From an optimization exercise on the open Yosys and OpenROAD flow, aimed at small area; shortcuts taken in it are not production practice. At most, simulation tests tie the RTL to the original design; equivalence was not proved. The series may have gaps, and a smaller design here may also do less where the tests do not look. No functional check of the RTL was part of runs 2 to 10.

### flow/run.sh
#!/bin/bash
# synth_recipe.tcl (not shown) runs the flow's synth.tcl, then flattens the netlist and writes it again
# the make line also repeats each setting of config.mk as NAME=value (left out here)
make -C /OpenROAD-flow-scripts/flow DESIGN_CONFIG=/design/flow/config.mk WORK_HOME=/design/flow/orfs CLKGATE_MAP_FILE= SYNTH_SCRIPT=/design/flow/synth_recipe.tcl finish
### flow/config.mk
export PLATFORM = sky130hd
export DESIGN_NAME = spi_interface
export DESIGN_NICKNAME = spi_interface
export VERILOG_FILES = /design/flow/design.v
export SDC_FILE = /design/flow/constraint.sdc
export NUM_CORES = 8
export LEC_CHECK = 0
export CAP_MARGIN = 20
export CORE_MARGIN = 2
export CORE_UTILIZATION = 40
export SLEW_MARGIN = 20
### flow/constraint.sdc
create_clock -name core_clock -period 5.0 [get_ports {clk}]
set_input_delay 1.0000 -clock core_clock [delete_from_list [all_inputs] [get_ports {clk}]]
set_output_delay 1.0000 -clock core_clock [all_outputs]
set_load 0.01 [all_outputs]
### flow/design.v
module spi_interface(
    output reg mosi,
    input miso,
    input clk,
    input rst,
    output reg              RX_valid,                
    output reg [7:0]        output_shift_register,   
    input               TX_valid,                    
    input [7:0]         input_shift_register
);
reg [2:0] meta_data_count;
reg [5:0] prefix_count;
reg [7:0] data_count;
reg [7:0]    SPI_to_FIB_metadata;
reg [63:0]   SPI_to_FIB_prefix;
reg [255:0]  SPI_to_FIB_data;
reg isInterestPacket;
localparam HIGH = 1;
localparam LOW = 0;
reg [2:0] receiving_state;
reg [2:0] prefix_byte_count;
reg [4:0] data_byte_count;
localparam idle = 0, INTERFACE_to_SPI_meta_state = 1, INTERFACE_to_SPI_prefix_state = 2, INTERFACE_to_SPI_packet_state = 3, SPI_to_FIB_meta_state = 4, SPI_to_FIB_prefix_state = 5, SPI_to_FIB_data_state = 6;
always@(posedge clk, posedge rst) begin
    if (rst) begin
        RX_valid <= 0;
        receiving_state <= idle;
        SPI_to_FIB_metadata <= 8'd0;
        SPI_to_FIB_prefix <= 64'd0;
        SPI_to_FIB_data <= 255'd0;
        prefix_byte_count <= 0;
        data_byte_count <= 0;
        output_shift_register <= 0;
    end
    else begin
        case (receiving_state)
            idle: begin
                RX_valid <= 0;
                SPI_to_FIB_metadata <= 0;
                SPI_to_FIB_prefix <= 0;
                SPI_to_FIB_data <= 0;
                meta_data_count <= 7;
                prefix_count <= 63;
                data_count <= 255;
                prefix_byte_count <= 7;
                data_byte_count <= 31;
                if (!miso) begin
                    receiving_state <= INTERFACE_to_SPI_meta_state;
                end
            end 
            INTERFACE_to_SPI_meta_state: begin
                if (meta_data_count == 6) begin
                    if (miso) begin
                        isInterestPacket <= HIGH;
                    end
                    else begin
                        isInterestPacket <= LOW;
                    end
                    SPI_to_FIB_metadata[meta_data_count] <= miso;
                    meta_data_count <= meta_data_count - 1;
                end
                else if (meta_data_count > 0) begin
                    SPI_to_FIB_metadata[meta_data_count] <= miso;
                end
                else if (meta_data_count == 0) begin
                    SPI_to_FIB_metadata[meta_data_count] <= miso;
                    receiving_state <= INTERFACE_to_SPI_prefix_state;
                end
                meta_data_count <= meta_data_count - 1;
            end
            INTERFACE_to_SPI_prefix_state: begin
                if (prefix_count == 0) begin
                    if (isInterestPacket) begin
                        RX_valid <= HIGH;
                        receiving_state <= SPI_to_FIB_meta_state;
                    end
                    else begin
                        receiving_state <= INTERFACE_to_SPI_packet_state;
                    end    
                end
                SPI_to_FIB_prefix[prefix_count] <= miso; 
                prefix_count <= prefix_count - 1;
            end
            INTERFACE_to_SPI_packet_state: begin
                if (data_count == 0) begin
                    RX_valid <= HIGH;
                    receiving_state <= SPI_to_FIB_meta_state;
                end
                SPI_to_FIB_data[data_count] <= miso;
                data_count <= data_count - 1;
            end
            SPI_to_FIB_meta_state: begin
                output_shift_register <= SPI_to_FIB_metadata;
                receiving_state <= SPI_to_FIB_prefix_state;
            end
            SPI_to_FIB_prefix_state: begin
                if (prefix_byte_count == 0) begin
                    if (isInterestPacket) begin
                        receiving_state <= idle;
                    end
                    else begin
                        receiving_state <= SPI_to_FIB_data_state;
                    end
                end
                output_shift_register <= SPI_to_FIB_prefix[63:56];
				SPI_to_FIB_prefix <= SPI_to_FIB_prefix << 8;
                prefix_byte_count <= prefix_byte_count - 1;
            end
            SPI_to_FIB_data_state: begin
                if (data_byte_count == 0) begin
                    receiving_state <= idle;
                end
                output_shift_register <= SPI_to_FIB_data[255:248];
				SPI_to_FIB_data <= SPI_to_FIB_data << 8;
                data_byte_count <= data_byte_count - 1;
            end
            default: begin
                receiving_state <= idle;
            end
        endcase
    end
end
reg [2:0] meta_data_input_count;
reg [5:0] prefix_input_count;
reg [7:0] data_input_count;
reg transferring_data_packet;
reg [7:0]    FIB_to_SPI_metadata;
reg [63:0]   FIB_to_SPI_prefix;
reg [255:0]  FIB_to_SPI_data;
parameter FIB_to_SPI_meta_state = 1, FIB_to_SPI_prefix_state = 2, FIB_to_SPI_data_state = 3, SPI_to_INTERFACE_meta = 4, SPI_to_INTERFACE_prefix = 5, SPI_to_INTERFACE_data = 6;
reg [2:0] transmitting_state;
always@(posedge clk, posedge rst)
    if (rst) begin
        transmitting_state <= idle;
        meta_data_input_count <= 0;
        prefix_input_count <= 0;
        data_input_count <= 0;
        mosi <= HIGH;
        transferring_data_packet <= LOW;
        FIB_to_SPI_metadata <= 0;
        FIB_to_SPI_data <= 0;
        FIB_to_SPI_prefix <= 0;
    end
    else begin
        case (transmitting_state)
            idle: begin
				meta_data_input_count <= 1;
                prefix_input_count <= 8;
                data_input_count <= 32;
                transferring_data_packet <= LOW;  
                if (TX_valid) begin
                    mosi <= LOW;
                    transmitting_state <= FIB_to_SPI_meta_state;
                end
                else begin
                    mosi <= HIGH;
                end
            end
			FIB_to_SPI_meta_state: begin
				if(meta_data_input_count > 0) begin
				FIB_to_SPI_metadata <= input_shift_register;
				meta_data_input_count <= meta_data_input_count - 1;
				end
				if(meta_data_input_count == 1) begin
				transmitting_state <= FIB_to_SPI_prefix_state;
				meta_data_input_count <= 7;
				end
			end
			FIB_to_SPI_prefix_state: begin
				if(prefix_input_count > 0) begin
					FIB_to_SPI_prefix <= (FIB_to_SPI_prefix << 8) + input_shift_register;
					prefix_input_count <= prefix_input_count - 1;
				end
				if(prefix_input_count == 1) begin
					transmitting_state <= FIB_to_SPI_data_state;
                	prefix_input_count <= 63;
				end
			end
			FIB_to_SPI_data_state: begin
				if(data_input_count > 0) begin
					FIB_to_SPI_data <= (FIB_to_SPI_data << 8) + input_shift_register;	
					data_input_count <= data_input_count - 1;			
				end
				if(data_input_count == 1) begin
					transmitting_state <= SPI_to_INTERFACE_meta;
                 	data_input_count <= 255;
				end
			end 
            SPI_to_INTERFACE_meta: begin
                if (meta_data_input_count == 0) begin
                    transmitting_state <= SPI_to_INTERFACE_prefix;
                end 
                else if (meta_data_input_count == 6) begin
                    transferring_data_packet <= !FIB_to_SPI_metadata[meta_data_input_count];  
                end
                mosi <= FIB_to_SPI_metadata[meta_data_input_count];
                meta_data_input_count <= meta_data_input_count - 1;
            end
            SPI_to_INTERFACE_prefix: begin
                if (prefix_input_count == 0) begin
                    if (transferring_data_packet) begin
                        transmitting_state <= SPI_to_INTERFACE_data;
                    end
                    else begin
                        transmitting_state <= idle;
                    end
                end
                mosi <= FIB_to_SPI_prefix[prefix_input_count];
                prefix_input_count <= prefix_input_count - 1;
            end
            SPI_to_INTERFACE_data: begin
                if (data_input_count == 0) begin
                    transmitting_state <= idle;
                end
                mosi <= FIB_to_SPI_data[data_input_count];
                data_input_count <= data_input_count - 1;
            end
        endcase
    end
endmodule
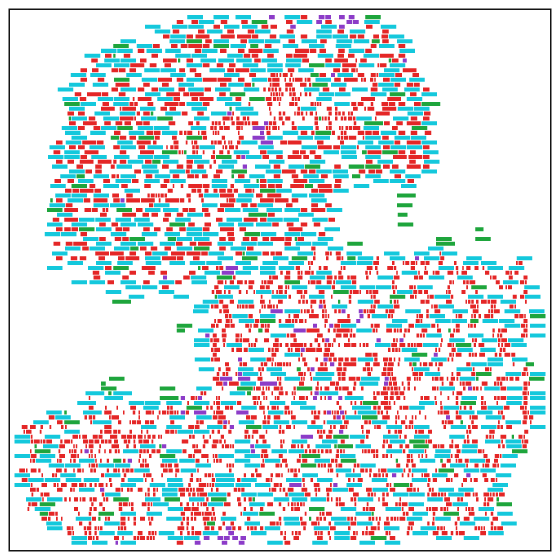
Figure 1: run 1, cell classes on the final placement.
legend:
  purple:
    class: remaining buffers and delay cells
    cells: 90
  red:
    class: remaining logic cells
    cells: 2315
  green:
    class: clock drivers and dummy loads
    cells: 153
  cyan:
    class: sequential cells
    cells: 716
core box area: 89700 um^2
Final Core Density: 45.0%

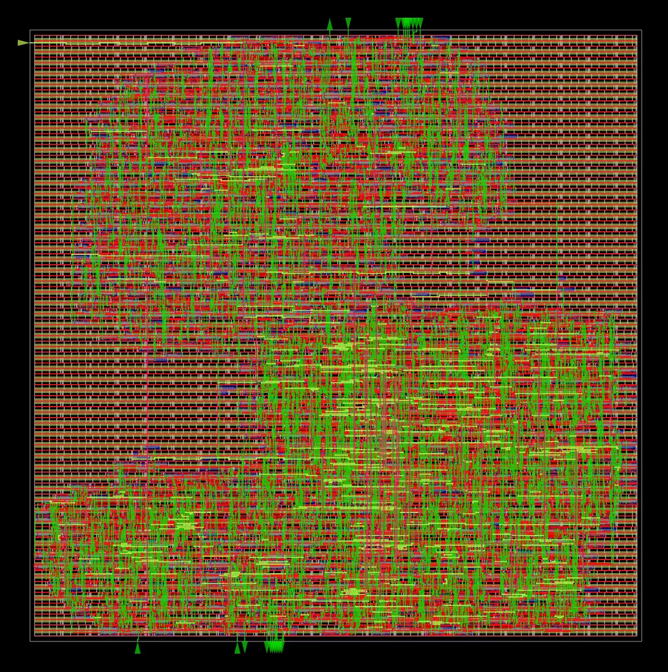
Figure 2: run 1, routing view.
final wirelength: 95400 um
max layer used: met4
met2 wire len: 43000 um
GR Util All Layers: 20.4%

==> summary.txt, run 1 <==
Run status
  • Status: timing/DRC/antenna clean

Detailed routing
  • DRT Pass-1 Iters: 5
  • DR iter-0 viols: ~2400
  • DR WL/cell: 21.4 um
  • Antenna-violating nets left: 0
  • Via count: 26900
  • Vias per inst: 6.05
  • DRC: 0

Timing
  • Crit path time final: between 3000 and 4000 ps
  • TNS Setup: 0 ps
  • RSZ-0062 raised after global routing: false
  • Setup violations, final: 0
  • Pins Over Slew Limit: 0
  • Worst Tran Pin Value: 1120 ps
  • Relative max-transition margin: 24.7%
  • Period utilisation layout: about 79%
  • Fmax: 0.253 GHz
  • Clk_skew: 47.7 ps
  • Final hold vios: 0

Setup path
  • Max incr delay on CP: between 700 and 800 ps
  • Required @ worst endpoint: 5510 ps
  • Worst-path maximum fanout: 25
  • Worst Setup End Kind: flop
  • CP max-delay cell: nand2_1
  • Worst setup SP type: flop
  • Family with the most delay on the worst path: simple AND/OR/NAND/NOR gates
  • CP bufs+invs: 1
  • CP Cell Sequence: inv_1, ha_1, nand2b_1, o31a_1, nor4_4, nand2_1, o21ai_0, a21oi_1, a221o_1
  • Crit path DAT: 4460 ps
  • CP Class: reg2reg

Synth
  • Top-area cell type share of the netlist area: 48.3%
  • Synth top area cells: dfrtp_1, mux2_2, mux4_2
  • Synth area leader: dfrtp_1
  • Number of enable flip-flop cells after synthesis: 18
  • Syn Nets: 3332
  • Syn avg cell area: between 10 and 15 um^2
  • Most frequent cell after synthesis: dfrtp_1
  • Synth Area in Compound Gates: between 10% and 20%
  • Synth Area in Adders: less than 1%
  • Cell variety after synth: 85
  • Synth top cells by count: dfrtp_1, nand2_1, mux2_2
  • Post-Syn Area: 36100 um^2
  • Simple-gate share of the synthesized area: 9.46%
  • Post-Synth XOR/XNOR Area: less than 1%
  • Ys async rst share: 97.5%
  • Post-Synthesis Cells: 3293
  • Largest family of logic cells by synthesized area: compound AO/OA/AOI/OAI gates
  • Predominant post-synthesis flop cell: dfrtp_1
  • Post-synthesis mux area share: roughly 17%
  • Sequential element share of the synthesized area: 49.8%
  • Seq cells post-synth: between 700 and 800
  • Yosys Warn Count: 1

Place
  • Post-DP Area: about 37000 um^2
  • Gp weighted congestion: around 0.87
  • IO buf count: 21
  • Final HPWL DP: 57800 um
  • Placed Cells: roughly 4300

Final layout
  • Fillers: approximately 8300
  • Layout area overhead: 11.7%
  • Fin cells: 4450
  • Final Instance Area: 40400 um^2
  • Layout cell share with drive strength beyond 1: 20.8%
  • Ant diodes: 0
  • # nets final: 3245

Clocking
  • CTS root buf: clkbuf_16
  • CTS clk-pin slew, worst paths: 60 ps
  • CTS H-tree lvls: 3
  • Setup Buffers After CTS: 0
  • Clock sinks: 716
  • Clock tree buffer depth: 3
  • Num CTS Buffers: 83
  • Post-CTS sizing: 0
  • CTS tree: done
  • Clk Latency, worst-skew pair: 660 ps
  • Hold buffers post-CTS: 0

Global routing
  • Global-route wire length before repair: ~150000 um
  • Initial antenna violation count: 0
  • Vias in the first global route: 26300
  • Overflow after GRT: 0
  • Largest net degree at the start of global routing: approximately 250

Hold path
  • Hold Crit Class: reg2reg

Floorplanning
  • Die area: 92800 um^2
  • Std cell rows: 110
  • Starting Density: around two fifths
  • Die H: between 300 and 400 um
  • Total I/O pin count: 22
  • Die Wd: 305 um

Job
  • Max cap viols: 0
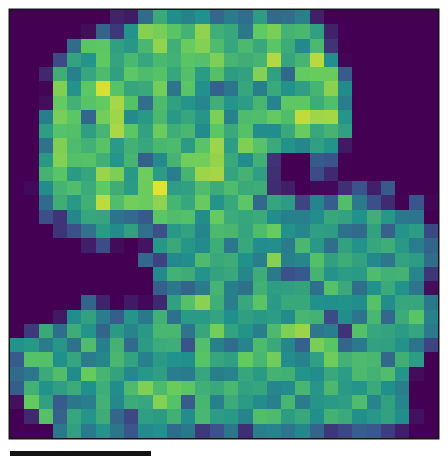
Figure 3: run 1, local utilization.
The bar under the picture is 100 um long. The die is cut into 30 by 30 equal tiles; dark purple is low, yellow is high, 0 to 100% covered.
nearly empty tiles: 21%
tiles over 75% full: 7.6%
densest ninth of the die: north
mean over tiles: 42%
fullest tile: 96%
emptiest ninth of the die: north-east

## run 1: final timing paths
kind / startpoint / end / slack, ps / cells past startpoint
max: data_count[0] / SPI_to_FIB_data[133] / 1050 / 9
min: SPI_to_FIB_prefix[55] / SPI_to_FIB_prefix[63] / 470 / 2
max in group asynchronous: rst / FIB_to_SPI_data[21] / 2750 / 3
min in group asynchronous: rst / SPI_to_FIB_data[132] / 1000 / 2
max reg2reg: data_count[0] / SPI_to_FIB_data[133] / 1050 / 9
min reg2reg: SPI_to_FIB_prefix[55] / SPI_to_FIB_prefix[63] / 470 / 2
## run 1: layout make-up
type | count | area, um^2 | share of cell area, %
clock buffers | 119 | 2460 | 6.08
clock inverters | 34 | 400 | 0.992
inverters | 34 | 131 | 0.325
multi-input cells | 2281 | 17000 | 42.1
flip-flops and latches | 716 | 18000 | 44.6
well taps | 1176 | 1470 | 3.65
repair buffers | 90 | 906 | 2.24
## run 1: layer usage
metal  up-vias  track usage [%]  part of all wire [%]
li1      12300                -                     -
met4         0             6.38                   2.7
met1     13700             30.6                    47
met5         -                0                     0
met3       173             2.84                   5.0
met2       777             30.5                    45
## run 1: worst min-delay path, stage by stage (launching register included)
cell and delay [ps]:
dfrtp_1 340, a32oi_1 60, nand2_1 60
## run 1: through the flow
stage               setup slack (ps)  hold slack (ps)
finish                          1050              474
global route                     775              492
CTS                             1080              475
detailed placement              1130              467
global placement                1260              458
floorplan                      -5550              445
## run 1: cells in the final DEF, fill, tap and decap left out, types with 11 or more instances in the layout
cell type | synthesis | final
mux2i_1 | 51 | 51
o22ai_1 | 23 | 23
and3_1 | 12 | 12
a211oi_1 | 16 | 16
a32o_1 | 15 | 15
a31oi_1 | 17 | 17
a22oi_1 | 125 | 125
nor3_1 | 42 | 42
nor2b_1 | 15 | 15
mux4_2 | 81 | 81
nand2b_1 | 12 | 12
clkbuf_1 | 188 | 15
a221oi_1 | 19 | 19
o21a_1 | 11 | 11
clkbuf_16 | 0 | 86
clkdlybuf4s50_1 | 0 | 20
a221o_1 | 127 | 127
buf_12 | 0 | 13
o21ai_1 | 42 | 42
clkinv_2 | 0 | 18
a21oi_1 | 241 | 240
a2bb2oi_1 | 12 | 12
edfxtp_1 | 18 | 18
nand3_1 | 50 | 50
and2_1 | 19 | 19
ha_1 | 27 | 27
clkbuf_8 | 0 | 18
o21ai_0 | 202 | 202
buf_4 | 9 | 55
nand2_1 | 400 | 399
nor2_1 | 128 | 121
o211ai_1 | 85 | 85
inv_1 | 29 | 28
a32oi_1 | 21 | 21
mux2_2 | 341 | 341
dfrtp_1 | 697 | 694
## run 1: sequential cells by signal, indices dropped and copies added (netlist names)
| register | flops |
|---|---|
| prefix_input_count | 6 |
| FIB_to_SPI_data | 256 |
| receiving_state | 3 |
| data_byte_count | 5 |
| output_shift_register | 8 |
| transmitting_state | 3 |
| SPI_to_FIB_data | 256 |
| prefix_count | 6 |
| FIB_to_SPI_metadata | 8 |
| data_input_count | 8 |
| prefix_byte_count | 3 |
| meta_data_count | 3 |
| RX_valid | 1 |
| meta_data_input_count | 3 |
| FIB_to_SPI_prefix | 64 |
| SPI_to_FIB_metadata | 8 |
| mosi | 1 |
| transferring_data_packet | 1 |
| SPI_to_FIB_prefix | 64 |
| data_count | 8 |
| isInterestPacket | 1 |
## run 1: cell families (layout without fill, tap and decap cells)
| kind of cell | count (synthesis) | count (layout) |
|---|---|---|
| buf+inv | 296 | 277 |
| mux | 474 | 474 |
| xor+xnor | 13 | 13 |
| fa+ha+maj | 28 | 28 |
| simple gates | 751 | 751 |
| flops | 716 | 716 |
| compound gates | 1015 | 1015 |
==> run 1 -> run 2 <==
==> flow/design.v (replaced) <==
module spi_interface(
    output reg          mosi,
    input               miso,
    input               clk,
    input               rst,
    output reg          RX_valid,
    output reg [7:0]    output_shift_register,
    input               TX_valid,
    input [7:0]         input_shift_register
);
genvar i;
reg       r_in, r_in_n;                         
reg       r_out;                                
reg [2:0] r_bit;
reg [5:0] r_byte;
reg       r_int;                                
wire r_end  = (r_byte == 6'd40) | (r_int & (r_byte == 6'd8));
wire r_last = r_in & (r_bit == 3'd7) & r_end;
wire r_in_next = r_in ? ~r_last : (~r_out & ~miso);
reg [327:0] rs;
wire [328:0] rs_ser  = {miso, rs};              
wire [335:0] rs_byte = {8'hff, rs};             
generate
    for (i = 0; i < 328; i = i + 1) begin : rsg
        always @(posedge clk)
            rs[i] <= ~((rs_ser[i+1] | r_in_n) & (rs_byte[i+8] | r_in));
    end
endgenerate
wire [7:0] r_tap;
generate
    for (i = 0; i < 8; i = i + 1) begin : rtap
        assign r_tap[7-i] = (r_int ? rs[256+i] : rs[i]) ^ r_byte[0] ^ (i % 2);
    end
endgenerate
always @(posedge clk) begin
    if (r_in & (r_byte == 6'd0) & (r_bit == 3'd1))
        r_int <= miso;
end
always @(posedge clk or posedge rst) begin
    if (rst) begin
        r_in <= 1'b0;
        r_in_n <= 1'b1;
        r_out <= 1'b0;
        RX_valid <= 1'b0;
        output_shift_register <= 8'd0;
    end else begin
        r_in <= r_in_next;
        r_in_n <= ~r_in_next;
        r_out <= r_last | (r_out & ~r_end);
        RX_valid <= r_last | r_out;
        if (r_out)
            output_shift_register <= r_tap;
    end
end
always @(posedge clk) begin
    if (~(r_in | r_out) | r_last | (r_out & r_end)) begin
        r_bit <= 3'd0;
        r_byte <= 6'd0;
    end else if (r_in) begin
        r_bit <= r_bit + 3'd1;
        if (r_bit == 3'd7)
            r_byte <= r_byte + 6'd1;
    end else begin
        r_byte <= r_byte + 6'd1;
    end
end
reg       t_in, t_in_n;                         
reg       t_out;                                
reg [2:0] t_bit;
reg [5:0] t_byte;
reg       t_int;                                
wire t_in_end = (t_byte == 6'd40);
wire t_end  = (t_bit == 3'd7) & ((t_byte == 6'd40) | (t_int & (t_byte == 6'd8)));
wire t_in_next = t_in ? ~t_in_end : (~t_out & TX_valid);
reg [327:0] ts;
wire [328:0] ts_ser  = {1'b1, ts};
wire [335:0] ts_byte;
generate
    for (i = 0; i < 8; i = i + 1) begin : tin
        assign ts_byte[328+i] = input_shift_register[7-i];
    end
endgenerate
assign ts_byte[327:0] = ts;
generate
    for (i = 0; i < 328; i = i + 1) begin : tsg
        always @(posedge clk)
            ts[i] <= ~((ts_ser[i+1] | t_in) & (ts_byte[i+8] | t_in_n));
    end
endgenerate
always @(posedge clk) begin
    if (t_in & (t_byte == 6'd0))
        t_int <= input_shift_register[6];
end
always @(posedge clk or posedge rst) begin
    if (rst) begin
        t_in <= 1'b0;
        t_in_n <= 1'b1;
        t_out <= 1'b0;
        mosi <= 1'b1;
    end else begin
        t_in <= t_in_next;
        t_in_n <= ~t_in_next;
        t_out <= (t_in & t_in_end) | (t_out & ~t_end);
        if (t_out)
            mosi <= ts[0] ^ ~(t_bit[0] ^ t_byte[0]);
        else
            mosi <= ~(t_in | TX_valid);
    end
end
always @(posedge clk) begin
    if (~(t_in | t_out) | (t_in & t_in_end) | (t_out & t_end)) begin
        t_bit <= 3'd0;
        t_byte <= 6'd0;
    end else if (t_in) begin
        t_byte <= t_byte + 6'd1;
    end else begin
        t_bit <= t_bit + 3'd1;
        if (t_bit == 3'd7)
            t_byte <= t_byte + 6'd1;
    end
end
endmodule
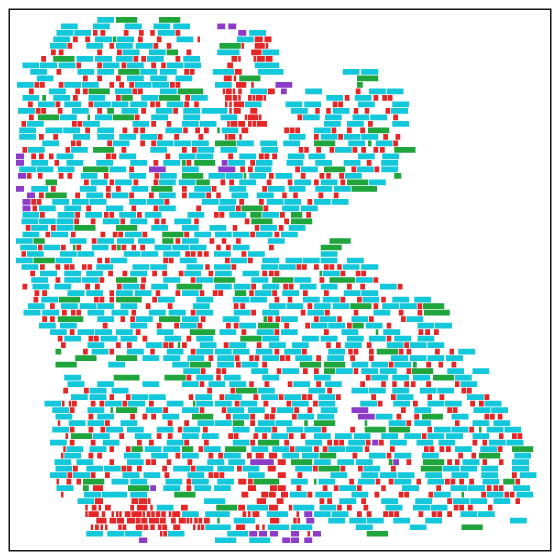
Figure 4: run 2, cell classes on the final placement.
legend:
  green:
    class: clock drivers and dummy loads
    cells: 127
  cyan:
    class: sequential cells
    cells: 692
  red:
    class: remaining logic cells
    cells: 793
  purple:
    class: remaining buffers and delay cells
    cells: 32

==> run 2 against run 1 <==
Compared with the run above: fmax is 51% higher; still clean; critical path depth decreased by 8; via count is 55% lower; area after synthesis decreased by 46%; first-iteration DRC count fell by 63%; worst hold slack worse by 72 ps.
==> summary.txt, run 2 <==
Timing
  • Period utilisation layout: 52.5% (-27 points)
  • TNS Setup: 0 ps (unchanged)
  • Pins Over Slew Limit: 0 (unchanged)
  • Fmax: 0.381 GHz (+51%)
  • Setup violations, final: 0 (unchanged)
  • Clk_skew: 24.6 ps (-23.0 ps)
  • Relative max-transition margin: 36.5% (+12 points)
  • RSZ-0062 raised after global routing: false
  • Crit path time final: 2630 ps (-1330 ps)
  • Final hold vios: 0 (unchanged)

Floorplanning
  • Total I/O pin count: 22 (unchanged)
  • Die area: 51000 um^2 (-45%)
  • Std cell rows: 81 (-26%)
  • Die Wd: 226 um (-26%)

Run status
  • Status: timing/DRC/antenna clean

Synth
  • Sequential element share of the synthesized area: 70.9% (+21 points)
  • Synth area leader: dfxtp_1
  • Most frequent cell after synthesis: dfxtp_1
  • Ys async rst share: 2.31% (-95 points)
  • Syn Nets: 1658 (-50%)
  • Post-Synthesis Cells: 1637 (-50%)
  • Top-area cell type share of the netlist area: 68.6% (+20 points)
  • Number of enable flip-flop cells after synthesis: 2 (-16)
  • Cell variety after synth: 43 (-49%)
  • Seq cells post-synth: 692 (-3.4%)
  • Post-Syn Area: 19700 um^2 (-46%)
  • Predominant post-synthesis flop cell: dfxtp_1
  • Synth top area cells: dfxtp_1, o22ai_1, buf_2
  • Syn avg cell area: 12.0 um^2 (+9.5%)

Detailed routing
  • DRC: 0 (unchanged)
  • Antenna-violating nets left: 0 (unchanged)
  • Final wirelength: 34000 um (-64%)
  • Vias per inst: 5.28 (-13%)
  • DRT Pass-1 Iters: 4 (-1)
  • Via count: 12200 (-55%)
  • DR iter-0 viols: 885 (-63%)

Place
  • Post-DP Area: 20200 um^2 (-46%)
  • Gp weighted congestion: 0.693 (-20%)
  • Final HPWL DP: 18400 um (-68%)
  • IO buf count: 21 (unchanged)

Setup path
  • Crit path DAT: 1630 ps (-2830 ps)
  • CP Class: reg2out
  • CP max-delay cell: clkdlybuf4s50_1
  • Worst Setup End Kind: primary output
  • CP Cell Sequence: clkdlybuf4s50_1
  • Family with the most delay on the worst path: buffers and inverters
  • Required @ worst endpoint: 4000 ps (-1510 ps)
  • CP bufs+invs: 1 (unchanged)
  • Worst setup SP type: flop
  • Worst-path maximum fanout: 1 (-96%)

Final layout
  • Ant diodes: 0 (unchanged)
  • Layout cell share with drive strength beyond 1: 8.45% (-12 points)
  • Leading registers by flop count: rs x328, ts x328, output_shift_register x8
  • # nets final: 1610 (-50%)
  • Most frequent cells in the layout: dfxtp_1, o22ai_1, clkbuf_16, nor2_1, clkdlybuf4s50_1
  • Layout area overhead: 15.5%
  • Final Instance Area: 22700 um^2 (-44%)

Clocking
  • Num CTS Buffers: 70 (-16%)
  • Setup Buffers After CTS: 0 (unchanged)
  • CTS H-tree lvls: 3 (unchanged)
  • CTS tree: done
  • Clock sinks: 692 (-3.4%)
  • CTS clk-pin slew, worst paths: 60 ps (about the same)
  • Clock tree buffer depth: 3 (unchanged)
  • Post-CTS sizing: 0 (unchanged)
  • Clk Latency, worst-skew pair: 600 ps (-60 ps)
  • Hold buffers post-CTS: 0 (unchanged)

Global routing
  • Initial antenna violation count: 0 (unchanged)
  • GR Util All Layers: 13.3% (-7.1 points)
  • Global-route wire length before repair: 57100 um (-63%)
  • Overflow after GRT: 0 (unchanged)
  • Vias in the first global route: 11600 (-56%)
  • Largest net degree at the start of global routing: 191 (-22%)

Hold path
  • Hold Crit Class: reg2reg

Job
  • Max cap viols: 0 (unchanged)
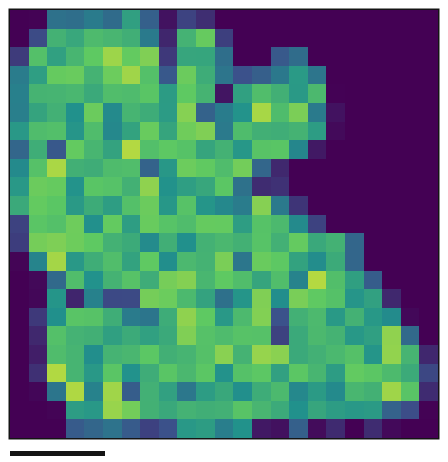
Figure 5: run 2, local utilization.
The bar under the picture is 50 um long. The die is cut into 23 by 23 equal tiles; dark purple is low, yellow is high, 0 to 100% covered.
fullest tile: 89%
nearly empty tiles: 24%
mean over tiles: 43%
emptiest ninth of the die: north-east
core box area: 48700 um^2
Final Core Density: 46.6%
Starting Density: 40.4%

[run 2: worst paths after layout]
check                           cells after the start  slack [ps]  startpoint                       end
worst max-delay path                                1        2370        mosi                      mosi
worst min-delay path                                1         400     rs[323]                   rs[322]
worst max register to register                      2        2750      t_in_n                   ts[182]
worst min register to register                      1         400     rs[323]                   rs[322]
max in group asynchronous                           2        3530         rst                      t_in
min in group asynchronous                           2         860         rst  output_shift_register[6]
[run 2: layer usage]
metal / wire (um) / up-vias / global-route usage [%]
met1: 17600 / 5799 / 19.4
met3: 979 / 58 / 2.76
met4: 789 / 0 / 5.62
met2: 14600 / 124 / 19.0
met5: 0 / - / 0
li1: - / 6208 / -
[run 2: cell type report]
cell class	instances	area (um^2)
Tap cell	664	831
Multi-Input combinational cell	785	5010
Inverter	8	30.0
Timing Repair Buffer	32	375
Sequential cell	692	14000
Fill cell	4427	26000
Clock buffer	100	2050
Clock inverter	27	452
[run 2: logic make-up (layout without fill, tap and decap cells)]
group	after synthesis	in the layout	synth area share [%]
AO/OA/AOI/OAI	679	679	21.7
AND/OR/NAND/NOR	62	62	1.51
buffers and inverters	160	167	3.61
flip-flops	692	692	70.9
multiplexers	16	16	0.839
XOR/XNOR	19	19	0.846
adder cells (fa/ha/maj)	9	9	0.572
[run 2: metrics by stage]
stage	hold slack, ps	instances	worst slack, ps
finish	402	2308	2370
CTS	408	2307	2330
floorplan	386	1637	3480
global placement	397	2180	2670
global route	429	2308	2320
detailed placement	402	2180	2640
==> run 2 -> run 3 <==
--- a/flow/config.mk
+++ b/flow/config.mk
@@ -10,2 +10,5 @@
 export CORE_UTILIZATION = 40
+export CTS_BUF_LIST = sky130_fd_sc_hd__clkbuf_8
+export CTS_CLUSTER_DIAMETER = 60
+export CTS_CLUSTER_SIZE = 20
 export SLEW_MARGIN = 20
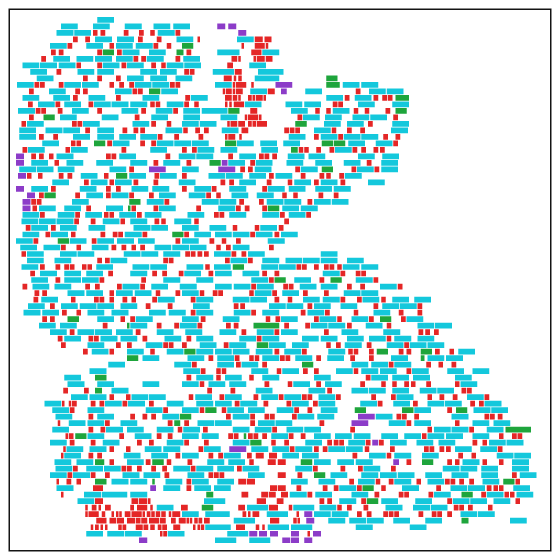
Figure 6: run 3, cell classes on the final placement.
legend:
  green:
    class: clock drivers and dummy loads
    cells: 65
  purple:
    class: remaining buffers and delay cells
    cells: 32
  red:
    class: remaining logic cells
    cells: 793
  cyan:
    class: sequential cells
    cells: 692
Final Core Density: 43.2%
std cell rows: 81
Final Instance Area: 21100 um^2

==> run 3 against run 2 <==
Compared with the run above: largest cell class unchanged; sequential cell count stayed put; critical path depth stayed put; die area stayed put; critical path type unchanged; fmax is 2.5% lower; core utilization is 3.4 points lower; final area is 7.3% lower; non-clock buffer count stayed put; synthesized cell count stayed put; register-to-register slack hardly changed; global-route usage is 0.49 points lower.
==> summary.txt, run 3 <==
Timing
  • Fmax: 0.371 GHz (-2.5%)
  • Period utilisation layout: 53.9% (+1.3 points)
  • Final hold vios: 0 (unchanged)
  • Setup violations, final: 0 (unchanged)
  • TNS Setup: 0 ps (unchanged)
  • Worst Tran Pin Value: 936 ps
  • Pins Over Slew Limit: 0 (unchanged)
  • Relative max-transition margin: 37.6% (+1.1 points)
  • Clk_skew: 38.9 ps (+14.3 ps)
  • RSZ-0062 raised after global routing: false
  • Crit path time final: 2690 ps (+66.3 ps)

Setup path
  • Max incr delay on CP: 530 ps
  • Worst Setup EP: mosi
  • Family with the most delay on the worst path: flip-flops
  • FF-to-FF setup slack: 2740 ps (about the same)
  • Required @ worst endpoint: 4000 ps (about the same)
  • Worst reg2reg path endpoint: ts[182]
  • Reg-to-Reg Start: t_in_n
  • Worst-path maximum fanout: 1 (unchanged)
  • Levels on crit path: 1 (unchanged)
  • CP bufs+invs: 1 (unchanged)
  • Worst Setup End Kind: primary output
  • Crit path DAT: 1690 ps (+60 ps)
  • CP max-delay cell: dfstp_2
  • R2R cell count: 2 (unchanged)
  • CP Class: reg2out
  • Worst setup SP type: flop
  • Critical path launch point: mosi
  • CP Cell Sequence: clkdlybuf4s50_1

Floorplanning
  • Core box area: 48700 um^2 (unchanged)
  • Starting Density: 40.4% (unchanged)
  • Die Wd: 226 um (unchanged)
  • Total I/O pin count: 22 (unchanged)
  • Die H: 226 um
  • Die area: 51000 um^2 (unchanged)

Synth
  • Sequential element share of the synthesized area: 70.9% (unchanged)
  • Synth area leader: dfxtp_1
  • Top-area cell type share of the netlist area: 68.6% (unchanged)
  • Syn avg cell area: 12.0 um^2 (unchanged)
  • Post-Syn Area: 19700 um^2 (unchanged)
  • Ys async rst share: 2.31% (unchanged)
  • Post-Synthesis Cells: 1637 (unchanged)
  • Seq cells post-synth: 692 (unchanged)
  • Synth top cells by count: dfxtp_1, o22ai_1, buf_2
  • Predominant post-synthesis flop cell: dfxtp_1
  • Cell variety after synth: 43 (unchanged)
  • Number of enable flip-flop cells after synthesis: 2 (unchanged)
  • Yosys Warn Count: 1
  • Most frequent cell after synthesis: dfxtp_1
  • Syn Nets: 1658 (unchanged)
  • Synth top area cells: dfxtp_1, o22ai_1, buf_2

Place
  • Post-DP Area: 20200 um^2 (unchanged)
  • Final HPWL DP: 18400 um (unchanged)
  • Gp weighted congestion: 0.693 (unchanged)
  • Placed Cells: 2180 (unchanged)
  • IO buf count: 21 (unchanged)

Clocking
  • Clock sinks: 692 (unchanged)
  • Setup Buffers After CTS: 0 (unchanged)
  • CTS root buf: clkbuf_8
  • Post-CTS sizing: 0 (unchanged)
  • Num CTS Buffers: 44 (-37%)
  • CTS H-tree lvls: 2 (-1)
  • CTS tree: done
  • CTS clk-pin slew, worst paths: 100 ps (+40 ps)
  • Clk Latency, worst-skew pair: 640 ps (+40 ps)
  • Hold buffers post-CTS: 0 (unchanged)
  • Clock tree buffer depth: 3 (unchanged)

Detailed routing
  • Via count: 12000 (-2.0%)
  • DRT Pass-1 Iters: 4 (unchanged)
  • Final wirelength: 33000 um (-2.9%)
  • DRC: 0 (unchanged)
  • DR iter-0 viols: 829 (-6.3%)
  • Antenna-violating nets left: 0 (unchanged)
  • Vias per inst: 5.32 (+0.70%)

Global routing
  • GR Util All Layers: 12.8% (-0.49 points)
  • Largest net degree at the start of global routing: 191 (unchanged)
  • Initial antenna violation count: 1 (+1)
  • Overflow after GRT: 0 (unchanged)
  • Global-route wire length before repair: 55600 um (-2.8%)
  • Vias in the first global route: 11300 (-2.9%)

Run status
  • Status: timing/DRC/antenna clean

Hold path
  • Hold Crit Class: reg2reg

Final layout
  • Multi-input combinational cell area: 5010 um^2 (unchanged)
  • Most frequent cells in the layout: dfxtp_1, o22ai_1, clkbuf_8, nor2_1, clkdlybuf4s50_1
  • Most common cell after layout, fill and taps aside: dfxtp_1
  • Fillers: 4596 (+3.8%)
  • Fin cells: 2247 (-2.6%)
  • Leading registers by flop count: rs x328, ts x328, output_shift_register x8
  • Register Area: 14000 um^2 (unchanged)
  • Layout cell share with drive strength beyond 1: 5.50% (-3.0 points)
  • # nets final: 1584 (-1.6%)
  • Layout area overhead: 7.05%

Job
  • Max cap viols: 0 (unchanged)
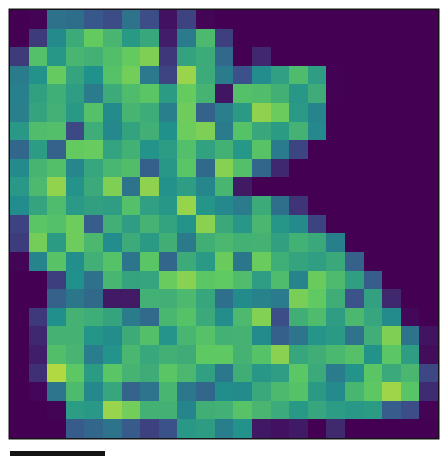
Figure 7: run 3, local utilization.
The bar under the picture is 50 um long. The die is cut into 23 by 23 equal tiles; dark purple is low, yellow is high, 0 to 100% covered.
mean over tiles: 40%
emptiest ninth of the die: north-east
tiles over 75% full: 7.2%
fullest tile: 88%

==> run 3: cell types whose count changed in the layout (fill, tap and decap cells not counted), sizes merged <==
| cell | before | now |
|---|---|---|
| clkbuf | 100 | 49 |
| clkinvlp | 3 | 1 |
| diode | 0 | 1 |
| clkinv | 13 | 5 |
| inv | 11 | 16 |
| bufinv | 8 | 2 |
==> run 3: logic make-up (layout without fill, tap and decap cells) <==
kind of cell	Yosys count	after routing	synth area share, %
buffers and inverters	160	105	3.61
DFF	692	692	70.9
muxes	16	16	0.839
xor gates and xnor gates	19	19	0.846
AOI/OAI and AO/OA	679	679	21.7
and+or+nand+nor	62	62	1.51
other	0	1	0
adders and majority gates	9	9	0.572
==> run 3: stage by stage <==
stage / util, % / hold WS [ps] / setup slack, ps
finish: 43.2 / 404 / 2310
CTS: 43.2 / 406 / 2230
global route: 43.2 / 435 / 2230
detailed placement: 41.4 / 402 / 2640
floorplan: - / 386 / 3480
global placement: 41.4 / 397 / 2670
==> run 3: final cells by class <==
class / count / area share (%)
Inverter: 8 / 0.143
Tap cell: 664 / 3.94
Multi-Input combinational cell: 785 / 23.8
Clock inverter: 16 / 0.832
Timing Repair Buffer: 32 / 1.75
Antenna cell: 1 / 0.0119
Clock buffer: 49 / 3.20
Sequential cell: 692 / 66.3
==> run 3: how the worst min path moves through the flow <==
stage | start | cells after the start | end | slack, ps
after CTS | rs[323] | 1 | rs[322] | 410
after detailed placement | rs[327] | 1 | rs[326] | 400
after global routing | rs[323] | 1 | rs[322] | 430
after floorplan | rs[321] | 1 | rs[320] | 390
final | rs[323] | 1 | rs[322] | 400
after global placement | rs[323] | 1 | rs[322] | 400
==> run 3: routing by layer <==
| layer | global-route usage [%] | share of wire, % | up-vias | wire length [um] |
|---|---|---|---|---|
| met1 | 19.2 | 53 | 5694 | 17400 |
| met3 | 2.43 | 2.5 | 50 | 839 |
| met5 | 0 | 0 | - | 0 |
| met4 | 4.04 | 2.2 | 0 | 717 |
| li1 | - | - | 6122 | - |
| met2 | 18.5 | 43 | 84 | 14100 |
==> run 3 -> run 4 <==
--- a/flow/config.mk
+++ b/flow/config.mk
@@ -9,3 +9,3 @@
 export CORE_MARGIN = 2
-export CORE_UTILIZATION = 40
+export CORE_UTILIZATION = 65
 export CTS_BUF_LIST = sky130_fd_sc_hd__clkbuf_8
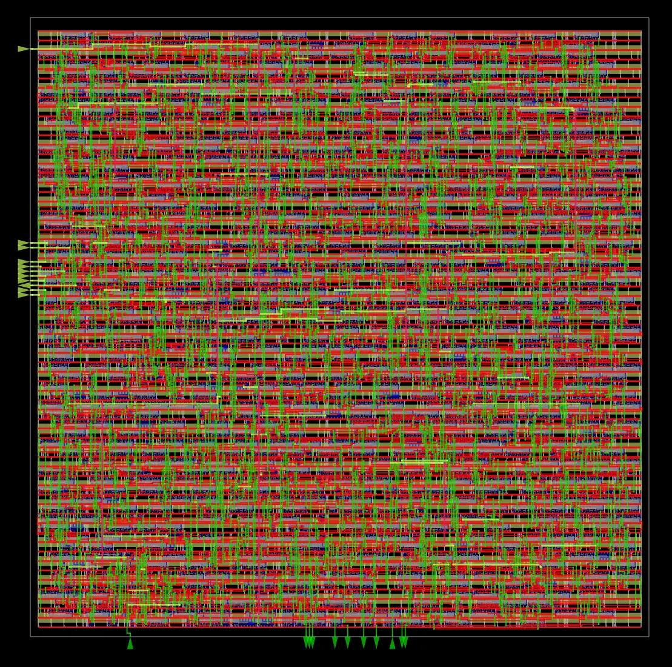
Figure 8: run 4, routing view.
met3 routed wirelength: 760 um
GR Util All Layers: 19.5%
via count: 12000

==> run 4 against run 3 <==
Compared with the run above: area after synthesis did not move; highest routed layer unchanged; core utilization rose by 26 points; routed wire length fell by 3.6%; register-to-register slack improved by 30 ps; worst setup slack improved by 35 ps; first-iteration DRC count fell by 10%; final cell count fell by 13%; synthesized cell count did not move.
==> summary.txt, run 4 <==
Timing
  • Fmax: 0.376 GHz (+1.3%)
  • Relative max-transition margin: 37.9% (+0.33 points)
  • RSZ-0062 raised after global routing: false
  • Period utilisation layout: 53.2% (-0.70 points)
  • Crit path time final: 2660 ps (-34.8 ps)
  • TNS Setup: 0 ps (unchanged)

Setup path
  • Worst setup SP type: flop
  • R2R cell count: 2 (unchanged)
  • Worst reg2reg path endpoint: rs[38]
  • Worst-path maximum fanout: 1 (unchanged)
  • CP max-delay cell: dfstp_2
  • Max incr delay on CP: 550 ps (+20 ps)
  • Worst Setup EP: mosi

Synth
  • Number of enable flip-flop cells after synthesis: 2 (unchanged)
  • Top-area cell type share of the netlist area: 68.6% (unchanged)
  • Yosys Warn Count: 1 (unchanged)
  • Ys async rst share: 2.31% (unchanged)
  • Sequential element share of the synthesized area: 70.9% (unchanged)
  • Synth area leader: dfxtp_1
  • Seq cells post-synth: 692 (unchanged)
  • Predominant post-synthesis flop cell: dfxtp_1
  • Cell variety after synth: 43 (unchanged)
  • Most frequent cell after synthesis: dfxtp_1

Place
  • Gp weighted congestion: 0.711 (+2.5%)
  • Final HPWL DP: 18100 um (-1.7%)

Clocking
  • Hold buffers post-CTS: 0 (unchanged)
  • CTS tree: done
  • Setup Buffers After CTS: 0 (unchanged)
  • CTS root buf: clkbuf_8
  • Post-CTS sizing: 0 (unchanged)

Final layout
  • # nets final: 1579 (-0.32%)
  • Ant diodes: 0 (-1)
  • Most common cell after layout, fill and taps aside: dfxtp_1
  • Most frequent cells in the layout: dfxtp_1, o22ai_1, clkbuf_8, nor2_1, clkdlybuf4s50_1

Run status
  • Status: timing/DRC/antenna clean

Global routing
  • Initial antenna violation count: 0 (-1)
  • Vias in the first global route: 11000 (-2.9%)
  • Overflow after GRT: 0 (unchanged)

Floorplanning
  • Die H: 178 um (-21%)
  • Die area: 31700 um^2 (-38%)

Detailed routing
  • Vias per inst: 6.11 (+15%)
  • Antenna-violating nets left: 0 (unchanged)
  • Final wirelength: 31800 um (-3.6%)
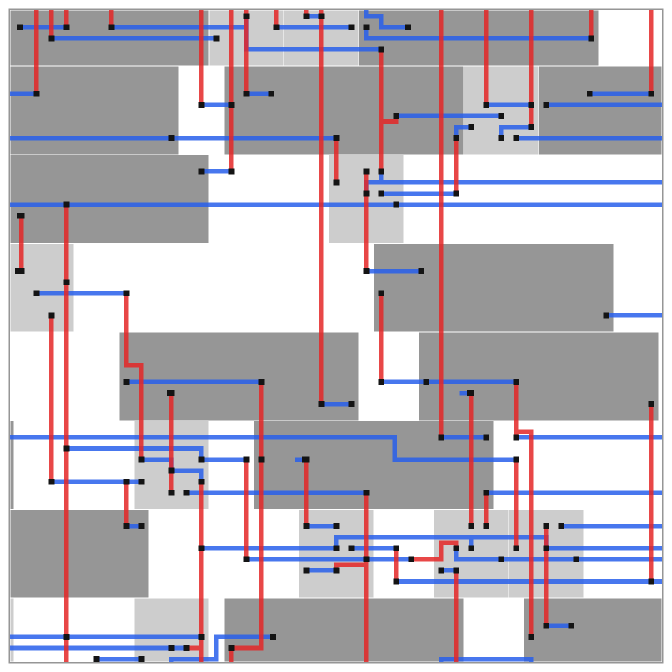
Figure 9: run 4, layout detail.
Window x 79 to 99, y 115 to 135 um. Cells in gray, sequential cells in the stronger gray; small squares are vias.
legend:
  red:
    layer: M2
  blue:
    layer: M1
most frequent: dfxtp_1 (13), o22ai_1 (10)
sequential cells in the window: 13
netlist names of flops here include: ts (13)
cells with their middle in the window: 23

## run 4: kinds of logic after synthesis
| group | after synthesis | share of synthesized area, % |
|---|---|---|
| AND/OR/NAND/NOR | 62 | 1.51 |
| AO/OA/AOI/OAI | 679 | 21.7 |
| adder cells (fa/ha/maj) | 9 | 0.572 |
| flip-flops | 692 | 70.9 |
| XOR/XNOR | 19 | 0.846 |
| buffers and inverters | 160 | 3.61 |
| multiplexers | 16 | 0.839 |
## run 4: per-stage QoR
| stage | util (%) | cells | hold WS [ps] | instance area (um^2) |
|---|---|---|---|---|
| floorplan | - | 1637 | 386 | 19700 |
| finish | 69.0 | 1958 | 413 | 20500 |
| global route | 69.0 | 1958 | 424 | 20500 |
| detailed placement | 66.7 | 1905 | 400 | 19800 |
| CTS | 69.0 | 1958 | 415 | 20500 |
| global placement | 66.7 | 1905 | 398 | 19800 |
## run 4: area by class of cell
type	instances	area, um^2
multi-input cells	785	5010
well taps	390	488
fillers	2189	9230
clock buffers	44	606
flip-flops and latches	692	14000
clock inverters	9	61.3
repair buffers	30	328
inverters	8	30.0
## run 4: worst min-delay path by stage
stage / endpoint / slack (ps) / cells past startpoint
after floorplan: rs[320] / 390 / 1
after global placement: rs[322] / 400 / 1
after detailed placement: rs[323] / 400 / 1
after CTS: rs[326] / 410 / 1
after global routing: rs[326] / 420 / 1
final: rs[323] / 410 / 1
## run 4: per-layer routing
layer  vias up  track usage, %  part of all wire (%)
met5         -               0                     0
met2        96            29.8                    45
li1       6102               -                     -
met3        42            3.01                   2.4
met1      5727            29.4                    51
met4         0            4.58                   1.5
==> run 4 -> run 5 <==
--- a/flow/config.mk
+++ b/flow/config.mk
@@ -7,5 +7,5 @@
 export LEC_CHECK = 0
-export CAP_MARGIN = 20
+export CAP_MARGIN = 0
 export CORE_MARGIN = 2
-export CORE_UTILIZATION = 65
+export CORE_UTILIZATION = 40
 export CTS_BUF_LIST = sky130_fd_sc_hd__clkbuf_8
@@ -13,2 +13,2 @@
 export CTS_CLUSTER_SIZE = 20
-export SLEW_MARGIN = 20
+export SLEW_MARGIN = 0
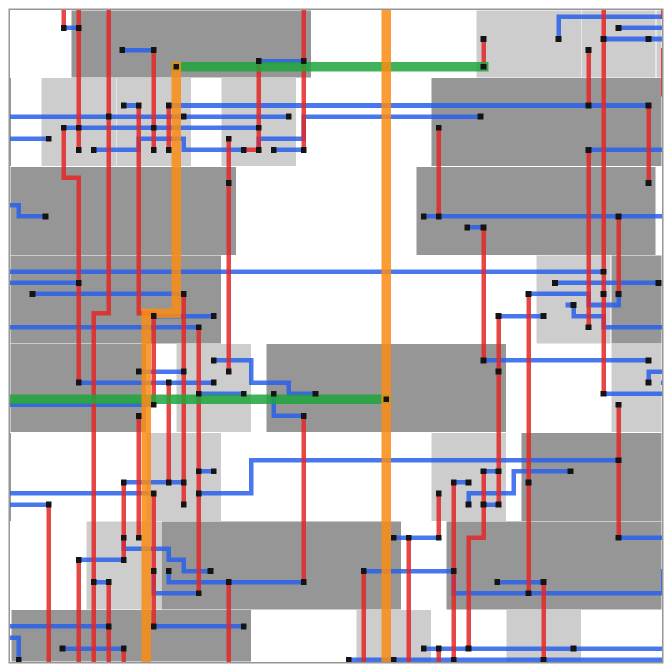
Figure 10: run 5, layout detail.
Window x 103 to 123, y 148 to 168 um. Cells in gray, sequential cells in the stronger gray; small squares are vias.
legend:
  green:
    layer: M3
  blue:
    layer: M1
  red:
    layer: M2
  orange:
    layer: M4
cells with their middle in the window: 24
sequential cells in the window: 11
netlist names of flops here include: ts (11)
most frequent: o22ai_1 (12), dfxtp_1 (11), inv_6 (1)

==> run 5 against run 4 <==
Compared with the run above: critical path depth unchanged; worst hold slack worse by 8.3 ps; final cell count increased by 15%; clock-buffer cell count up 5; global-route usage is 6.7 points lower; routed wire length rose by 3.6%; highest routed layer unchanged.
==> summary.txt, run 5 <==
Setup path
  • CP Cell Sequence: clkdlybuf4s50_1
  • Crit path DAT: 1690 ps
  • Worst setup SP type: flop
  • CP bufs+invs: 1
  • Required @ worst endpoint: 4000 ps
  • CP Class: reg2out
  • Max incr delay on CP: 530 ps (-20 ps)
  • Worst Setup End Kind: primary output
  • Family with the most delay on the worst path: flip-flops
  • Worst-path maximum fanout: 1 (unchanged)
  • CP max-delay cell: dfstp_2

Final layout
  • Most frequent cells in the layout: dfxtp_1, o22ai_1, clkbuf_8, nor2_1, clkdlybuf4s50_1
  • # nets final: 1583 (+0.25%)
  • Most common cell after layout, fill and taps aside: dfxtp_1
  • Layout cell share with drive strength beyond 1: under 10%
  • Leading registers by flop count: rs x328, ts x328, output_shift_register x8
  • Layout area overhead: 6.94%
  • Final Core Density: 43.2% (-26 points)
  • Fillers: 4598 (+110%)

Clocking
  • Clock sinks: around 690
  • Clock tree buffer depth: 3
  • CTS clk-pin slew, worst paths: 110 ps
  • CTS tree: done
  • Post-CTS sizing: 0 (unchanged)
  • CTS root buf: clkbuf_8
  • Setup Buffers After CTS: 0 (unchanged)
  • CTS H-tree lvls: 2
  • Num CTS Buffers: 44
  • Clk Latency, worst-skew pair: 640 ps
  • Hold buffers post-CTS: 0 (unchanged)

Global routing
  • Vias in the first global route: 11300 (+3.0%)
  • Global-route wire length before repair: between 50000 and 60000 um
  • Largest net degree at the start of global routing: between 150 and 200
  • Overflow after GRT: 0 (unchanged)
  • GR Util All Layers: 12.8% (-6.7 points)
  • Initial antenna violation count: 1 (+1)

Place
  • Final HPWL DP: 18400 um (+1.7%)
  • Gp weighted congestion: 0.693 (-2.4%)
  • DP Worst Slack: 2640 ps
  • IO buf count: 21

Floorplanning
  • Die area: 51000 um^2 (+61%)
  • Std cell rows: 81
  • Die H: 226 um (+27%)
  • Total I/O pin count: 22
  • Starting Density: 40.4%
  • Die Wd: 226 um
  • Core box area: 48700 um^2

Synth
  • Predominant post-synthesis flop cell: dfxtp_1
  • Post-Synth XOR/XNOR Area: 0.846% (unchanged)
  • Post-Syn Area: 19700 um^2
  • Synth Area in Adders: 0.572% (unchanged)
  • Synth Area in Compound Gates: 21.7% (unchanged)
  • Top-area cell type share of the netlist area: 68.6% (unchanged)
  • Largest family of logic cells by synthesized area: compound AO/OA/AOI/OAI gates
  • Seq cells post-synth: 692 (unchanged)
  • Yosys Warn Count: 1 (unchanged)
  • Synth top cells by count: dfxtp_1, o22ai_1, buf_2
  • Post-synthesis mux area share: 0.839% (unchanged)
  • Synth top area cells: dfxtp_1, o22ai_1, buf_2
  • Simple-gate share of the synthesized area: 1.51% (unchanged)
  • Syn Nets: 1658
  • Cell variety after synth: 43 (unchanged)
  • Syn avg cell area: 12.0 um^2
  • Ys async rst share: 2.31% (unchanged)
  • Synth area leader: dfxtp_1
  • Number of enable flip-flop cells after synthesis: 2 (unchanged)
  • Sequential element share of the synthesized area: 70.9% (unchanged)
  • Post-Synthesis Cells: between 1500 and 2000
  • Most frequent cell after synthesis: dfxtp_1

Timing
  • Worst Tran Pin Value: 1160 ps
  • Setup ws final: around 2300 ps
  • Final hold vios: 0
  • Clk_skew: 38.9 ps
  • Pins Over Slew Limit: 0
  • TNS Setup: 0 ps (unchanged)
  • Crit path time final: 2690 ps (+35.4 ps)
  • Fmax: 0.371 GHz (-1.3%)
  • Period utilisation layout: 53.9% (+0.71 points)
  • Relative max-transition margin: 22.3% (-16 points)
  • RSZ-0062 raised after global routing: false
  • Setup violations, final: 0

Detailed routing
  • DR WL/cell: 14.7 um
  • DR iter-0 viols: 881
  • Antenna-violating nets left: 0 (unchanged)
  • DRC: 0
  • Via count: 12000 (-0.075%)
  • DRT Pass-1 Iters: 4
  • Vias per inst: 5.32 (-13%)
  • Final wirelength: 33000 um (+3.6%)

Run status
  • Status: timing/DRC/antenna clean

Hold path
  • Hold Crit Class: reg2reg

Job
  • Max cap viols: 0
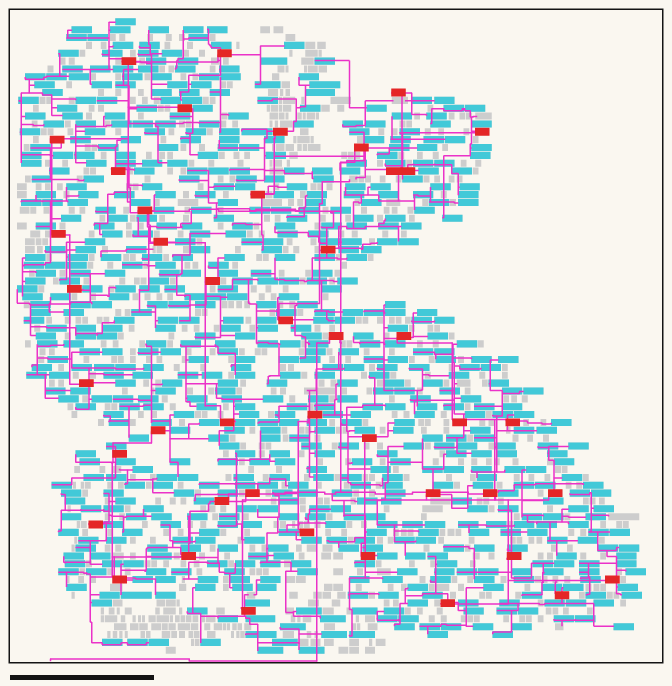
Figure 11: run 5, clock network drawn from the DEF.
The bar under the picture is 50 um long.
legend:
  red:
    item: clock-net drivers
    count: 44
  magenta:
    item: clock wires
    length: 6710 um
  cyan:
    item: flip-flops
    count: 692
flops lie: widely spread
routed clock nets: 45

[run 5: cell counts after synthesis]
No cell type changed its count.
[run 5: cell families after synthesis]
kind of cell	count (synthesis)
simple gates	62
compound gates	679
fa+ha+maj	9
mux	16
flops	692
xor+xnor	19
buf+inv	160
[run 5: cell type report]
type | instances | area [um^2] | share of cell area (%)
inverter | 8 | 30.0 | 0.143
timing repair buffer | 31 | 348 | 1.65
sequential | 692 | 14000 | 66.4
tap | 664 | 831 | 3.95
antenna | 1 | 2.50 | 0.0119
clock buffer | 49 | 674 | 3.21
multi-input combinational | 785 | 5010 | 23.8
clock inverter | 16 | 175 | 0.833
[run 5: stage by stage]
step                hold WS, ps  area (um^2)  cells
finish                      405        21000   2246
global route                435        21000   2246
CTS                         406        21000   2245
detailed placement          402        20200   2180
global placement            397        20200   2180
floorplan                   386        19700   1637
[run 5: worst paths after layout]
kind | start | to | slack [ps] | cells after the start
max in group asynchronous | rst | t_in | 3610 | 2
setup / recovery | mosi | mosi | 2310 | 1
hold reg to reg | rs[323] | rs[322] | 400 | 1
min in group asynchronous | rst | output_shift_register[4] | 790 | 2
setup reg to reg | r_in_n | rs[44] | 2620 | 2
hold / removal | rs[323] | rs[322] | 400 | 1
[run 5: metal layers]
metal	up-vias	share of wire [%]	GRT usage (%)
met1	5702	53	19.2
met5	-	0	0
met4	0	2.1	4.04
met2	97	42	18.5
met3	47	2.6	2.43
li1	6112	-	-
==> run 5 -> run 6 <==
==> flow/config.mk (replaced) <==
export PLATFORM = sky130hd
export DESIGN_NAME = spi_interface
export DESIGN_NICKNAME = spi_interface
export VERILOG_FILES = /design/flow/design.v
export SDC_FILE = /design/flow/constraint.sdc
export NUM_CORES = 8
export LEC_CHECK = 0
export CAP_MARGIN = 20
export CORE_MARGIN = 2
export CORE_UTILIZATION = 40
export CTS_BUF_LIST = sky130_fd_sc_hd__clkbuf_4
export CTS_CLUSTER_DIAMETER = 40
export CTS_CLUSTER_SIZE = 12
export SLEW_MARGIN = 20
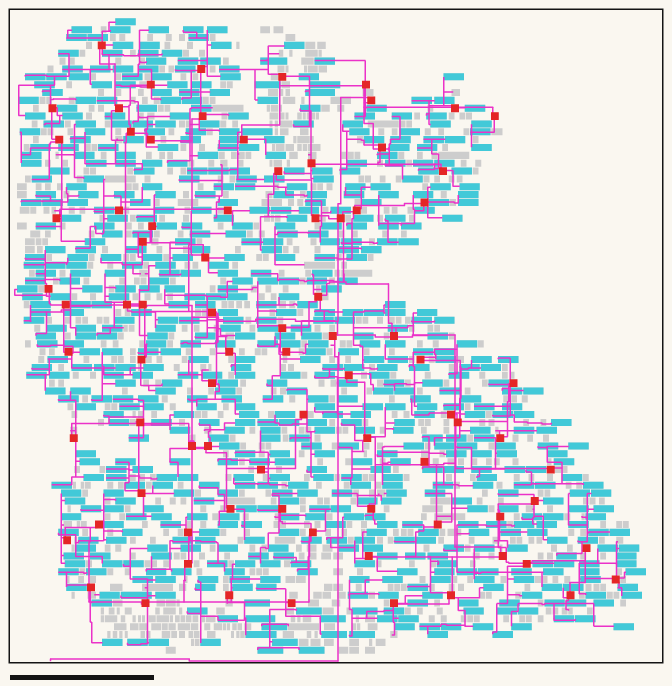
Figure 12: run 6, clock network drawn from the DEF.
The bar under the picture is 50 um long.
legend:
  red:
    item: clock-net drivers
    count: 82
  cyan:
    item: flip-flops
    count: 692
  magenta:
    item: clock wires
    length: 7300 um
routed clock nets: 83
flops lie: widely spread
clk_skew: 50.8 ps
Clk Latency, worst-skew pair: 840 ps

==> run 6 against run 5 <==
Compared with the run above: sequential cell count unchanged; routed wire length increased by 2.4%; worst setup slack lost 170 ps; core utilization increased by 0.83 points; global-route usage increased by 0.47 points; via count up 2.5%; non-clock buffer count grew 1; final cell count up 3.4%; critical path type unchanged; critical endpoint unchanged; largest cell class unchanged.
==> summary.txt, run 6 <==
Clocking
  • CTS H-tree lvls: 3 (+1)
  • Post-CTS sizing: 0 (unchanged)
  • CTS root buf: clkbuf_4
  • Num CTS Buffers: 82 (+86%)
  • Hold buffers post-CTS: 0 (unchanged)
  • Clock tree buffer depth: 3 (unchanged)
  • CTS clk-pin slew, worst paths: 110 ps (about the same)
  • Setup Buffers After CTS: 0 (unchanged)
  • Clock sinks: 692 (unchanged)
  • CTS tree: done

Setup path
  • Worst-path maximum fanout: 1 (unchanged)
  • Max incr delay on CP: 530 ps (about the same)
  • Critical path launch point: mosi
  • R2R cell count: 2 (unchanged)
  • CP bufs+invs: 1 (unchanged)
  • Crit path DAT: 1860 ps (+170 ps)
  • FF-to-FF setup slack: 2680 ps (+60 ps)
  • CP Cell Sequence: clkdlybuf4s50_1
  • Worst setup SP type: flop
  • Reg-to-Reg Start: t_in_n
  • Worst Setup End Kind: primary output
  • Family with the most delay on the worst path: flip-flops
  • Required @ worst endpoint: 4000 ps (about the same)
  • Worst reg2reg path endpoint: ts[182]
  • CP Class: reg2out

Global routing
  • Largest net degree at the start of global routing: 191 (unchanged)
  • GR Util All Layers: 13.3% (+0.47 points)
  • Vias in the first global route: 11700 (+3.3%)
  • Overflow after GRT: 0 (unchanged)
  • Initial antenna violation count: 2 (+1)
  • Global-route wire length before repair: 56900 um (+2.3%)

Place
  • IO buf count: 21 (unchanged)
  • Gp weighted congestion: 0.693 (unchanged)
  • Final HPWL DP: 18400 um (unchanged)

Final layout
  • Layout area overhead: 8.99%
  • Fillers: 4618 (+0.43%)
  • Leading registers by flop count: rs x328, ts x328, output_shift_register x8
  • Most frequent cells in the layout: dfxtp_1, o22ai_1, clkbuf_4, nor2_1, clkdlybuf4s50_1
  • Final Core Density: 44.0% (+0.83 points)
  • Most common cell after layout, fill and taps aside: dfxtp_1
  • Layout cell share with drive strength beyond 1: 9.47% (+4.0 points)

Floorplanning
  • Starting Density: 40.4% (unchanged)
  • Die H: 226 um (unchanged)
  • Die area: 51000 um^2 (unchanged)
  • Die Wd: 226 um (unchanged)
  • Total I/O pin count: 22 (unchanged)
  • Core box area: 48700 um^2 (unchanged)

Synth
  • Synth area leader: dfxtp_1
  • Ys async rst share: 2.31% (unchanged)
  • Yosys Warn Count: 1 (unchanged)
  • Top-area cell type share of the netlist area: 68.6% (unchanged)
  • Predominant post-synthesis flop cell: dfxtp_1
  • Number of enable flip-flop cells after synthesis: 2 (unchanged)
  • Syn avg cell area: 12.0 um^2 (unchanged)
  • Syn Nets: 1658 (unchanged)
  • Synth top cells by count: dfxtp_1, o22ai_1, buf_2
  • Seq cells post-synth: 692 (unchanged)
  • Post-Synthesis Cells: 1637 (unchanged)
  • Cell variety after synth: 43 (unchanged)
  • Sequential element share of the synthesized area: 70.9% (unchanged)
  • Most frequent cell after synthesis: dfxtp_1
  • Post-Syn Area: 19700 um^2 (unchanged)

Hold path
  • Min-Delay Path Depth: 1 (unchanged)
  • Hold Crit Class: reg2reg
  • Hold worst-path end: rs[322]

Run status
  • Status: timing/DRC/antenna clean

Timing
  • Crit path time final: 2860 ps (+166 ps)
  • Fmax: 0.350 GHz (-5.8%)
  • Worst Tran Pin Value: 960 ps (-205 ps)
  • Final hold vios: 0 (unchanged)
  • RSZ-0062 raised after global routing: false
  • Pins Over Slew Limit: 0 (unchanged)
  • Worst hold slack: 411 ps (+5.95 ps)
  • TNS Setup: 0 ps (unchanged)
  • Relative max-transition margin: 36.0% (+14 points)
  • Setup violations, final: 0 (unchanged)

Detailed routing
  • DR iter-0 viols: 849 (-3.6%)
  • Final wirelength: 33700 um (+2.4%)
  • Via count: 12300 (+2.5%)
  • DR WL/cell: 14.5 um (-1.0%)
  • Antenna-violating nets left: 0 (unchanged)
  • DRT Pass-1 Iters: 4 (unchanged)
  • DRC: 0 (unchanged)
  • Vias per inst: 5.28 (-0.90%)

Job
  • Max cap viols: 0 (unchanged)
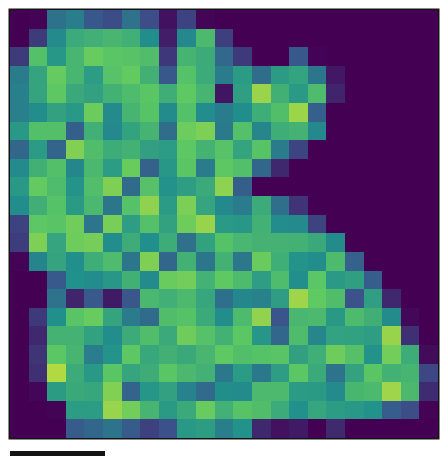
Figure 13: run 6, local utilization.
The bar under the picture is 50 um long. The die is cut into 23 by 23 equal tiles; dark purple is low, yellow is high, 0 to 100% covered.
tiles over 75% full: 7.8%
emptiest ninth of the die: north-east
nearly empty tiles: 26%
mean over tiles: 40%

==> run 6: per-layer routing <==
metal / global-route usage, % / wire length, um
met1: 19.3 / 17500
met4: 6.00 / 753
met5: 0 / 0
met2: 18.7 / 14200
met3: 3.08 / 1250
==> run 6: worst max-delay path by stage <==
stage	endpoint	slack (ps)	depth (start not counted)
after floorplan	mosi	3480	0
after global placement	rs[34]	2670	2
after detailed placement	rs[15]	2640	2
after CTS	mosi	2010	1
after global routing	mosi	2000	1
final	mosi	2140	1
==> run 6: cell families after synthesis <==
family	count (synthesis)	share of synthesized area (%)
AND/OR/NAND/NOR	62	1.51
multiplexers	16	0.839
flip-flops	692	70.9
adder cells (fa/ha/maj)	9	0.572
XOR/XNOR	19	0.846
buffers and inverters	160	3.61
AO/OA/AOI/OAI	679	21.7
==> run 6: cell type report <==
type                    count  area [um^2]  area share, %
multi-input cells         785         5010           23.4
clock inverters            47          532           2.48
repair buffers             32          368           1.72
inverters                   8         30.0          0.140
clock buffers              93          698           3.26
diodes                      2         5.00         0.0233
well taps                 664          831           3.87
flip-flops and latches    692        14000           65.2
==> run 6: metrics by stage <==
stage	area [um^2]	worst slack, ps	instances
6_report	21400	2140	2323
5_1_grt	21400	2000	2323
4_1_cts	21400	2010	2320
3_5_place_dp	20200	2640	2180
3_3_place_gp	20200	2670	2180
2_1_floorplan	19700	3480	1637
==> run 6 -> run 7 <==
--- a/flow/config.mk
+++ b/flow/config.mk
@@ -10,5 +10,3 @@
 export CORE_UTILIZATION = 40
-export CTS_BUF_LIST = sky130_fd_sc_hd__clkbuf_4
-export CTS_CLUSTER_DIAMETER = 40
-export CTS_CLUSTER_SIZE = 12
+export CTS_BUF_LIST = sky130_fd_sc_hd__clkbuf_4 sky130_fd_sc_hd__clkbuf_8
 export SLEW_MARGIN = 20
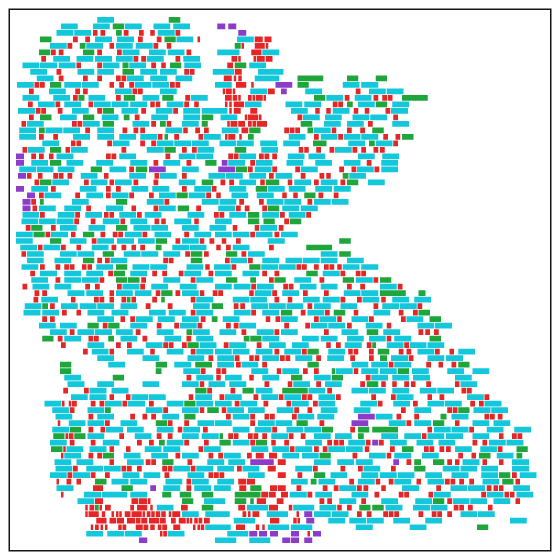
Figure 14: run 7, cell classes on the final placement.
legend:
  purple:
    class: remaining buffers and delay cells
    cells: 32
  green:
    class: clock drivers and dummy loads
    cells: 186
  cyan:
    class: sequential cells
    cells: 692
  red:
    class: remaining logic cells
    cells: 793

==> run 7 against run 6 <==
Compared with the run above: routed wire length rose by 2.2%; clock skew shrank 11 ps; final area is 5.5% higher; worst hold slack got worse by 12 ps; fmax rose by 5.3%; critical endpoint unchanged; sequential cell count is the same; area after synthesis unchanged; global-route usage grew 0.23 points; final cell count rose by 1.9%; non-clock buffer count unchanged.
==> summary.txt, run 7 <==
Run status
  • Status: timing/DRC/antenna clean

Place
  • DP Worst Slack: 2640 ps (unchanged)
  • Gp weighted congestion: 0.693 (unchanged)
  • Final HPWL DP: 18400 um (unchanged)
  • IO buf count: 21 (unchanged)

Setup path
  • Reg-to-Reg Start: t_in_n
  • Worst-path maximum fanout: 1 (unchanged)
  • Worst setup SP type: flop
  • CP bufs+invs: 1 (unchanged)
  • CP Cell Sequence: clkdlybuf4s50_1
  • R2R cell count: 2 (unchanged)
  • Max incr delay on CP: 520 ps (about the same)
  • FF-to-FF setup slack: 2750 ps (+70 ps)
  • CP Class: reg2out
  • Crit path DAT: 1720 ps (-140 ps)
  • Worst reg2reg path endpoint: ts[182]
  • Worst Setup End Kind: primary output
  • Family with the most delay on the worst path: buffers and inverters

Timing
  • Fmax: 0.368 GHz (+5.3%)
  • Crit path time final: 2720 ps (-145 ps)
  • RSZ-0062 raised after global routing: false
  • Setup violations, final: 0 (unchanged)
  • TNS Setup: 0 ps (unchanged)
  • Final hold vios: 0 (unchanged)
  • Relative max-transition margin: 36.5% (+0.56 points)
  • Setup ws final: 2280 ps (+145 ps)
  • Worst Tran Pin Value: 952 ps (-8.38 ps)
  • Pins Over Slew Limit: 0 (unchanged)
  • Clk_skew: 39.8 ps (-11.0 ps)

Synth
  • Post-Synth XOR/XNOR Area: 0.846% (unchanged)
  • Syn avg cell area: 12.0 um^2 (unchanged)
  • Yosys Warn Count: 1 (unchanged)
  • Predominant post-synthesis flop cell: dfxtp_1
  • Post-Synthesis Cells: 1637 (unchanged)
  • Synth top cells by count: dfxtp_1, o22ai_1, buf_2
  • Synth area leader: dfxtp_1
  • Ys async rst share: 2.31% (unchanged)
  • Post-synthesis mux area share: 0.839% (unchanged)
  • Most frequent cell after synthesis: dfxtp_1
  • Cell variety after synth: 43 (unchanged)
  • Simple-gate share of the synthesized area: 1.51% (unchanged)
  • Post-Syn Area: 19700 um^2 (unchanged)
  • Synth Area in Compound Gates: 21.7% (unchanged)
  • Seq cells post-synth: 692 (unchanged)
  • Sequential element share of the synthesized area: 70.9% (unchanged)
  • Largest family of logic cells by synthesized area: compound AO/OA/AOI/OAI gates
  • Syn Nets: 1658 (unchanged)
  • Number of enable flip-flop cells after synthesis: 2 (unchanged)
  • Synth Area in Adders: 0.572% (unchanged)
  • Top-area cell type share of the netlist area: 68.6% (unchanged)

Detailed routing
  • Vias per inst: 5.22 (-1.0%)
  • Antenna-violating nets left: 0 (unchanged)
  • DR iter-0 viols: 812 (-4.4%)
  • DRT Pass-1 Iters: 4 (unchanged)
  • Final wirelength: 34500 um (+2.2%)
  • DR WL/cell: 14.6 um (+0.23%)
  • DRC: 0 (unchanged)

Floorplanning
  • Die H: 226 um (unchanged)
  • Die Wd: 226 um (unchanged)
  • Core box area: 48700 um^2 (unchanged)
  • Die area: 51000 um^2 (unchanged)
  • Total I/O pin count: 22 (unchanged)

Global routing
  • Overflow after GRT: 0 (unchanged)
  • GR Util All Layers: 13.5% (+0.23 points)
  • Initial antenna violation count: 1 (-1)
  • Largest net degree at the start of global routing: 191 (unchanged)
  • Vias in the first global route: 12000 (+2.3%)
  • Met1 usage: 19.4% (+0.14 points)
  • Layer with the highest usage: met1
  • Met3 GRT Util: 3.37% (+0.29 points)
  • Met2 Usage GRT: 19.0% (+0.33 points)

Clocking
  • Hold buffers post-CTS: 0 (unchanged)
  • Post-CTS sizing: 0 (unchanged)
  • Clock sinks: 692 (unchanged)
  • CTS clk-pin slew, worst paths: 60 ps (-50 ps)
  • Clk Latency, worst-skew pair: 700 ps (-140 ps)
  • Setup Buffers After CTS: 0 (unchanged)
  • Clock tree buffer depth: 3 (unchanged)
  • CTS root buf: clkbuf_8
  • CTS H-tree lvls: 3 (unchanged)

Final layout
  • Fillers: 4467 (-3.3%)
  • Layout cell share with drive strength beyond 1: 12.4% (+3.0 points)
  • Layout area overhead: 15.0%
  • Leading registers by flop count: rs x328, ts x328, output_shift_register x8
  • Most common cell after layout, fill and taps aside: dfxtp_1

Job
  • Max cap viols: 0 (unchanged)

Hold path
  • Min-Delay Path Depth: 1 (unchanged)
  • Hold worst-path end: rs[322]
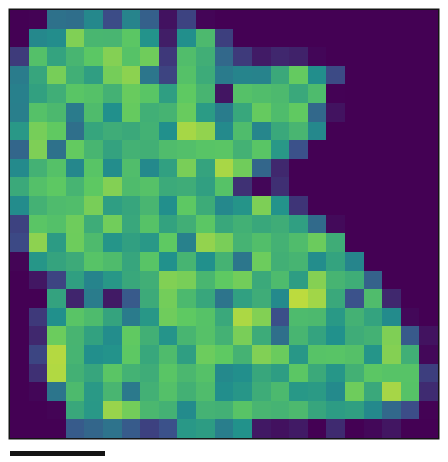
Figure 15: run 7, local utilization.
The bar under the picture is 50 um long. The die is cut into 23 by 23 equal tiles; dark purple is low, yellow is high, 0 to 100% covered.
mean over tiles: 43%
tiles over 75% full: 11%
fullest tile: 90%
emptiest ninth of the die: north-east
nearly empty tiles: 24%
Final Core Density: 46.4%

## run 7: per-layer routing
layer  wire (um)  part of all wire (%)
met1       17800                    52
met2       14700                    43
met3        1310                   3.8
met4         733                   2.1
met5           0                     0
## run 7: final cells by class
class / instances / area [um^2] / share of cell area [%]
Antenna cell: 1 / 2.50 / 0.0111
Multi-Input combinational cell: 785 / 5010 / 22.1
Inverter: 8 / 30.0 / 0.133
Clock inverter: 23 / 345 / 1.53
Sequential cell: 692 / 14000 / 61.7
Tap cell: 664 / 831 / 3.67
Timing Repair Buffer: 32 / 375 / 1.66
Clock buffer: 163 / 2070 / 9.14
## run 7: through the flow
stage          util (%)  instances  cell area, um^2  hold slack, ps
2_1_floorplan         -       1637            19700             386
3_3_place_gp       41.4       2180            20200             397
3_5_place_dp       41.4       2180            20200             402
4_1_cts            46.4       2366            22600             405
5_1_grt            46.4       2368            22600             421
6_report           46.4       2368            22600             399
## run 7: worst max path at each step
stage / start / end / slack (ps) / cells past startpoint
finish: mosi / mosi / 2280 / 1
global route: mosi / mosi / 2200 / 1
CTS: mosi / mosi / 2200 / 1
detailed placement: r_in_n / rs[15] / 2640 / 2
global placement: r_in_n / rs[34] / 2670 / 2
floorplan: mosi / mosi / 3480 / 0
## run 7: cells by family (layout without fill, tap and decap cells)
family                     Yosys count  count (layout)
DFF                                692             692
adders and majority gates            9               9
other                                0               1
and+or+nand+nor                     62              62
buffers and inverters              160             226
AOI/OAI and AO/OA                  679             679
muxes                               16              16
xor gates and xnor gates            19              19
==> run 7 -> run 8 <==
--- a/flow/config.mk
+++ b/flow/config.mk
@@ -10,3 +10,5 @@
 export CORE_UTILIZATION = 40
-export CTS_BUF_LIST = sky130_fd_sc_hd__clkbuf_4 sky130_fd_sc_hd__clkbuf_8
+export CTS_BUF_LIST = sky130_fd_sc_hd__clkbuf_16
+export CTS_CLUSTER_DIAMETER = 60
+export CTS_CLUSTER_SIZE = 40
 export SLEW_MARGIN = 20
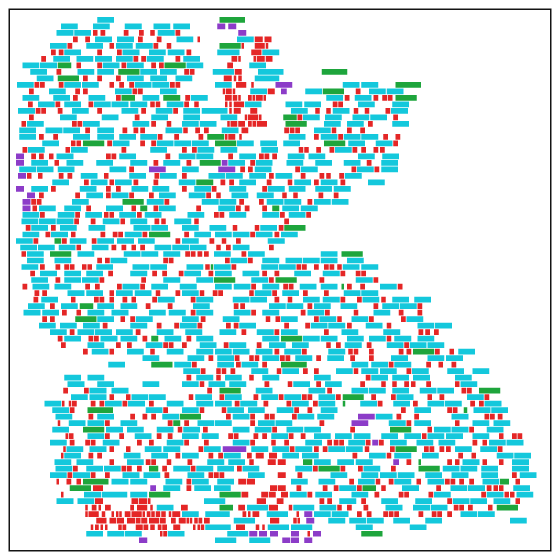
Figure 16: run 8, cell classes on the final placement.
legend:
  green:
    class: clock drivers and dummy loads
    cells: 64
  purple:
    class: remaining buffers and delay cells
    cells: 32
  cyan:
    class: sequential cells
    cells: 692
  red:
    class: remaining logic cells
    cells: 793
fraction of area in registers: 64.8%
Final Instance Area: 21600 um^2
Final Core Density: 44.2%

==> run 8 against run 7 <==
Compared with the run above: final cell count shrank 5.2%; routed wire length shrank 4.7%; worst hold slack lost 7.9 ps; synthesized cell count is the same; area after synthesis is the same; fmax grew 4.5%; clock-buffer cell count shrank 127; critical endpoint unchanged; highest routed layer unchanged.
==> summary.txt, run 8 <==
Floorplanning
  • Die Wd: 226 um (unchanged)
  • Die H: 226 um (unchanged)
  • Total I/O pin count: 22 (unchanged)
  • Core box area: 48700 um^2 (unchanged)
  • Starting Density: 40.4%
  • Die area: 51000 um^2 (unchanged)
  • Std cell rows: 81

Clocking
  • Setup Buffers After CTS: 0 (unchanged)
  • Hold buffers post-CTS: 0 (unchanged)
  • CTS H-tree lvls: 2 (-1)
  • Clk Latency, worst-skew pair: 600 ps (-100 ps)
  • CTS tree: done
  • Post-CTS sizing: 0 (unchanged)
  • CTS root buf: clkbuf_16
  • Num CTS Buffers: 35
  • Clock sinks: 692 (unchanged)
  • CTS clk-pin slew, worst paths: 110 ps (+50 ps)
  • Clock tree buffer depth: 3 (unchanged)

Synth
  • Post-synthesis mux area share: 0.839% (unchanged)
  • Syn avg cell area: 12.0 um^2 (unchanged)
  • Most frequent cell after synthesis: dfxtp_1
  • Largest family of logic cells by synthesized area: compound AO/OA/AOI/OAI gates
  • Cell variety after synth: 43 (unchanged)
  • Simple-gate share of the synthesized area: 1.51% (unchanged)
  • Synth Area in Adders: 0.572% (unchanged)
  • Synth area leader: dfxtp_1
  • Synth top area cells: dfxtp_1, o22ai_1, buf_2
  • Seq cells post-synth: 692 (unchanged)
  • Yosys Warn Count: 1 (unchanged)
  • Post-Synth XOR/XNOR Area: 0.846% (unchanged)
  • Post-Syn Area: 19700 um^2 (unchanged)
  • Ys async rst share: 2.31% (unchanged)
  • Synth Area in Compound Gates: 21.7% (unchanged)
  • Post-Synthesis Cells: 1637 (unchanged)
  • Sequential element share of the synthesized area: 70.9% (unchanged)
  • Synth top cells by count: dfxtp_1, o22ai_1, buf_2
  • Predominant post-synthesis flop cell: dfxtp_1
  • Syn Nets: 1658 (unchanged)
  • Top-area cell type share of the netlist area: 68.6% (unchanged)
  • Number of enable flip-flop cells after synthesis: 2 (unchanged)

Final layout
  • Fin cells: 2245 (-5.2%)
  • Most common cell after layout, fill and taps aside: dfxtp_1
  • Layout cell share with drive strength beyond 1: 5.44% (-7.0 points)
  • Ant diodes: 0 (-1)
  • Leading registers by flop count: rs x328, ts x328, output_shift_register x8
  • Layout area overhead: 9.55%
  • Fillers: 4546 (+1.8%)
  • Most frequent cells in the layout: dfxtp_1, o22ai_1, clkbuf_16, nor2_1, clkdlybuf4s50_1
  • # nets final: 1575

Global routing
  • Overflow after GRT: 0 (unchanged)
  • Vias in the first global route: 11200 (-6.3%)
  • GR Util All Layers: 12.8% (-0.76 points)
  • Global-route wire length before repair: ~55000 um
  • Initial antenna violation count: 0 (-1)
  • Largest net degree at the start of global routing: 191 (unchanged)

Detailed routing
  • Via count: roughly 12000
  • DRT Pass-1 Iters: 5 (+1)
  • DR WL/cell: 14.6 um (+0.51%)
  • Antenna-violating nets left: 0 (unchanged)
  • DRC: 0 (unchanged)
  • DR iter-0 viols: 946 (+17%)
  • Vias per inst: 5.33 (+2.1%)
  • Final wirelength: 32800 um (-4.7%)

Place
  • Gp weighted congestion: 0.693 (unchanged)
  • Final HPWL DP: 18400 um (unchanged)
  • Placed Cells: 2180 (unchanged)
  • IO buf count: 21 (unchanged)
  • DP Worst Slack: 2640 ps (unchanged)

Hold path
  • Hold Crit Class: reg2reg

Timing
  • Relative max-transition margin: 37.1% (+0.56 points)
  • Setup ws final: 2400 ps (+116 ps)
  • Pins Over Slew Limit: 0 (unchanged)
  • RSZ-0062 raised after global routing: false
  • Period utilisation layout: 52.0%
  • Fmax: 0.385 GHz (+4.5%)
  • Worst Tran Pin Value: 944 ps (-8.36 ps)
  • Final hold vios: 0 (unchanged)
  • Clk_skew: 54.2 ps (+14.4 ps)
  • TNS Setup: 0 ps (unchanged)
  • Crit path time final: 2600 ps (-116 ps)
  • Setup violations, final: 0 (unchanged)

Setup path
  • CP Class: reg2out
  • Max incr delay on CP: 520 ps (about the same)
  • CP max-delay cell: dfstp_2
  • Worst Setup End Kind: primary output
  • Crit path DAT: 1600 ps (-120 ps)
  • Family with the most delay on the worst path: flip-flops
  • Worst setup SP type: flop
  • CP bufs+invs: 1 (unchanged)
  • Worst-path maximum fanout: 1 (unchanged)
  • Required @ worst endpoint: 4000 ps
  • CP Cell Sequence: clkdlybuf4s50_1

Job
  • Max cap viols: 0 (unchanged)

Run status
  • Status: timing/DRC/antenna clean
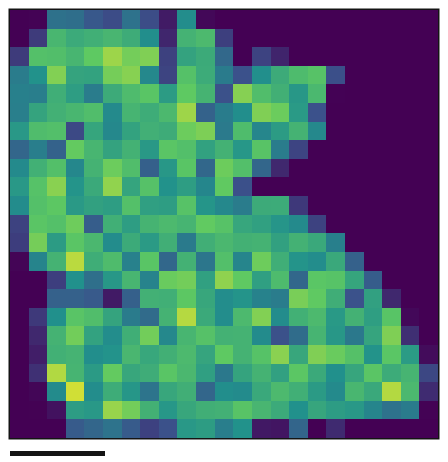
Figure 17: run 8, local utilization.
The bar under the picture is 50 um long. The die is cut into 23 by 23 equal tiles; dark purple is low, yellow is high, 0 to 100% covered.
fullest tile: 93%
mean over tiles: 41%
tiles over 75% full: 8.5%
nearly empty tiles: 26%
emptiest ninth of the die: north-east

run 8: cell count changes in the layout (fill, tap and decap cells not counted), moves of 4 or more:
cell and delta:
clkinv_16 +4, clkbuf_16 +36, bufinv_16 -5, clkbuf_8 -135
clkinv_2 -8, clkbuf_4 -28
run 8: stage by stage:
| step | hold slack (ps) | area [um^2] |
|---|---|---|
| after floorplan | 386 | 19700 |
| after global placement | 397 | 20200 |
| after detailed placement | 402 | 20200 |
| after CTS | 398 | 21500 |
| after global routing | 411 | 21600 |
| final | 391 | 21600 |
run 8: layer usage:
layer,share of wire (%),up-vias,global-route usage (%),routed length [um]
met5,0,-,0,0
met4,2.1,0,3.91,704
met3,2.9,46,2.45,937
met2,43,94,18.4,14100
met1,52,5702,19.2,17100
li1,-,6127,-,-
run 8: cells by family (layout without fill, tap and decap cells):
family	Yosys count	in the layout
adder cells (fa/ha/maj)	9	9
buffers and inverters	160	104
multiplexers	16	16
AND/OR/NAND/NOR	62	62
AO/OA/AOI/OAI	679	679
XOR/XNOR	19	19
flip-flops	692	692
run 8: path summary, 6_finish.rpt:
kind,from,end,slack [ps],cells past startpoint
min,rs[326],rs[325],390,1
min reg2reg,rs[326],rs[325],390,1
min in group asynchronous,rst,output_shift_register[6],870,2
max in group asynchronous,rst,t_in,3530,2
max reg2reg,t_in_n,ts[182],2760,2
max,mosi,mosi,2400,1
run 8: area by class of cell:
cell class	instances	area [um^2]	area share, %
timing repair buffer	32	375	1.74
clock buffer	36	901	4.18
inverter	8	30.0	0.139
tap	664	831	3.85
multi-input combinational	785	5010	23.2
clock inverter	28	435	2.02
sequential	692	14000	64.8
==> run 8 -> run 9 <==
==> flow/flow/run.sh (new file) <==
#!/bin/bash
set -euo pipefail
export CTS_ARGS="-sink_clustering_enable -repair_clock_nets -sink_clustering_size 20 -sink_clustering_max_diameter 60 -buf_list sky130_fd_sc_hd__clkbuf_8 -dont_use_dummy_load"
bash standard.sh > standard.log 2>&1
==> flow/standard.sh (new file) <==
#!/bin/bash
# synth_recipe.tcl (not shown) runs the flow's synth.tcl, then flattens the netlist and writes it again
# the make line also repeats each setting of config.mk as NAME=value (left out here)
make -C /OpenROAD-flow-scripts/flow DESIGN_CONFIG=/design/flow/config.mk WORK_HOME=/design/flow/orfs CLKGATE_MAP_FILE= SYNTH_SCRIPT=/design/flow/synth_recipe.tcl "${@:-finish}"
--- a/flow/config.mk
+++ b/flow/config.mk
@@ -9,6 +9,6 @@
 export CORE_MARGIN = 2
-export CORE_UTILIZATION = 40
-export CTS_BUF_LIST = sky130_fd_sc_hd__clkbuf_16
+export CORE_UTILIZATION = 65
+export CTS_BUF_LIST = sky130_fd_sc_hd__clkbuf_8
 export CTS_CLUSTER_DIAMETER = 60
-export CTS_CLUSTER_SIZE = 40
+export CTS_CLUSTER_SIZE = 20
 export SLEW_MARGIN = 20
removed: flow/run.sh
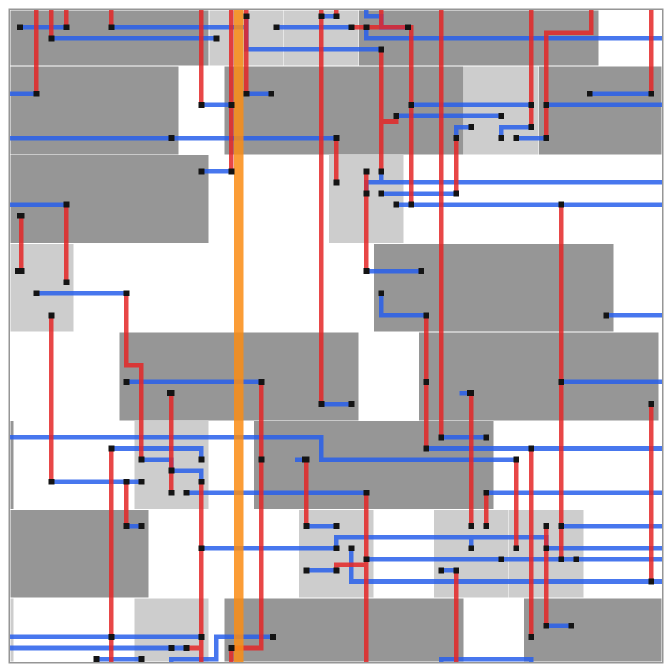
Figure 18: run 9, layout detail.
Window x 79 to 99, y 115 to 135 um. Cells in gray, sequential cells in the stronger gray; small squares are vias.
legend:
  orange:
    layer: M4
  blue:
    layer: M1
  red:
    layer: M2
sequential cells in the window: 13
cells with their middle in the window: 23
netlist names of flops here include: ts (13)
most frequent: dfxtp_1 (13), o22ai_1 (10)

==> run 9 against run 8 <==
Compared with the run above: still clean on timing, DRC and antenna; synthesized cell count did not move; die area fell by 38%; worst hold slack got worse by 0.50 ps; clock skew fell by 9.4 ps; register-to-register slack got worse by 20 ps; area after synthesis did not move; fmax fell by 1.7%; critical path type unchanged; critical endpoint unchanged; largest cell class unchanged.
==> summary.txt, run 9 <==
Detailed routing
  • Antenna-violating nets left: 0 (unchanged)
  • Final wirelength: 31800 um (-3.1%)
  • DR WL/cell: 16.4 um (+12%)
  • DRC: 0 (unchanged)
  • Vias per inst: 6.13 (+15%)
  • Via count: 11900 (-0.32%)
  • DR iter-0 viols: 678 (-28%)
  • DRT Pass-1 Iters: 5 (unchanged)

Floorplanning
  • Die area: 31700 um^2 (-38%)
  • Die H: 178 um (-21%)
  • Die Wd: 178 um (-21%)
  • Core box area: 29700 um^2 (-39%)
  • Total I/O pin count: 22 (unchanged)
  • Std cell rows: 63 (-22%)
  • Starting Density: 66.2% (+26 points)

Setup path
  • R2R cell count: 2 (unchanged)
  • Required @ worst endpoint: 4000 ps (about the same)
  • Crit path DAT: 1640 ps (+40 ps)
  • Reg-to-Reg Start: r_in_n
  • Worst Setup EP: mosi
  • Worst-path maximum fanout: 1 (unchanged)
  • Max incr delay on CP: 550 ps (+30 ps)
  • Levels on crit path: 1 (unchanged)
  • Family with the most delay on the worst path: flip-flops
  • Worst reg2reg path endpoint: rs[38]
  • CP max-delay cell: dfstp_2
  • Worst setup SP type: flop
  • CP Cell Sequence: clkdlybuf4s50_1
  • FF-to-FF setup slack: 2740 ps (-20 ps)
  • CP bufs+invs: 1 (unchanged)
  • Worst Setup End Kind: primary output
  • Critical path launch point: mosi
  • CP Class: reg2out

Global routing
  • Initial antenna violation count: 0 (unchanged)
  • Largest net degree at the start of global routing: 220 (+15%)
  • Global-route wire length before repair: 52100 um (-5.7%)
  • Overflow after GRT: 0 (unchanged)
  • GR Util All Layers: 19.5% (+6.7 points)
  • Vias in the first global route: 11000 (-2.0%)

Hold path
  • Hold Crit Class: reg2reg

Place
  • Gp weighted congestion: 0.711 (+2.5%)
  • Final HPWL DP: 18100 um (-1.7%)
  • Post-DP Area: 19800 um^2 (-1.8%)
  • IO buf count: 21 (unchanged)

Synth
  • Most frequent cell after synthesis: dfxtp_1
  • Ys async rst share: 2.31% (unchanged)
  • Top-area cell type share of the netlist area: 68.6% (unchanged)
  • Synth top cells by count: dfxtp_1, o22ai_1, buf_2
  • Synth top area cells: dfxtp_1, o22ai_1, buf_2
  • Syn avg cell area: 12.0 um^2 (unchanged)
  • Seq cells post-synth: 692 (unchanged)
  • Number of enable flip-flop cells after synthesis: 2 (unchanged)
  • Post-Syn Area: 19700 um^2 (unchanged)
  • Post-Synthesis Cells: 1637 (unchanged)
  • Cell variety after synth: 43 (unchanged)
  • Synth area leader: dfxtp_1
  • Sequential element share of the synthesized area: 70.9% (unchanged)
  • Syn Nets: 1658 (unchanged)
  • Yosys Warn Count: 1 (unchanged)
  • Predominant post-synthesis flop cell: dfxtp_1

Clocking
  • Clock tree buffer depth: 3 (unchanged)
  • CTS H-tree lvls: 2 (unchanged)
  • Clk Latency, worst-skew pair: 580 ps (-20 ps)
  • Num CTS Buffers: 41 (+17%)
  • Clock sinks: 692 (unchanged)
  • Setup Buffers After CTS: 0 (unchanged)
  • CTS clk-pin slew, worst paths: 110 ps (about the same)
  • CTS root buf: clkbuf_8
  • Hold buffers post-CTS: 0 (unchanged)
  • CTS tree: done
  • Post-CTS sizing: 0 (unchanged)

Final layout
  • Fillers: 2202 (-52%)
  • Multi-input combinational cell area: 5010 um^2 (unchanged)
  • Leading registers by flop count: rs x328, ts x328, output_shift_register x8
  • Ant diodes: 0 (unchanged)
  • Final Core Density: 68.6% (+24 points)
  • Layout cell share with drive strength beyond 1: 4.18% (-1.3 points)
  • Most common cell after layout, fill and taps aside: dfxtp_1
  • Register Area: 14000 um^2 (unchanged)
  • # nets final: 1579 (+0.25%)
  • Layout area overhead: 3.64%
  • Final Instance Area: 20400 um^2 (-5.4%)
  • Most frequent cells in the layout: dfxtp_1, o22ai_1, clkbuf_8, nor2_1, clkdlybuf4s50_1

Timing
  • TNS Setup: 0 ps (unchanged)
  • RSZ-0062 raised after global routing: false
  • Setup violations, final: 0 (unchanged)
  • Fmax: 0.378 GHz (-1.7%)
  • Worst hold slack: 390 ps (-0.504 ps)
  • Period utilisation layout: 52.9% (+0.88 points)
  • Final hold vios: 0 (unchanged)
  • Worst Tran Pin Value: 960 ps (+16.6 ps)
  • Crit path time final: 2640 ps (+44.0 ps)
  • Relative max-transition margin: 36.0% (-1.1 points)
  • Pins Over Slew Limit: 0 (unchanged)
  • Clk_skew: 44.9 ps (-9.36 ps)

Run status
  • Status: timing/DRC/antenna clean

Job
  • Max cap viols: 0 (unchanged)
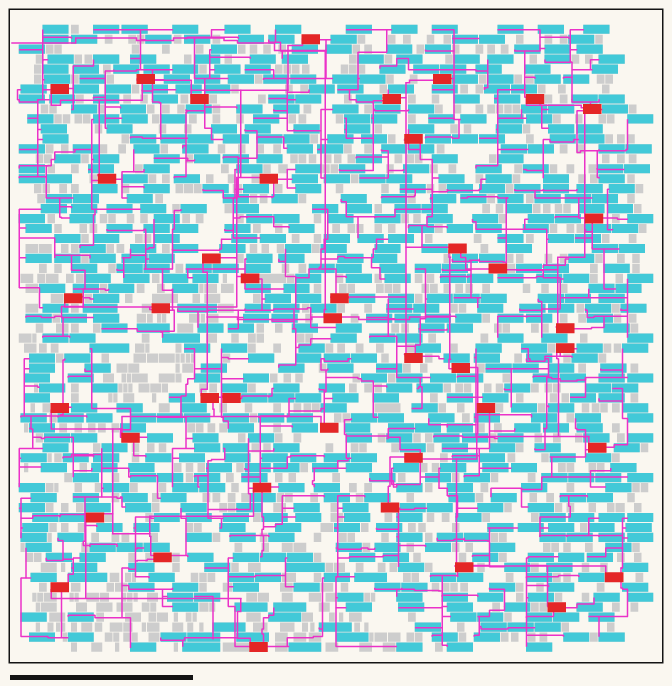
Figure 19: run 9, clock network drawn from the DEF.
The bar under the picture is 50 um long.
legend:
  magenta:
    item: clock wires
    length: 6090 um
  red:
    item: clock-net drivers
    count: 41
  cyan:
    item: flip-flops
    count: 692
flops lie: widely spread

## run 9: kinds of logic (layout without fill, tap and decap cells)
kind of cell	after synthesis	after routing	share of synthesized area [%]
AO/OA/AOI/OAI	679	679	21.7
XOR/XNOR	19	19	0.846
adder cells (fa/ha/maj)	9	9	0.572
buffers and inverters	160	79	3.61
flip-flops	692	692	70.9
multiplexers	16	16	0.839
AND/OR/NAND/NOR	62	62	1.51
## run 9: how the worst min path moves through the flow
stage,from,end,slack (ps),cells after the start
6_report,rs[327],rs[326],390,1
5_1_grt,rs[327],rs[326],390,1
4_1_cts,rs[327],rs[326],380,1
3_5_place_dp,rs[324],rs[323],400,1
3_3_place_gp,rs[323],rs[322],400,1
2_1_floorplan,rs[321],rs[320],390,1
## run 9: layer usage
metal / vias to the layer above / wire length, um / GRT usage [%]
li1: 6097 / - / -
met1: 5702 / 16300 / 29.2
met2: 89 / 14300 / 29.9
met3: 43 / 824 / 3.22
met4: 0 / 445 / 4.23
met5: - / 0 / 0
## run 9: per-stage QoR
| step | worst slack, ps | std cells |
|---|---|---|
| 4_1_cts | 2300 | 1946 |
| 3_3_place_gp | 2860 | 1905 |
| 2_1_floorplan | 3480 | 1637 |
| 5_1_grt | 2270 | 1946 |
| 3_5_place_dp | 2820 | 1905 |
| 6_report | 2360 | 1946 |
## run 9: final cells by class
type	count	share of cell area, %
flip-flops and latches	692	68.5
multi-input cells	785	24.6
clock buffers	41	2.77
well taps	390	2.39
inverters	8	0.147
repair buffers	30	1.61
==> run 9 -> run 10 <==
==> flow/flow/run.sh (replaced) <==
#!/bin/bash
set -euo pipefail
export CTS_ARGS="-sink_clustering_enable -repair_clock_nets -sink_clustering_size 20 -sink_clustering_max_diameter 60 -buf_list sky130_fd_sc_hd__clkbuf_8 -dont_use_dummy_load -tree_buf sky130_fd_sc_hd__clkbuf_4 -root_buf sky130_fd_sc_hd__clkbuf_8"
bash standard.sh > standard.log 2>&1
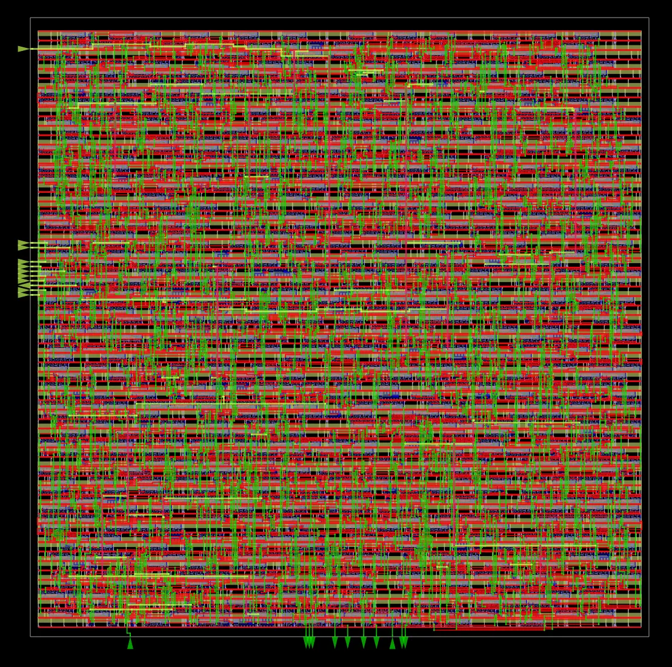
Figure 20: run 10, routing view.
GR Util All Layers: 19.5%
final wirelength: 31800 um
met3 routed wirelength: 824 um

==> run 10 against run 9 <==
Compared with the run above: final area is the same; synthesized cell count is the same; sequential share of layout area is the same; non-clock buffer count is the same; sequential cell count is the same; clock-buffer cell count is the same; critical path type unchanged; critical endpoint unchanged.
==> summary.txt, run 10 <==
Place
  • Placed Cells: 1905 (unchanged)
  • Final HPWL DP: 18100 um (unchanged)
  • Gp weighted congestion: 0.711 (unchanged)

Global routing
  • Vias in the first global route: 11000 (unchanged)
  • Global-route wire length before repair: 52100 um (unchanged)
  • Overflow after GRT: 0 (unchanged)
  • Largest net degree at the start of global routing: 220 (unchanged)
  • Initial antenna violation count: 0 (unchanged)

Floorplanning
  • Core box area: 29700 um^2 (unchanged)
  • Die area: 31700 um^2 (unchanged)
  • Std cell rows: 63 (unchanged)
  • Die Wd: 178 um (unchanged)
  • Die H: 178 um (unchanged)
  • Starting Density: 66.2% (unchanged)

Detailed routing
  • DRC: 0 (unchanged)
  • Via count: 11900 (unchanged)
  • DR WL/cell: 16.4 um (unchanged)
  • DRT Pass-1 Iters: 5 (unchanged)

Setup path
  • Reg-to-Reg Start: r_in_n
  • Required @ worst endpoint: 4000 ps (about the same)
  • Max incr delay on CP: 550 ps (about the same)
  • CP bufs+invs: 1 (unchanged)
  • Critical path launch point: mosi
  • Worst setup SP type: flop
  • Worst Setup End Kind: primary output
  • CP max-delay cell: dfstp_2
  • Worst-path maximum fanout: 1 (unchanged)
  • Crit path DAT: 1640 ps (about the same)
  • FF-to-FF setup slack: 2740 ps (about the same)
  • CP Class: reg2out
  • CP Cell Sequence: clkdlybuf4s50_1

Synth
  • Synth top area cells: dfxtp_1, o22ai_1, buf_2
  • Synth top cells by count: dfxtp_1, o22ai_1, buf_2
  • Post-Syn Area: 19700 um^2 (unchanged)
  • Yosys Warn Count: 1 (unchanged)
  • Sequential element share of the synthesized area: 70.9% (unchanged)
  • Seq cells post-synth: 692 (unchanged)
  • Predominant post-synthesis flop cell: dfxtp_1
  • Ys async rst share: 2.31% (unchanged)
  • Synth area leader: dfxtp_1
  • Cell variety after synth: 43 (unchanged)
  • Number of enable flip-flop cells after synthesis: 2 (unchanged)

Clocking
  • Clk Latency, worst-skew pair: 580 ps (about the same)
  • Hold buffers post-CTS: 0 (unchanged)
  • Post-CTS sizing: 0 (unchanged)
  • CTS root buf: clkbuf_8
  • CTS H-tree lvls: 2 (unchanged)
  • CTS clk-pin slew, worst paths: 110 ps (about the same)
  • Clock tree buffer depth: 3 (unchanged)
  • Num CTS Buffers: 41 (unchanged)
  • Setup Buffers After CTS: 0 (unchanged)
  • CTS tree: done

Timing
  • Worst hold slack: 390 ps (unchanged)
  • Crit path time final: 2640 ps (unchanged)
  • RSZ-0062 raised after global routing: false
  • Fmax: 0.378 GHz (unchanged)
  • Period utilisation layout: 52.9% (unchanged)
  • Pins Over Slew Limit: 0 (unchanged)
  • Worst Tran Pin Value: 960 ps (unchanged)
  • Relative max-transition margin: 36.0% (unchanged)
  • Setup violations, final: 0 (unchanged)
  • Clk_skew: 44.9 ps (unchanged)
  • TNS Setup: 0 ps (unchanged)

Final layout
  • Leading registers by flop count: rs x328, ts x328, output_shift_register x8
  • Most common cell after layout, fill and taps aside: dfxtp_1
  • Layout area overhead: 3.64% (unchanged)
  • Ant diodes: 0 (unchanged)
  • Layout cell share with drive strength beyond 1: 4.18% (unchanged)
  • Final Core Density: 68.6% (unchanged)
  • # nets final: 1579 (unchanged)

Run status
  • Status: timing/DRC/antenna clean

Hold path
  • Hold Crit Class: reg2reg
  • Hold Crit Start: rs[327]

Job
  • Max cap viols: 0 (unchanged)
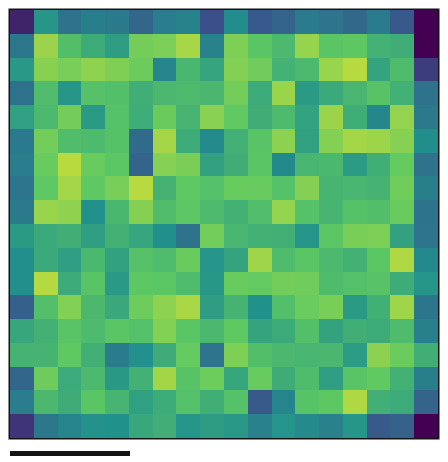
Figure 21: run 10, local utilization.
The bar under the picture is 50 um long. The die is cut into 18 by 18 equal tiles; dark purple is low, yellow is high, 0 to 100% covered.
tiles over 75% full: 25%
mean over tiles: 63%
fullest tile: 89%
nearly empty tiles: 0.90%

==> run 10: cell counts after synthesis <==
Identical to the previous run, type by type.
==> run 10: layout make-up <==
class,instances,area (um^2)
sequential,692,14000
fill,2202,9330
multi-input combinational,785,5010
clock buffer,41,564
tap,390,488
timing repair buffer,30,328
inverter,8,30.0
==> run 10: cell families after synthesis <==
| group | Yosys count | share of synthesized area, % |
|---|---|---|
| AO/OA/AOI/OAI | 679 | 21.7 |
| AND/OR/NAND/NOR | 62 | 1.51 |
| buffers and inverters | 160 | 3.61 |
| multiplexers | 16 | 0.839 |
| flip-flops | 692 | 70.9 |
| XOR/XNOR | 19 | 0.846 |
| adder cells (fa/ha/maj) | 9 | 0.572 |
==> run 10: path summary, 6_finish.rpt <==
kind	to	depth (start not counted)
min in group asynchronous	output_shift_register[2]	2
max reg2reg	rs[38]	2
max	mosi	1
min	rs[326]	1
max in group asynchronous	t_in	2
min reg2reg	rs[326]	1
==> run 10: per-stage QoR <==
step	setup slack, ps	instance area, um^2
finish	2360	20400
global route	2270	20400
CTS	2300	20400
detailed placement	2820	19800
global placement	2860	19800
floorplan	3480	19700
==> run 10: layer usage <==
layer / vias to the layer above / routed length (um) / global-route usage (%)
met1: 5702 / 16300 / 29.2
met2: 89 / 14300 / 29.9
li1: 6097 / - / -
met3: 43 / 824 / 3.22
met5: - / 0 / 0
met4: 0 / 445 / 4.23
==> run 10 -> run 11 <==
==> flow/design.v (replaced) <==
module spi_interface(
    output reg          mosi,
    input               miso,
    input               clk,
    input               rst,
    output reg          RX_valid,
    output reg [7:0]    output_shift_register,
    input               TX_valid,
    input [7:0]         input_shift_register
);
genvar j, p;
reg       r_in;                                 
reg       r_out;                                
reg [2:0] r_bit;
reg [3:0] r_q;                                  
reg [1:0] r_m;
reg       r_int;                                
reg [6:0] r_des;                                
wire r_k8   = (r_q == 4'd2) & (r_m == 2'd2);
wire r_k40  = (r_q == 4'd13) & (r_m == 2'd1);
wire r_end  = r_k40 | (r_int & r_k8);
wire r_last = r_in & (r_bit == 3'd7) & r_end;
wire r_lo   = (r_q < 4'd7);                     
wire r_ins  = r_in & (r_bit == 3'd7);
wire [7:0] r_byte = {r_des, miso};              
reg [20:0] ra [0:7];
reg [20:0] rb [0:7];
wire [7:0] r_tap;
generate
    for (j = 0; j < 8; j = j + 1) begin : rl
        always @(posedge clk) begin
            ra[j] <= {(r_ins & r_lo)  ? r_byte[7-j] : ra[j][0], ra[j][20:1]};
            rb[j] <= {(r_ins & ~r_lo) ? r_byte[7-j] : rb[j][0], rb[j][20:1]};
        end
        reg t;
        always @(*) begin
            if (r_lo) begin
                if (r_int)
                    case (r_m)
                        2'd0: t = ra[j][19];
                        2'd1: t = ra[j][5];
                        default: t = ra[j][12];
                    endcase
                else
                    case (r_m)
                        2'd0: t = ra[j][15];
                        2'd1: t = ra[j][1];
                        default: t = ra[j][8];
                    endcase
            end else begin
                case (r_m)
                    2'd0: t = rb[j][15];
                    2'd1: t = rb[j][1];
                    default: t = rb[j][8];
                endcase
            end
        end
        assign r_tap[7-j] = t;
    end
endgenerate
always @(posedge clk)
    r_des <= {r_des[5:0], miso};
always @(posedge clk) begin
    if (r_in & (r_q == 4'd0) & (r_m == 2'd0) & (r_bit == 3'd1))
        r_int <= miso;
end
always @(posedge clk or posedge rst) begin
    if (rst) begin
        r_in <= 1'b0;
        r_out <= 1'b0;
        RX_valid <= 1'b0;
        output_shift_register <= 8'd0;
    end else begin
        r_in <= r_in ? ~r_last : (~r_out & ~miso);
        r_out <= r_last | (r_out & ~r_end);
        RX_valid <= r_last | r_out;
        if (r_out)
            output_shift_register <= r_tap;
    end
end
wire r_inc = r_out | r_ins;
always @(posedge clk) begin
    if (~(r_in | r_out) | r_last | (r_out & r_end)) begin
        r_bit <= 3'd0;
        r_q <= 4'd0;
        r_m <= 2'd0;
    end else begin
        if (r_in)
            r_bit <= r_bit + 3'd1;
        if (r_inc) begin
            if (r_m == 2'd2) begin
                r_m <= 2'd0;
                r_q <= r_q + 4'd1;
            end else begin
                r_m <= r_m + 2'd1;
            end
        end
    end
end
reg       t_in;                                 
reg       t_out;                                
reg [2:0] t_bit;
reg [2:0] t_q;                                  
reg [2:0] t_m;
reg       t_int;                                
wire t_k8   = (t_q == 3'd1) & (t_m == 3'd2);
wire t_k40  = (t_q == 3'd6) & (t_m == 3'd4);
wire t_end  = (t_bit == 3'd7) & (t_k40 | (t_int & t_k8));
reg [41:0] tr [0:7];
reg t_tap;
generate
    for (j = 0; j < 8; j = j + 1) begin : tl
        always @(posedge clk)
            tr[j] <= {t_in ? input_shift_register[7-j] : tr[j][0], tr[j][41:1]};
    end
endgenerate
integer jj, mm;
always @(*) begin
    t_tap = 1'b0;
    for (jj = 0; jj < 8; jj = jj + 1)
        for (mm = 0; mm < 6; mm = mm + 1)
            if (t_bit == jj && t_m == mm)
                t_tap = tr[jj][(1 - jj - 7 * mm + 84) % 42];
end
always @(posedge clk) begin
    if (t_in & (t_q == 3'd0) & (t_m == 3'd0))
        t_int <= input_shift_register[6];
end
always @(posedge clk or posedge rst) begin
    if (rst) begin
        t_in <= 1'b0;
        t_out <= 1'b0;
        mosi <= 1'b1;
    end else begin
        t_in <= t_in ? ~t_k40 : (~t_out & TX_valid);
        t_out <= (t_in & t_k40) | (t_out & ~t_end);
        if (t_out)
            mosi <= t_tap;
        else
            mosi <= ~(t_in | TX_valid);
    end
end
wire t_inc = t_in | (t_bit == 3'd7);
always @(posedge clk) begin
    if (~(t_in | t_out) | (t_in & t_k40) | (t_out & t_end)) begin
        t_bit <= 3'd0;
        t_q <= 3'd0;
        t_m <= 3'd0;
    end else begin
        if (t_out)
            t_bit <= t_bit + 3'd1;
        if (t_inc) begin
            if (t_m == 3'd5) begin
                t_m <= 3'd0;
                t_q <= t_q + 3'd1;
            end else begin
                t_m <= t_m + 3'd1;
            end
        end
    end
end
endmodule
==> flow/run.sh (new file) <==
#!/bin/bash
# synth_recipe.tcl (not shown) runs the flow's synth.tcl, then flattens the netlist and writes it again
# the make line also repeats each setting of config.mk as NAME=value (left out here)
make -C /OpenROAD-flow-scripts/flow DESIGN_CONFIG=/design/flow/config.mk WORK_HOME=/design/flow/orfs CLKGATE_MAP_FILE= SYNTH_SCRIPT=/design/flow/synth_recipe.tcl finish
removed: flow/flow/run.sh
removed: flow/standard.sh
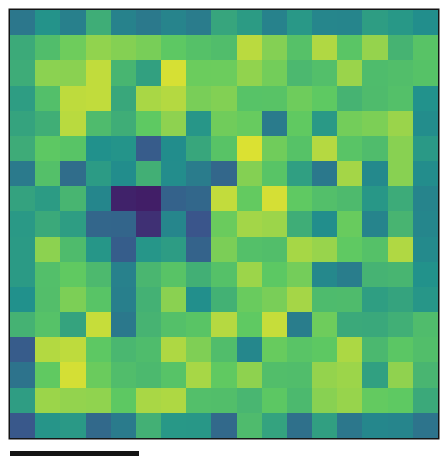
Figure 22: run 11, local utilization.
The bar under the picture is 50 um long. The die is cut into 17 by 17 equal tiles; dark purple is low, yellow is high, 0 to 100% covered.
emptiest ninth of the die: west
tiles over 75% full: 31%
mean over tiles: 65%

==> run 11 against run 10 <==
Compared with the run above: sequential share of layout area is 10 points higher; worst hold slack worse by 75 ps; register-to-register slack got worse by 830 ps; largest cell class unchanged; highest routed layer unchanged.
==> summary.txt, run 11 <==
Synth
  • Cell variety after synth: 71 (+65%)
  • Synth top area cells: dfxtp_1, dfrtp_1, mux2_2
  • Most frequent cell after synthesis: dfxtp_1
  • Synth area leader: dfxtp_1
  • Sequential element share of the synthesized area: 84.5% (+14 points)
  • Number of enable flip-flop cells after synthesis: 2 (unchanged)
  • Post-Synth XOR/XNOR Area: 0.412% (-0.43 points)
  • Synth Area in Adders: 1.32% (+0.75 points)
  • Simple-gate share of the synthesized area: 4.08% (+2.6 points)
  • Ys async rst share: 1.96% (-0.35 points)
  • Synth Area in Compound Gates: 4.28% (-17 points)
  • Yosys Warn Count: 4 (+3)
  • Post-Syn Area: 17000 um^2 (-14%)
  • Predominant post-synthesis flop cell: dfxtp_1
  • Post-synthesis mux area share: 4.10% (+3.3 points)
  • Synth top cells by count: dfxtp_1, nor2_1, a21oi_1
  • Seq cells post-synth: 713 (+3.0%)
  • Largest family of logic cells by synthesized area: compound AO/OA/AOI/OAI gates
  • Top-area cell type share of the netlist area: 82.0%

Detailed routing
  • DR WL/cell: 16.3 um (-0.64%)
  • DRT Pass-1 Iters: 5 (unchanged)
  • Final wirelength: 24000 um (-25%)
  • DRC: 0 (unchanged)
  • Via count: 7217 (-40%)

Global routing
  • Initial antenna violation count: 0 (unchanged)
  • Global-route wire length before repair: 38400 um (-26%)
  • Largest net degree at the start of global routing: 35 (-84%)
  • GR Util All Layers: 17.8% (-1.7 points)
  • Vias in the first global route: 7230 (-34%)
  • Overflow after GRT: 0 (unchanged)

Setup path
  • Worst Setup End Kind: flop
  • CP Cell Sequence: and2_1, ha_1, or2_2, a2111oi_1, a211oi_1, o211ai_2, a21oi_1, o21ai_1, a211o_1
  • CP max-delay cell: dfxtp_1
  • Worst setup SP type: flop
  • Max incr delay on CP: 920 ps (+370 ps)
  • Required @ worst endpoint: 5490 ps (+1490 ps)
  • CP Class: reg2reg
  • Crit path DAT: 3580 ps (+1940 ps)
  • Worst-path maximum fanout: 26 (+25)

Clocking
  • Num CTS Buffers: 44 (+7.3%)
  • CTS clk-pin slew, worst paths: 110 ps (about the same)
  • CTS root buf: clkbuf_8
  • Clock tree buffer depth: 3 (unchanged)
  • CTS H-tree lvls: 2 (unchanged)
  • CTS tree: done
  • Clk Latency, worst-skew pair: 580 ps (about the same)
  • Hold buffers post-CTS: 0 (unchanged)
  • Setup Buffers After CTS: 0 (unchanged)
  • Post-CTS sizing: 0 (unchanged)

Final layout
  • Layout cell share with drive strength beyond 1: 9.29% (+5.1 points)
  • Leading registers by flop count: tr x336, ra x168, rb x168
  • Most common cell after layout, fill and taps aside: dfxtp_1
  • Fillers: 1717 (-22%)
  • Register Area: 14400 um^2 (+2.8%)
  • Final Instance Area: 18300 um^2 (-10%)
  • Layout area overhead: 7.47%
  • Multi-input combinational cell area: 2410 um^2 (-52%)
  • Final Core Density: 70.7% (+2.1 points)
  • # nets final: 1162 (-26%)
  • Ant diodes: 0 (unchanged)

Timing
  • Pins Over Slew Limit: 0 (unchanged)
  • RSZ-0062 raised after global routing: false
  • Period utilisation layout: 61.9% (+9.0 points)
  • Setup violations, final: 0 (unchanged)
  • Crit path time final: 3090 ps (+451 ps)
  • Fmax: 0.323 GHz (-15%)
  • Worst Tran Pin Value: 961 ps (+0.560 ps)
  • TNS Setup: 0 ps (unchanged)
  • Worst hold slack: 315 ps (-75.4 ps)
  • Relative max-transition margin: 35.7% (-0.27 points)
  • Clk_skew: 22.8 ps (-22.0 ps)

Place
  • Post-DP Area: 17500 um^2 (-12%)
  • IO buf count: 21
  • Final HPWL DP: 15300 um (-15%)
  • Gp weighted congestion: 0.879 (+24%)

Floorplanning
  • Die area: 27500 um^2 (-13%)
  • Core box area: 25800 um^2 (-13%)
  • Die H: 166 um (-6.9%)
  • Std cell rows: 59 (-6.3%)
  • Starting Density: 65.8% (-0.38 points)
  • Die Wd: 166 um (-6.9%)

Job
  • Max cap viols: 0 (unchanged)

Hold path
  • Hold Crit Class: reg2reg

Run status
  • Status: timing/DRC/antenna clean
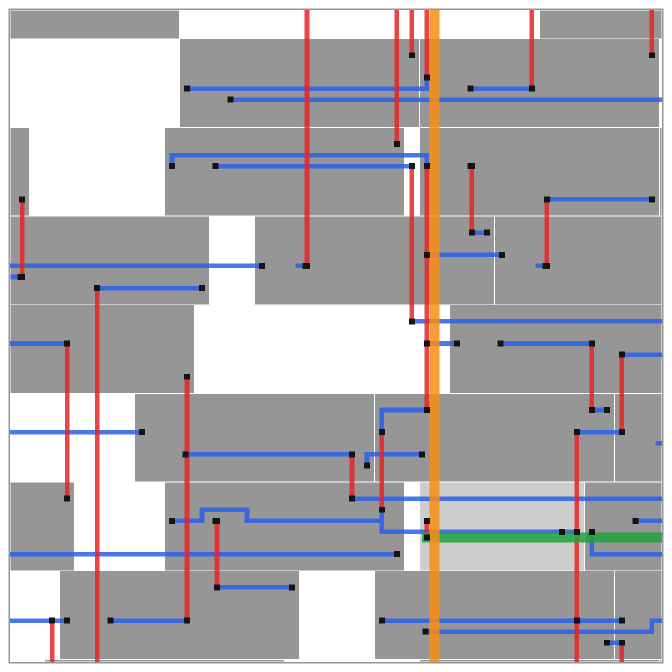
Figure 23: run 11, layout detail.
Window x 73 to 93, y 106 to 126 um. Cells in gray, sequential cells in the stronger gray; small squares are vias.
legend:
  red:
    layer: M2
  blue:
    layer: M1
  orange:
    layer: M4
  green:
    layer: M3
cells with their middle in the window: 15
most frequent: dfxtp_1 (14), clkbuf_8 (1)
sequential cells in the window: 14
netlist names of flops here include: rb (9), tr (4)

-- run 11: cell count changes after synthesis, sizes merged, moves of 9 or more --
cell    change
o22ai     -645
dfxtp      +23
a21oi      +38
buf        -80
mux2       +22
inv        +11
clkbuf     -44
nor2       +28
ha          +9
mux2i      +10
-- run 11: cells by family after synthesis --
kind of cell               after synthesis
xor gates and xnor gates                 8
buffers and inverters                   47
muxes                                   56
AOI/OAI and AO/OA                      110
DFF                                    713
adders and majority gates               18
and+or+nand+nor                        136
-- run 11: path summary, 6_finish.rpt --
| path | from | endpoint | slack, ps | depth (start not counted) |
|---|---|---|---|---|
| min in group asynchronous | rst | output_shift_register[3] | 820 | 2 |
| setup / recovery | t_m[1] | mosi | 1910 | 9 |
| hold / removal | tr[7][12] | tr[7][11] | 310 | 0 |
| max in group asynchronous | rst | output_shift_register[4] | 3720 | 2 |
| setup reg to reg | t_m[1] | mosi | 1910 | 9 |
| hold reg to reg | tr[7][12] | tr[7][11] | 310 | 0 |
-- run 11: critical path, delay by kind of cell, from the launching register on --
family / cells / cell delay (ps)
AOI/OAI and AO/OA: 6 / 1010
and+or+nand+nor: 2 / 470
adders and majority gates: 1 / 600
DFF: 1 / 920
-- run 11: cell type report --
type                       instances  area share [%]
inverter                          19           0.390
timing repair buffer              26            1.36
clock inverter                    10           0.767
tap                              335            2.29
multi-input combinational        328            13.2
clock buffer                      45            3.39
sequential                       713            78.6
-- run 11: metrics by stage --
step | setup slack [ps] | std cells
3_3_place_gp | 1800 | 1421
6_report | 1910 | 1476
3_5_place_dp | 1760 | 1421
2_1_floorplan | 2680 | 1088
5_1_grt | 1590 | 1476
4_1_cts | 1700 | 1476
-- run 11: layer usage --
layer | vias to the layer above | GRT usage (%) | wire [um]
li1 | 3637 | - | -
met1 | 3396 | 25.2 | 11700
met2 | 126 | 28.0 | 10700
met3 | 58 | 2.96 | 805
met4 | 0 | 6.99 | 720
met5 | - | 0 | 0
==> run 11 -> run 12 <==
--- a/flow/config.mk
+++ b/flow/config.mk
@@ -9,6 +9,3 @@
 export CORE_MARGIN = 2
-export CORE_UTILIZATION = 65
-export CTS_BUF_LIST = sky130_fd_sc_hd__clkbuf_8
-export CTS_CLUSTER_DIAMETER = 60
-export CTS_CLUSTER_SIZE = 20
+export CORE_UTILIZATION = 40
 export SLEW_MARGIN = 20
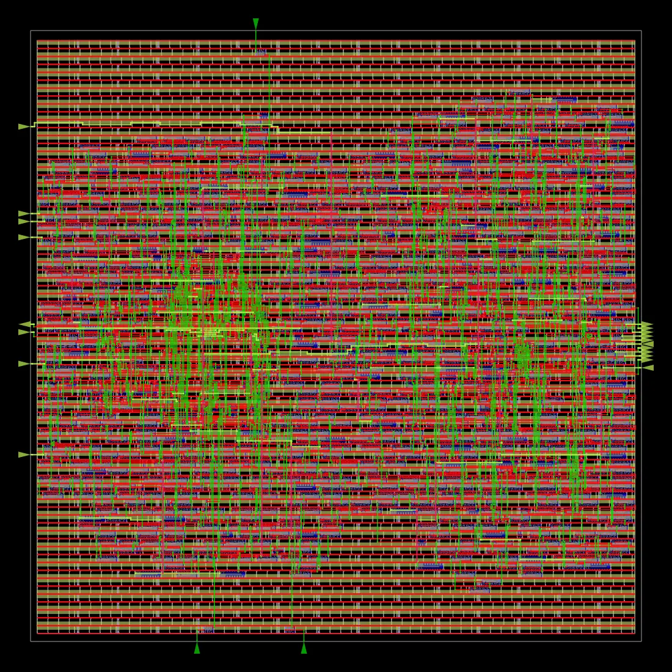
Figure 24: run 12, routing view.
DR WL/cell: 14.5 um
WL met1: 12600 um
met2 wire len: 10800 um
met3 routed wirelength: 1090 um
GR Util All Layers: 11.7%

==> run 12 against run 11 <==
Compared with the run above: via count up 2.6%; clock-buffer cell count is 45 higher; sequential share of layout area is 6.5 points lower; still clean on timing, DRC and antenna; critical endpoint unchanged; register-to-register slack worse by 50 ps; global-route usage decreased by 6.1 points; non-clock buffer count is 2 higher; critical path depth is the same; worst setup slack lost 53 ps.
==> summary.txt, run 12 <==
Synth
  • Largest family of logic cells by synthesized area: compound AO/OA/AOI/OAI gates
  • Most frequent cell after synthesis: dfxtp_1
  • Synth Area in Compound Gates: 4.28% (unchanged)
  • Predominant post-synthesis flop cell: dfxtp_1
  • Number of enable flip-flop cells after synthesis: 2 (unchanged)
  • Post-Syn Area: 17000 um^2 (unchanged)
  • Yosys Warn Count: 4 (unchanged)
  • Synth area leader: dfxtp_1
  • Top-area cell type share of the netlist area: 82.0% (unchanged)
  • Cell variety after synth: 71 (unchanged)
  • Synth Area in Adders: 1.32% (unchanged)
  • Post-synthesis mux area share: 4.10% (unchanged)
  • Synth top area cells: dfxtp_1, dfrtp_1, mux2_2
  • Seq cells post-synth: 713 (unchanged)

Final layout
  • Final Instance Area: 19900 um^2 (+9.0%)
  • # nets final: 1181 (+1.6%)
  • Leading registers by flop count: tr x336, ra x168, rb x168
  • Layout cell share with drive strength beyond 1: 13.0% (+3.7 points)
  • Most common cell after layout, fill and taps aside: dfxtp_1
  • Fillers: 3623 (+110%)

Global routing
  • Largest net degree at the start of global routing: 35 (unchanged)
  • Vias in the first global route: 7588 (+5.0%)
  • Global-route wire length before repair: 40700 um (+6.0%)
  • Initial antenna violation count: 0 (unchanged)

Detailed routing
  • DRC: 0 (unchanged)
  • DRT Pass-1 Iters: 4 (-1)

Setup path
  • CP Cell Sequence: and2_1, ha_1, or2_2, a2111oi_1, a211oi_1, o211ai_2, a21oi_1, o21ai_1, a211o_1
  • CP Class: reg2reg
  • Required @ worst endpoint: 5510 ps (+20 ps)
  • Crit path DAT: 3660 ps (+80 ps)
  • Worst Setup End Kind: flop
  • CP bufs+invs: 0 (unchanged)
  • Worst-path maximum fanout: 26 (unchanged)
  • Max incr delay on CP: 920 ps (about the same)
  • Worst setup SP type: flop
  • CP max-delay cell: dfxtp_1

Timing
  • Crit path time final: 3150 ps (+52.9 ps)
  • Relative max-transition margin: 39.3% (+3.6 points)
  • Worst Tran Pin Value: 910 ps (-51.1 ps)

Floorplanning
  • Std cell rows: 75 (+27%)
  • Starting Density: 40.5% (-25 points)
  • Die area: 44200 um^2 (+61%)
  • Die H: 210 um (+27%)
  • Core box area: 41900 um^2 (+62%)

Clocking
  • Num CTS Buffers: 61 (+39%)
  • CTS root buf: clkbuf_16
  • CTS H-tree lvls: 2 (unchanged)
  • Hold buffers post-CTS: 0 (unchanged)
  • CTS tree: done
  • Setup Buffers After CTS: 0 (unchanged)

Place
  • Post-DP Area: 17800 um^2 (+1.5%)

Run status
  • Status: timing/DRC/antenna clean

Hold path
  • Hold Crit Class: reg2reg
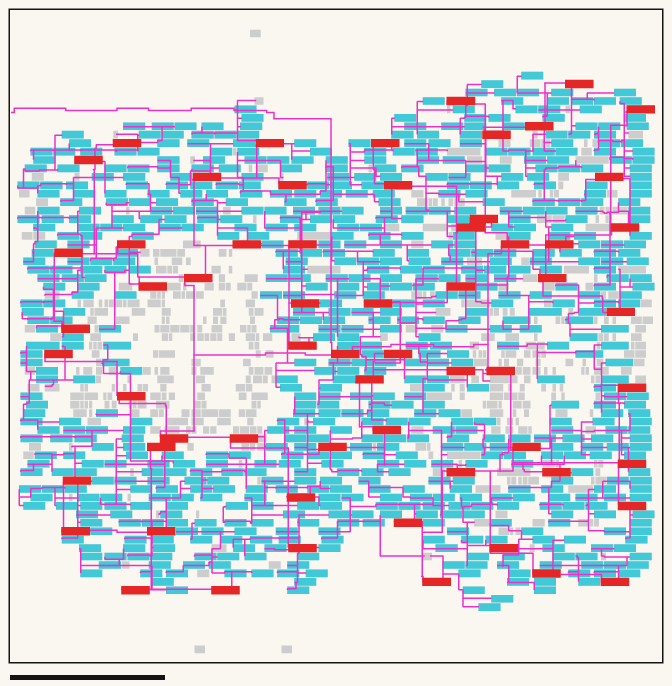
Figure 25: run 12, clock network drawn from the DEF.
The bar under the picture is 50 um long.
legend:
  cyan:
    item: flip-flops
    count: 713
  red:
    item: clock-net drivers
    count: 61
  magenta:
    item: clock wires
    length: 6690 um
routed clock nets: 62
Clk Latency, worst-skew pair: 600 ps
clk_skew: 21.7 ps

## run 12: cell type report
type	instances	area (um^2)	area share, %
clock inverters	23	318	1.60
multi-input cells	328	2410	12.1
well taps	539	674	3.38
inverters	19	71.3	0.358
clock buffers	90	1820	9.12
repair buffers	28	263	1.32
flip-flops and latches	713	14400	72.1
## run 12: worst reg2reg max path, delay by kind of cell (launching register included)
family,cells,cell delay [ps]
flops,1,920
simple gates,2,480
compound gates,6,1040
fa+ha+maj,1,620
## run 12: kinds of logic (layout without fill, tap and decap cells)
group	Yosys count	after routing
AOI/OAI and AO/OA	110	110
xor gates and xnor gates	8	8
DFF	713	713
muxes	56	56
buffers and inverters	47	160
and+or+nand+nor	136	136
adders and majority gates	18	18
## run 12: metal layers
layer / track usage [%] / part of all wire (%) / up-vias
met5: 0 / 0 / -
met4: 4.40 / 2.6 / 0
met3: 2.98 / 4.3 / 55
met2: 18.0 / 43 / 121
met1: 16.0 / 50 / 3503
li1: - / - / 3726
## run 12: path summary, 6_finish.rpt
path / start / endpoint / slack, ps / depth (start not counted)
hold / removal: tr[4][14] / tr[4][13] / 310 / 0
setup reg to reg: t_m[1] / mosi / 1850 / 9
min in group asynchronous: rst / output_shift_register[0] / 800 / 2
setup / recovery: t_m[1] / mosi / 1850 / 9
max in group asynchronous: rst / t_out / 3750 / 2
hold reg to reg: tr[4][14] / tr[4][13] / 310 / 0
## run 12: through the flow
step | hold slack, ps | worst slack (ps) | util (%) | cells
floorplan | 310 | 2680 | - | 1088
global placement | 310 | 2020 | 42.4 | 1627
detailed placement | 312 | 1940 | 42.4 | 1627
CTS | 313 | 1930 | 47.5 | 1740
global route | 323 | 1710 | 47.5 | 1740
finish | 311 | 1850 | 47.5 | 1740

==> re-timing with driven ports <==
The flow's constraints put no driver on any port. The routed layouts listed below were extracted and timed again, unchanged, in two steps. Step 1 (the two cells are an assumption about what drives the block):
set clk [get_ports {clk}]
set_driving_cell -lib_cell sky130_fd_sc_hd__clkbuf_16 $clk
set_driving_cell -lib_cell sky130_fd_sc_hd__buf_2 [delete_from_list [all_inputs] $clk]
Step 2, shift: input delay + t, output delay - t, t = (earliest + latest rising clock arrival at the registers) / 2. This alone moves slack from input paths to output paths. Slacks: no drivers / after step 1 / after step 2; pairs: no drivers / after step 1.
run	shift t [ns]	slack for setup (ns)	worst data-port slew with drivers (ns)
run 1	0.708	1.046 / 1.046 / 1.046	0.04
run 2	0.643	2.373 / 2.322 / 2.752	0.03
run 3	0.673	2.307 / 2.259 / 2.743	0.03
run 4	0.613	2.342 / 2.294 / 2.773	0.04
run 5	0.673	2.306 / 2.259 / 2.616	0.03
run 6	0.860	2.140 / 2.091 / 2.678	0.03
run 7	0.725	2.285 / 2.238 / 2.752	0.03
run 8	0.629	2.401 / 2.348 / 2.755	0.03
run 9	0.607	2.357 / 2.308 / 2.745	0.04
run 10	0.607	2.357 / 2.308 / 2.745	0.04
run 11	0.609	1.906 / 1.906 / 1.906	0.04
run 12	0.637	1.853 / 1.853 / 1.853	0.03
After both steps setup and hold are still met in every run listed.
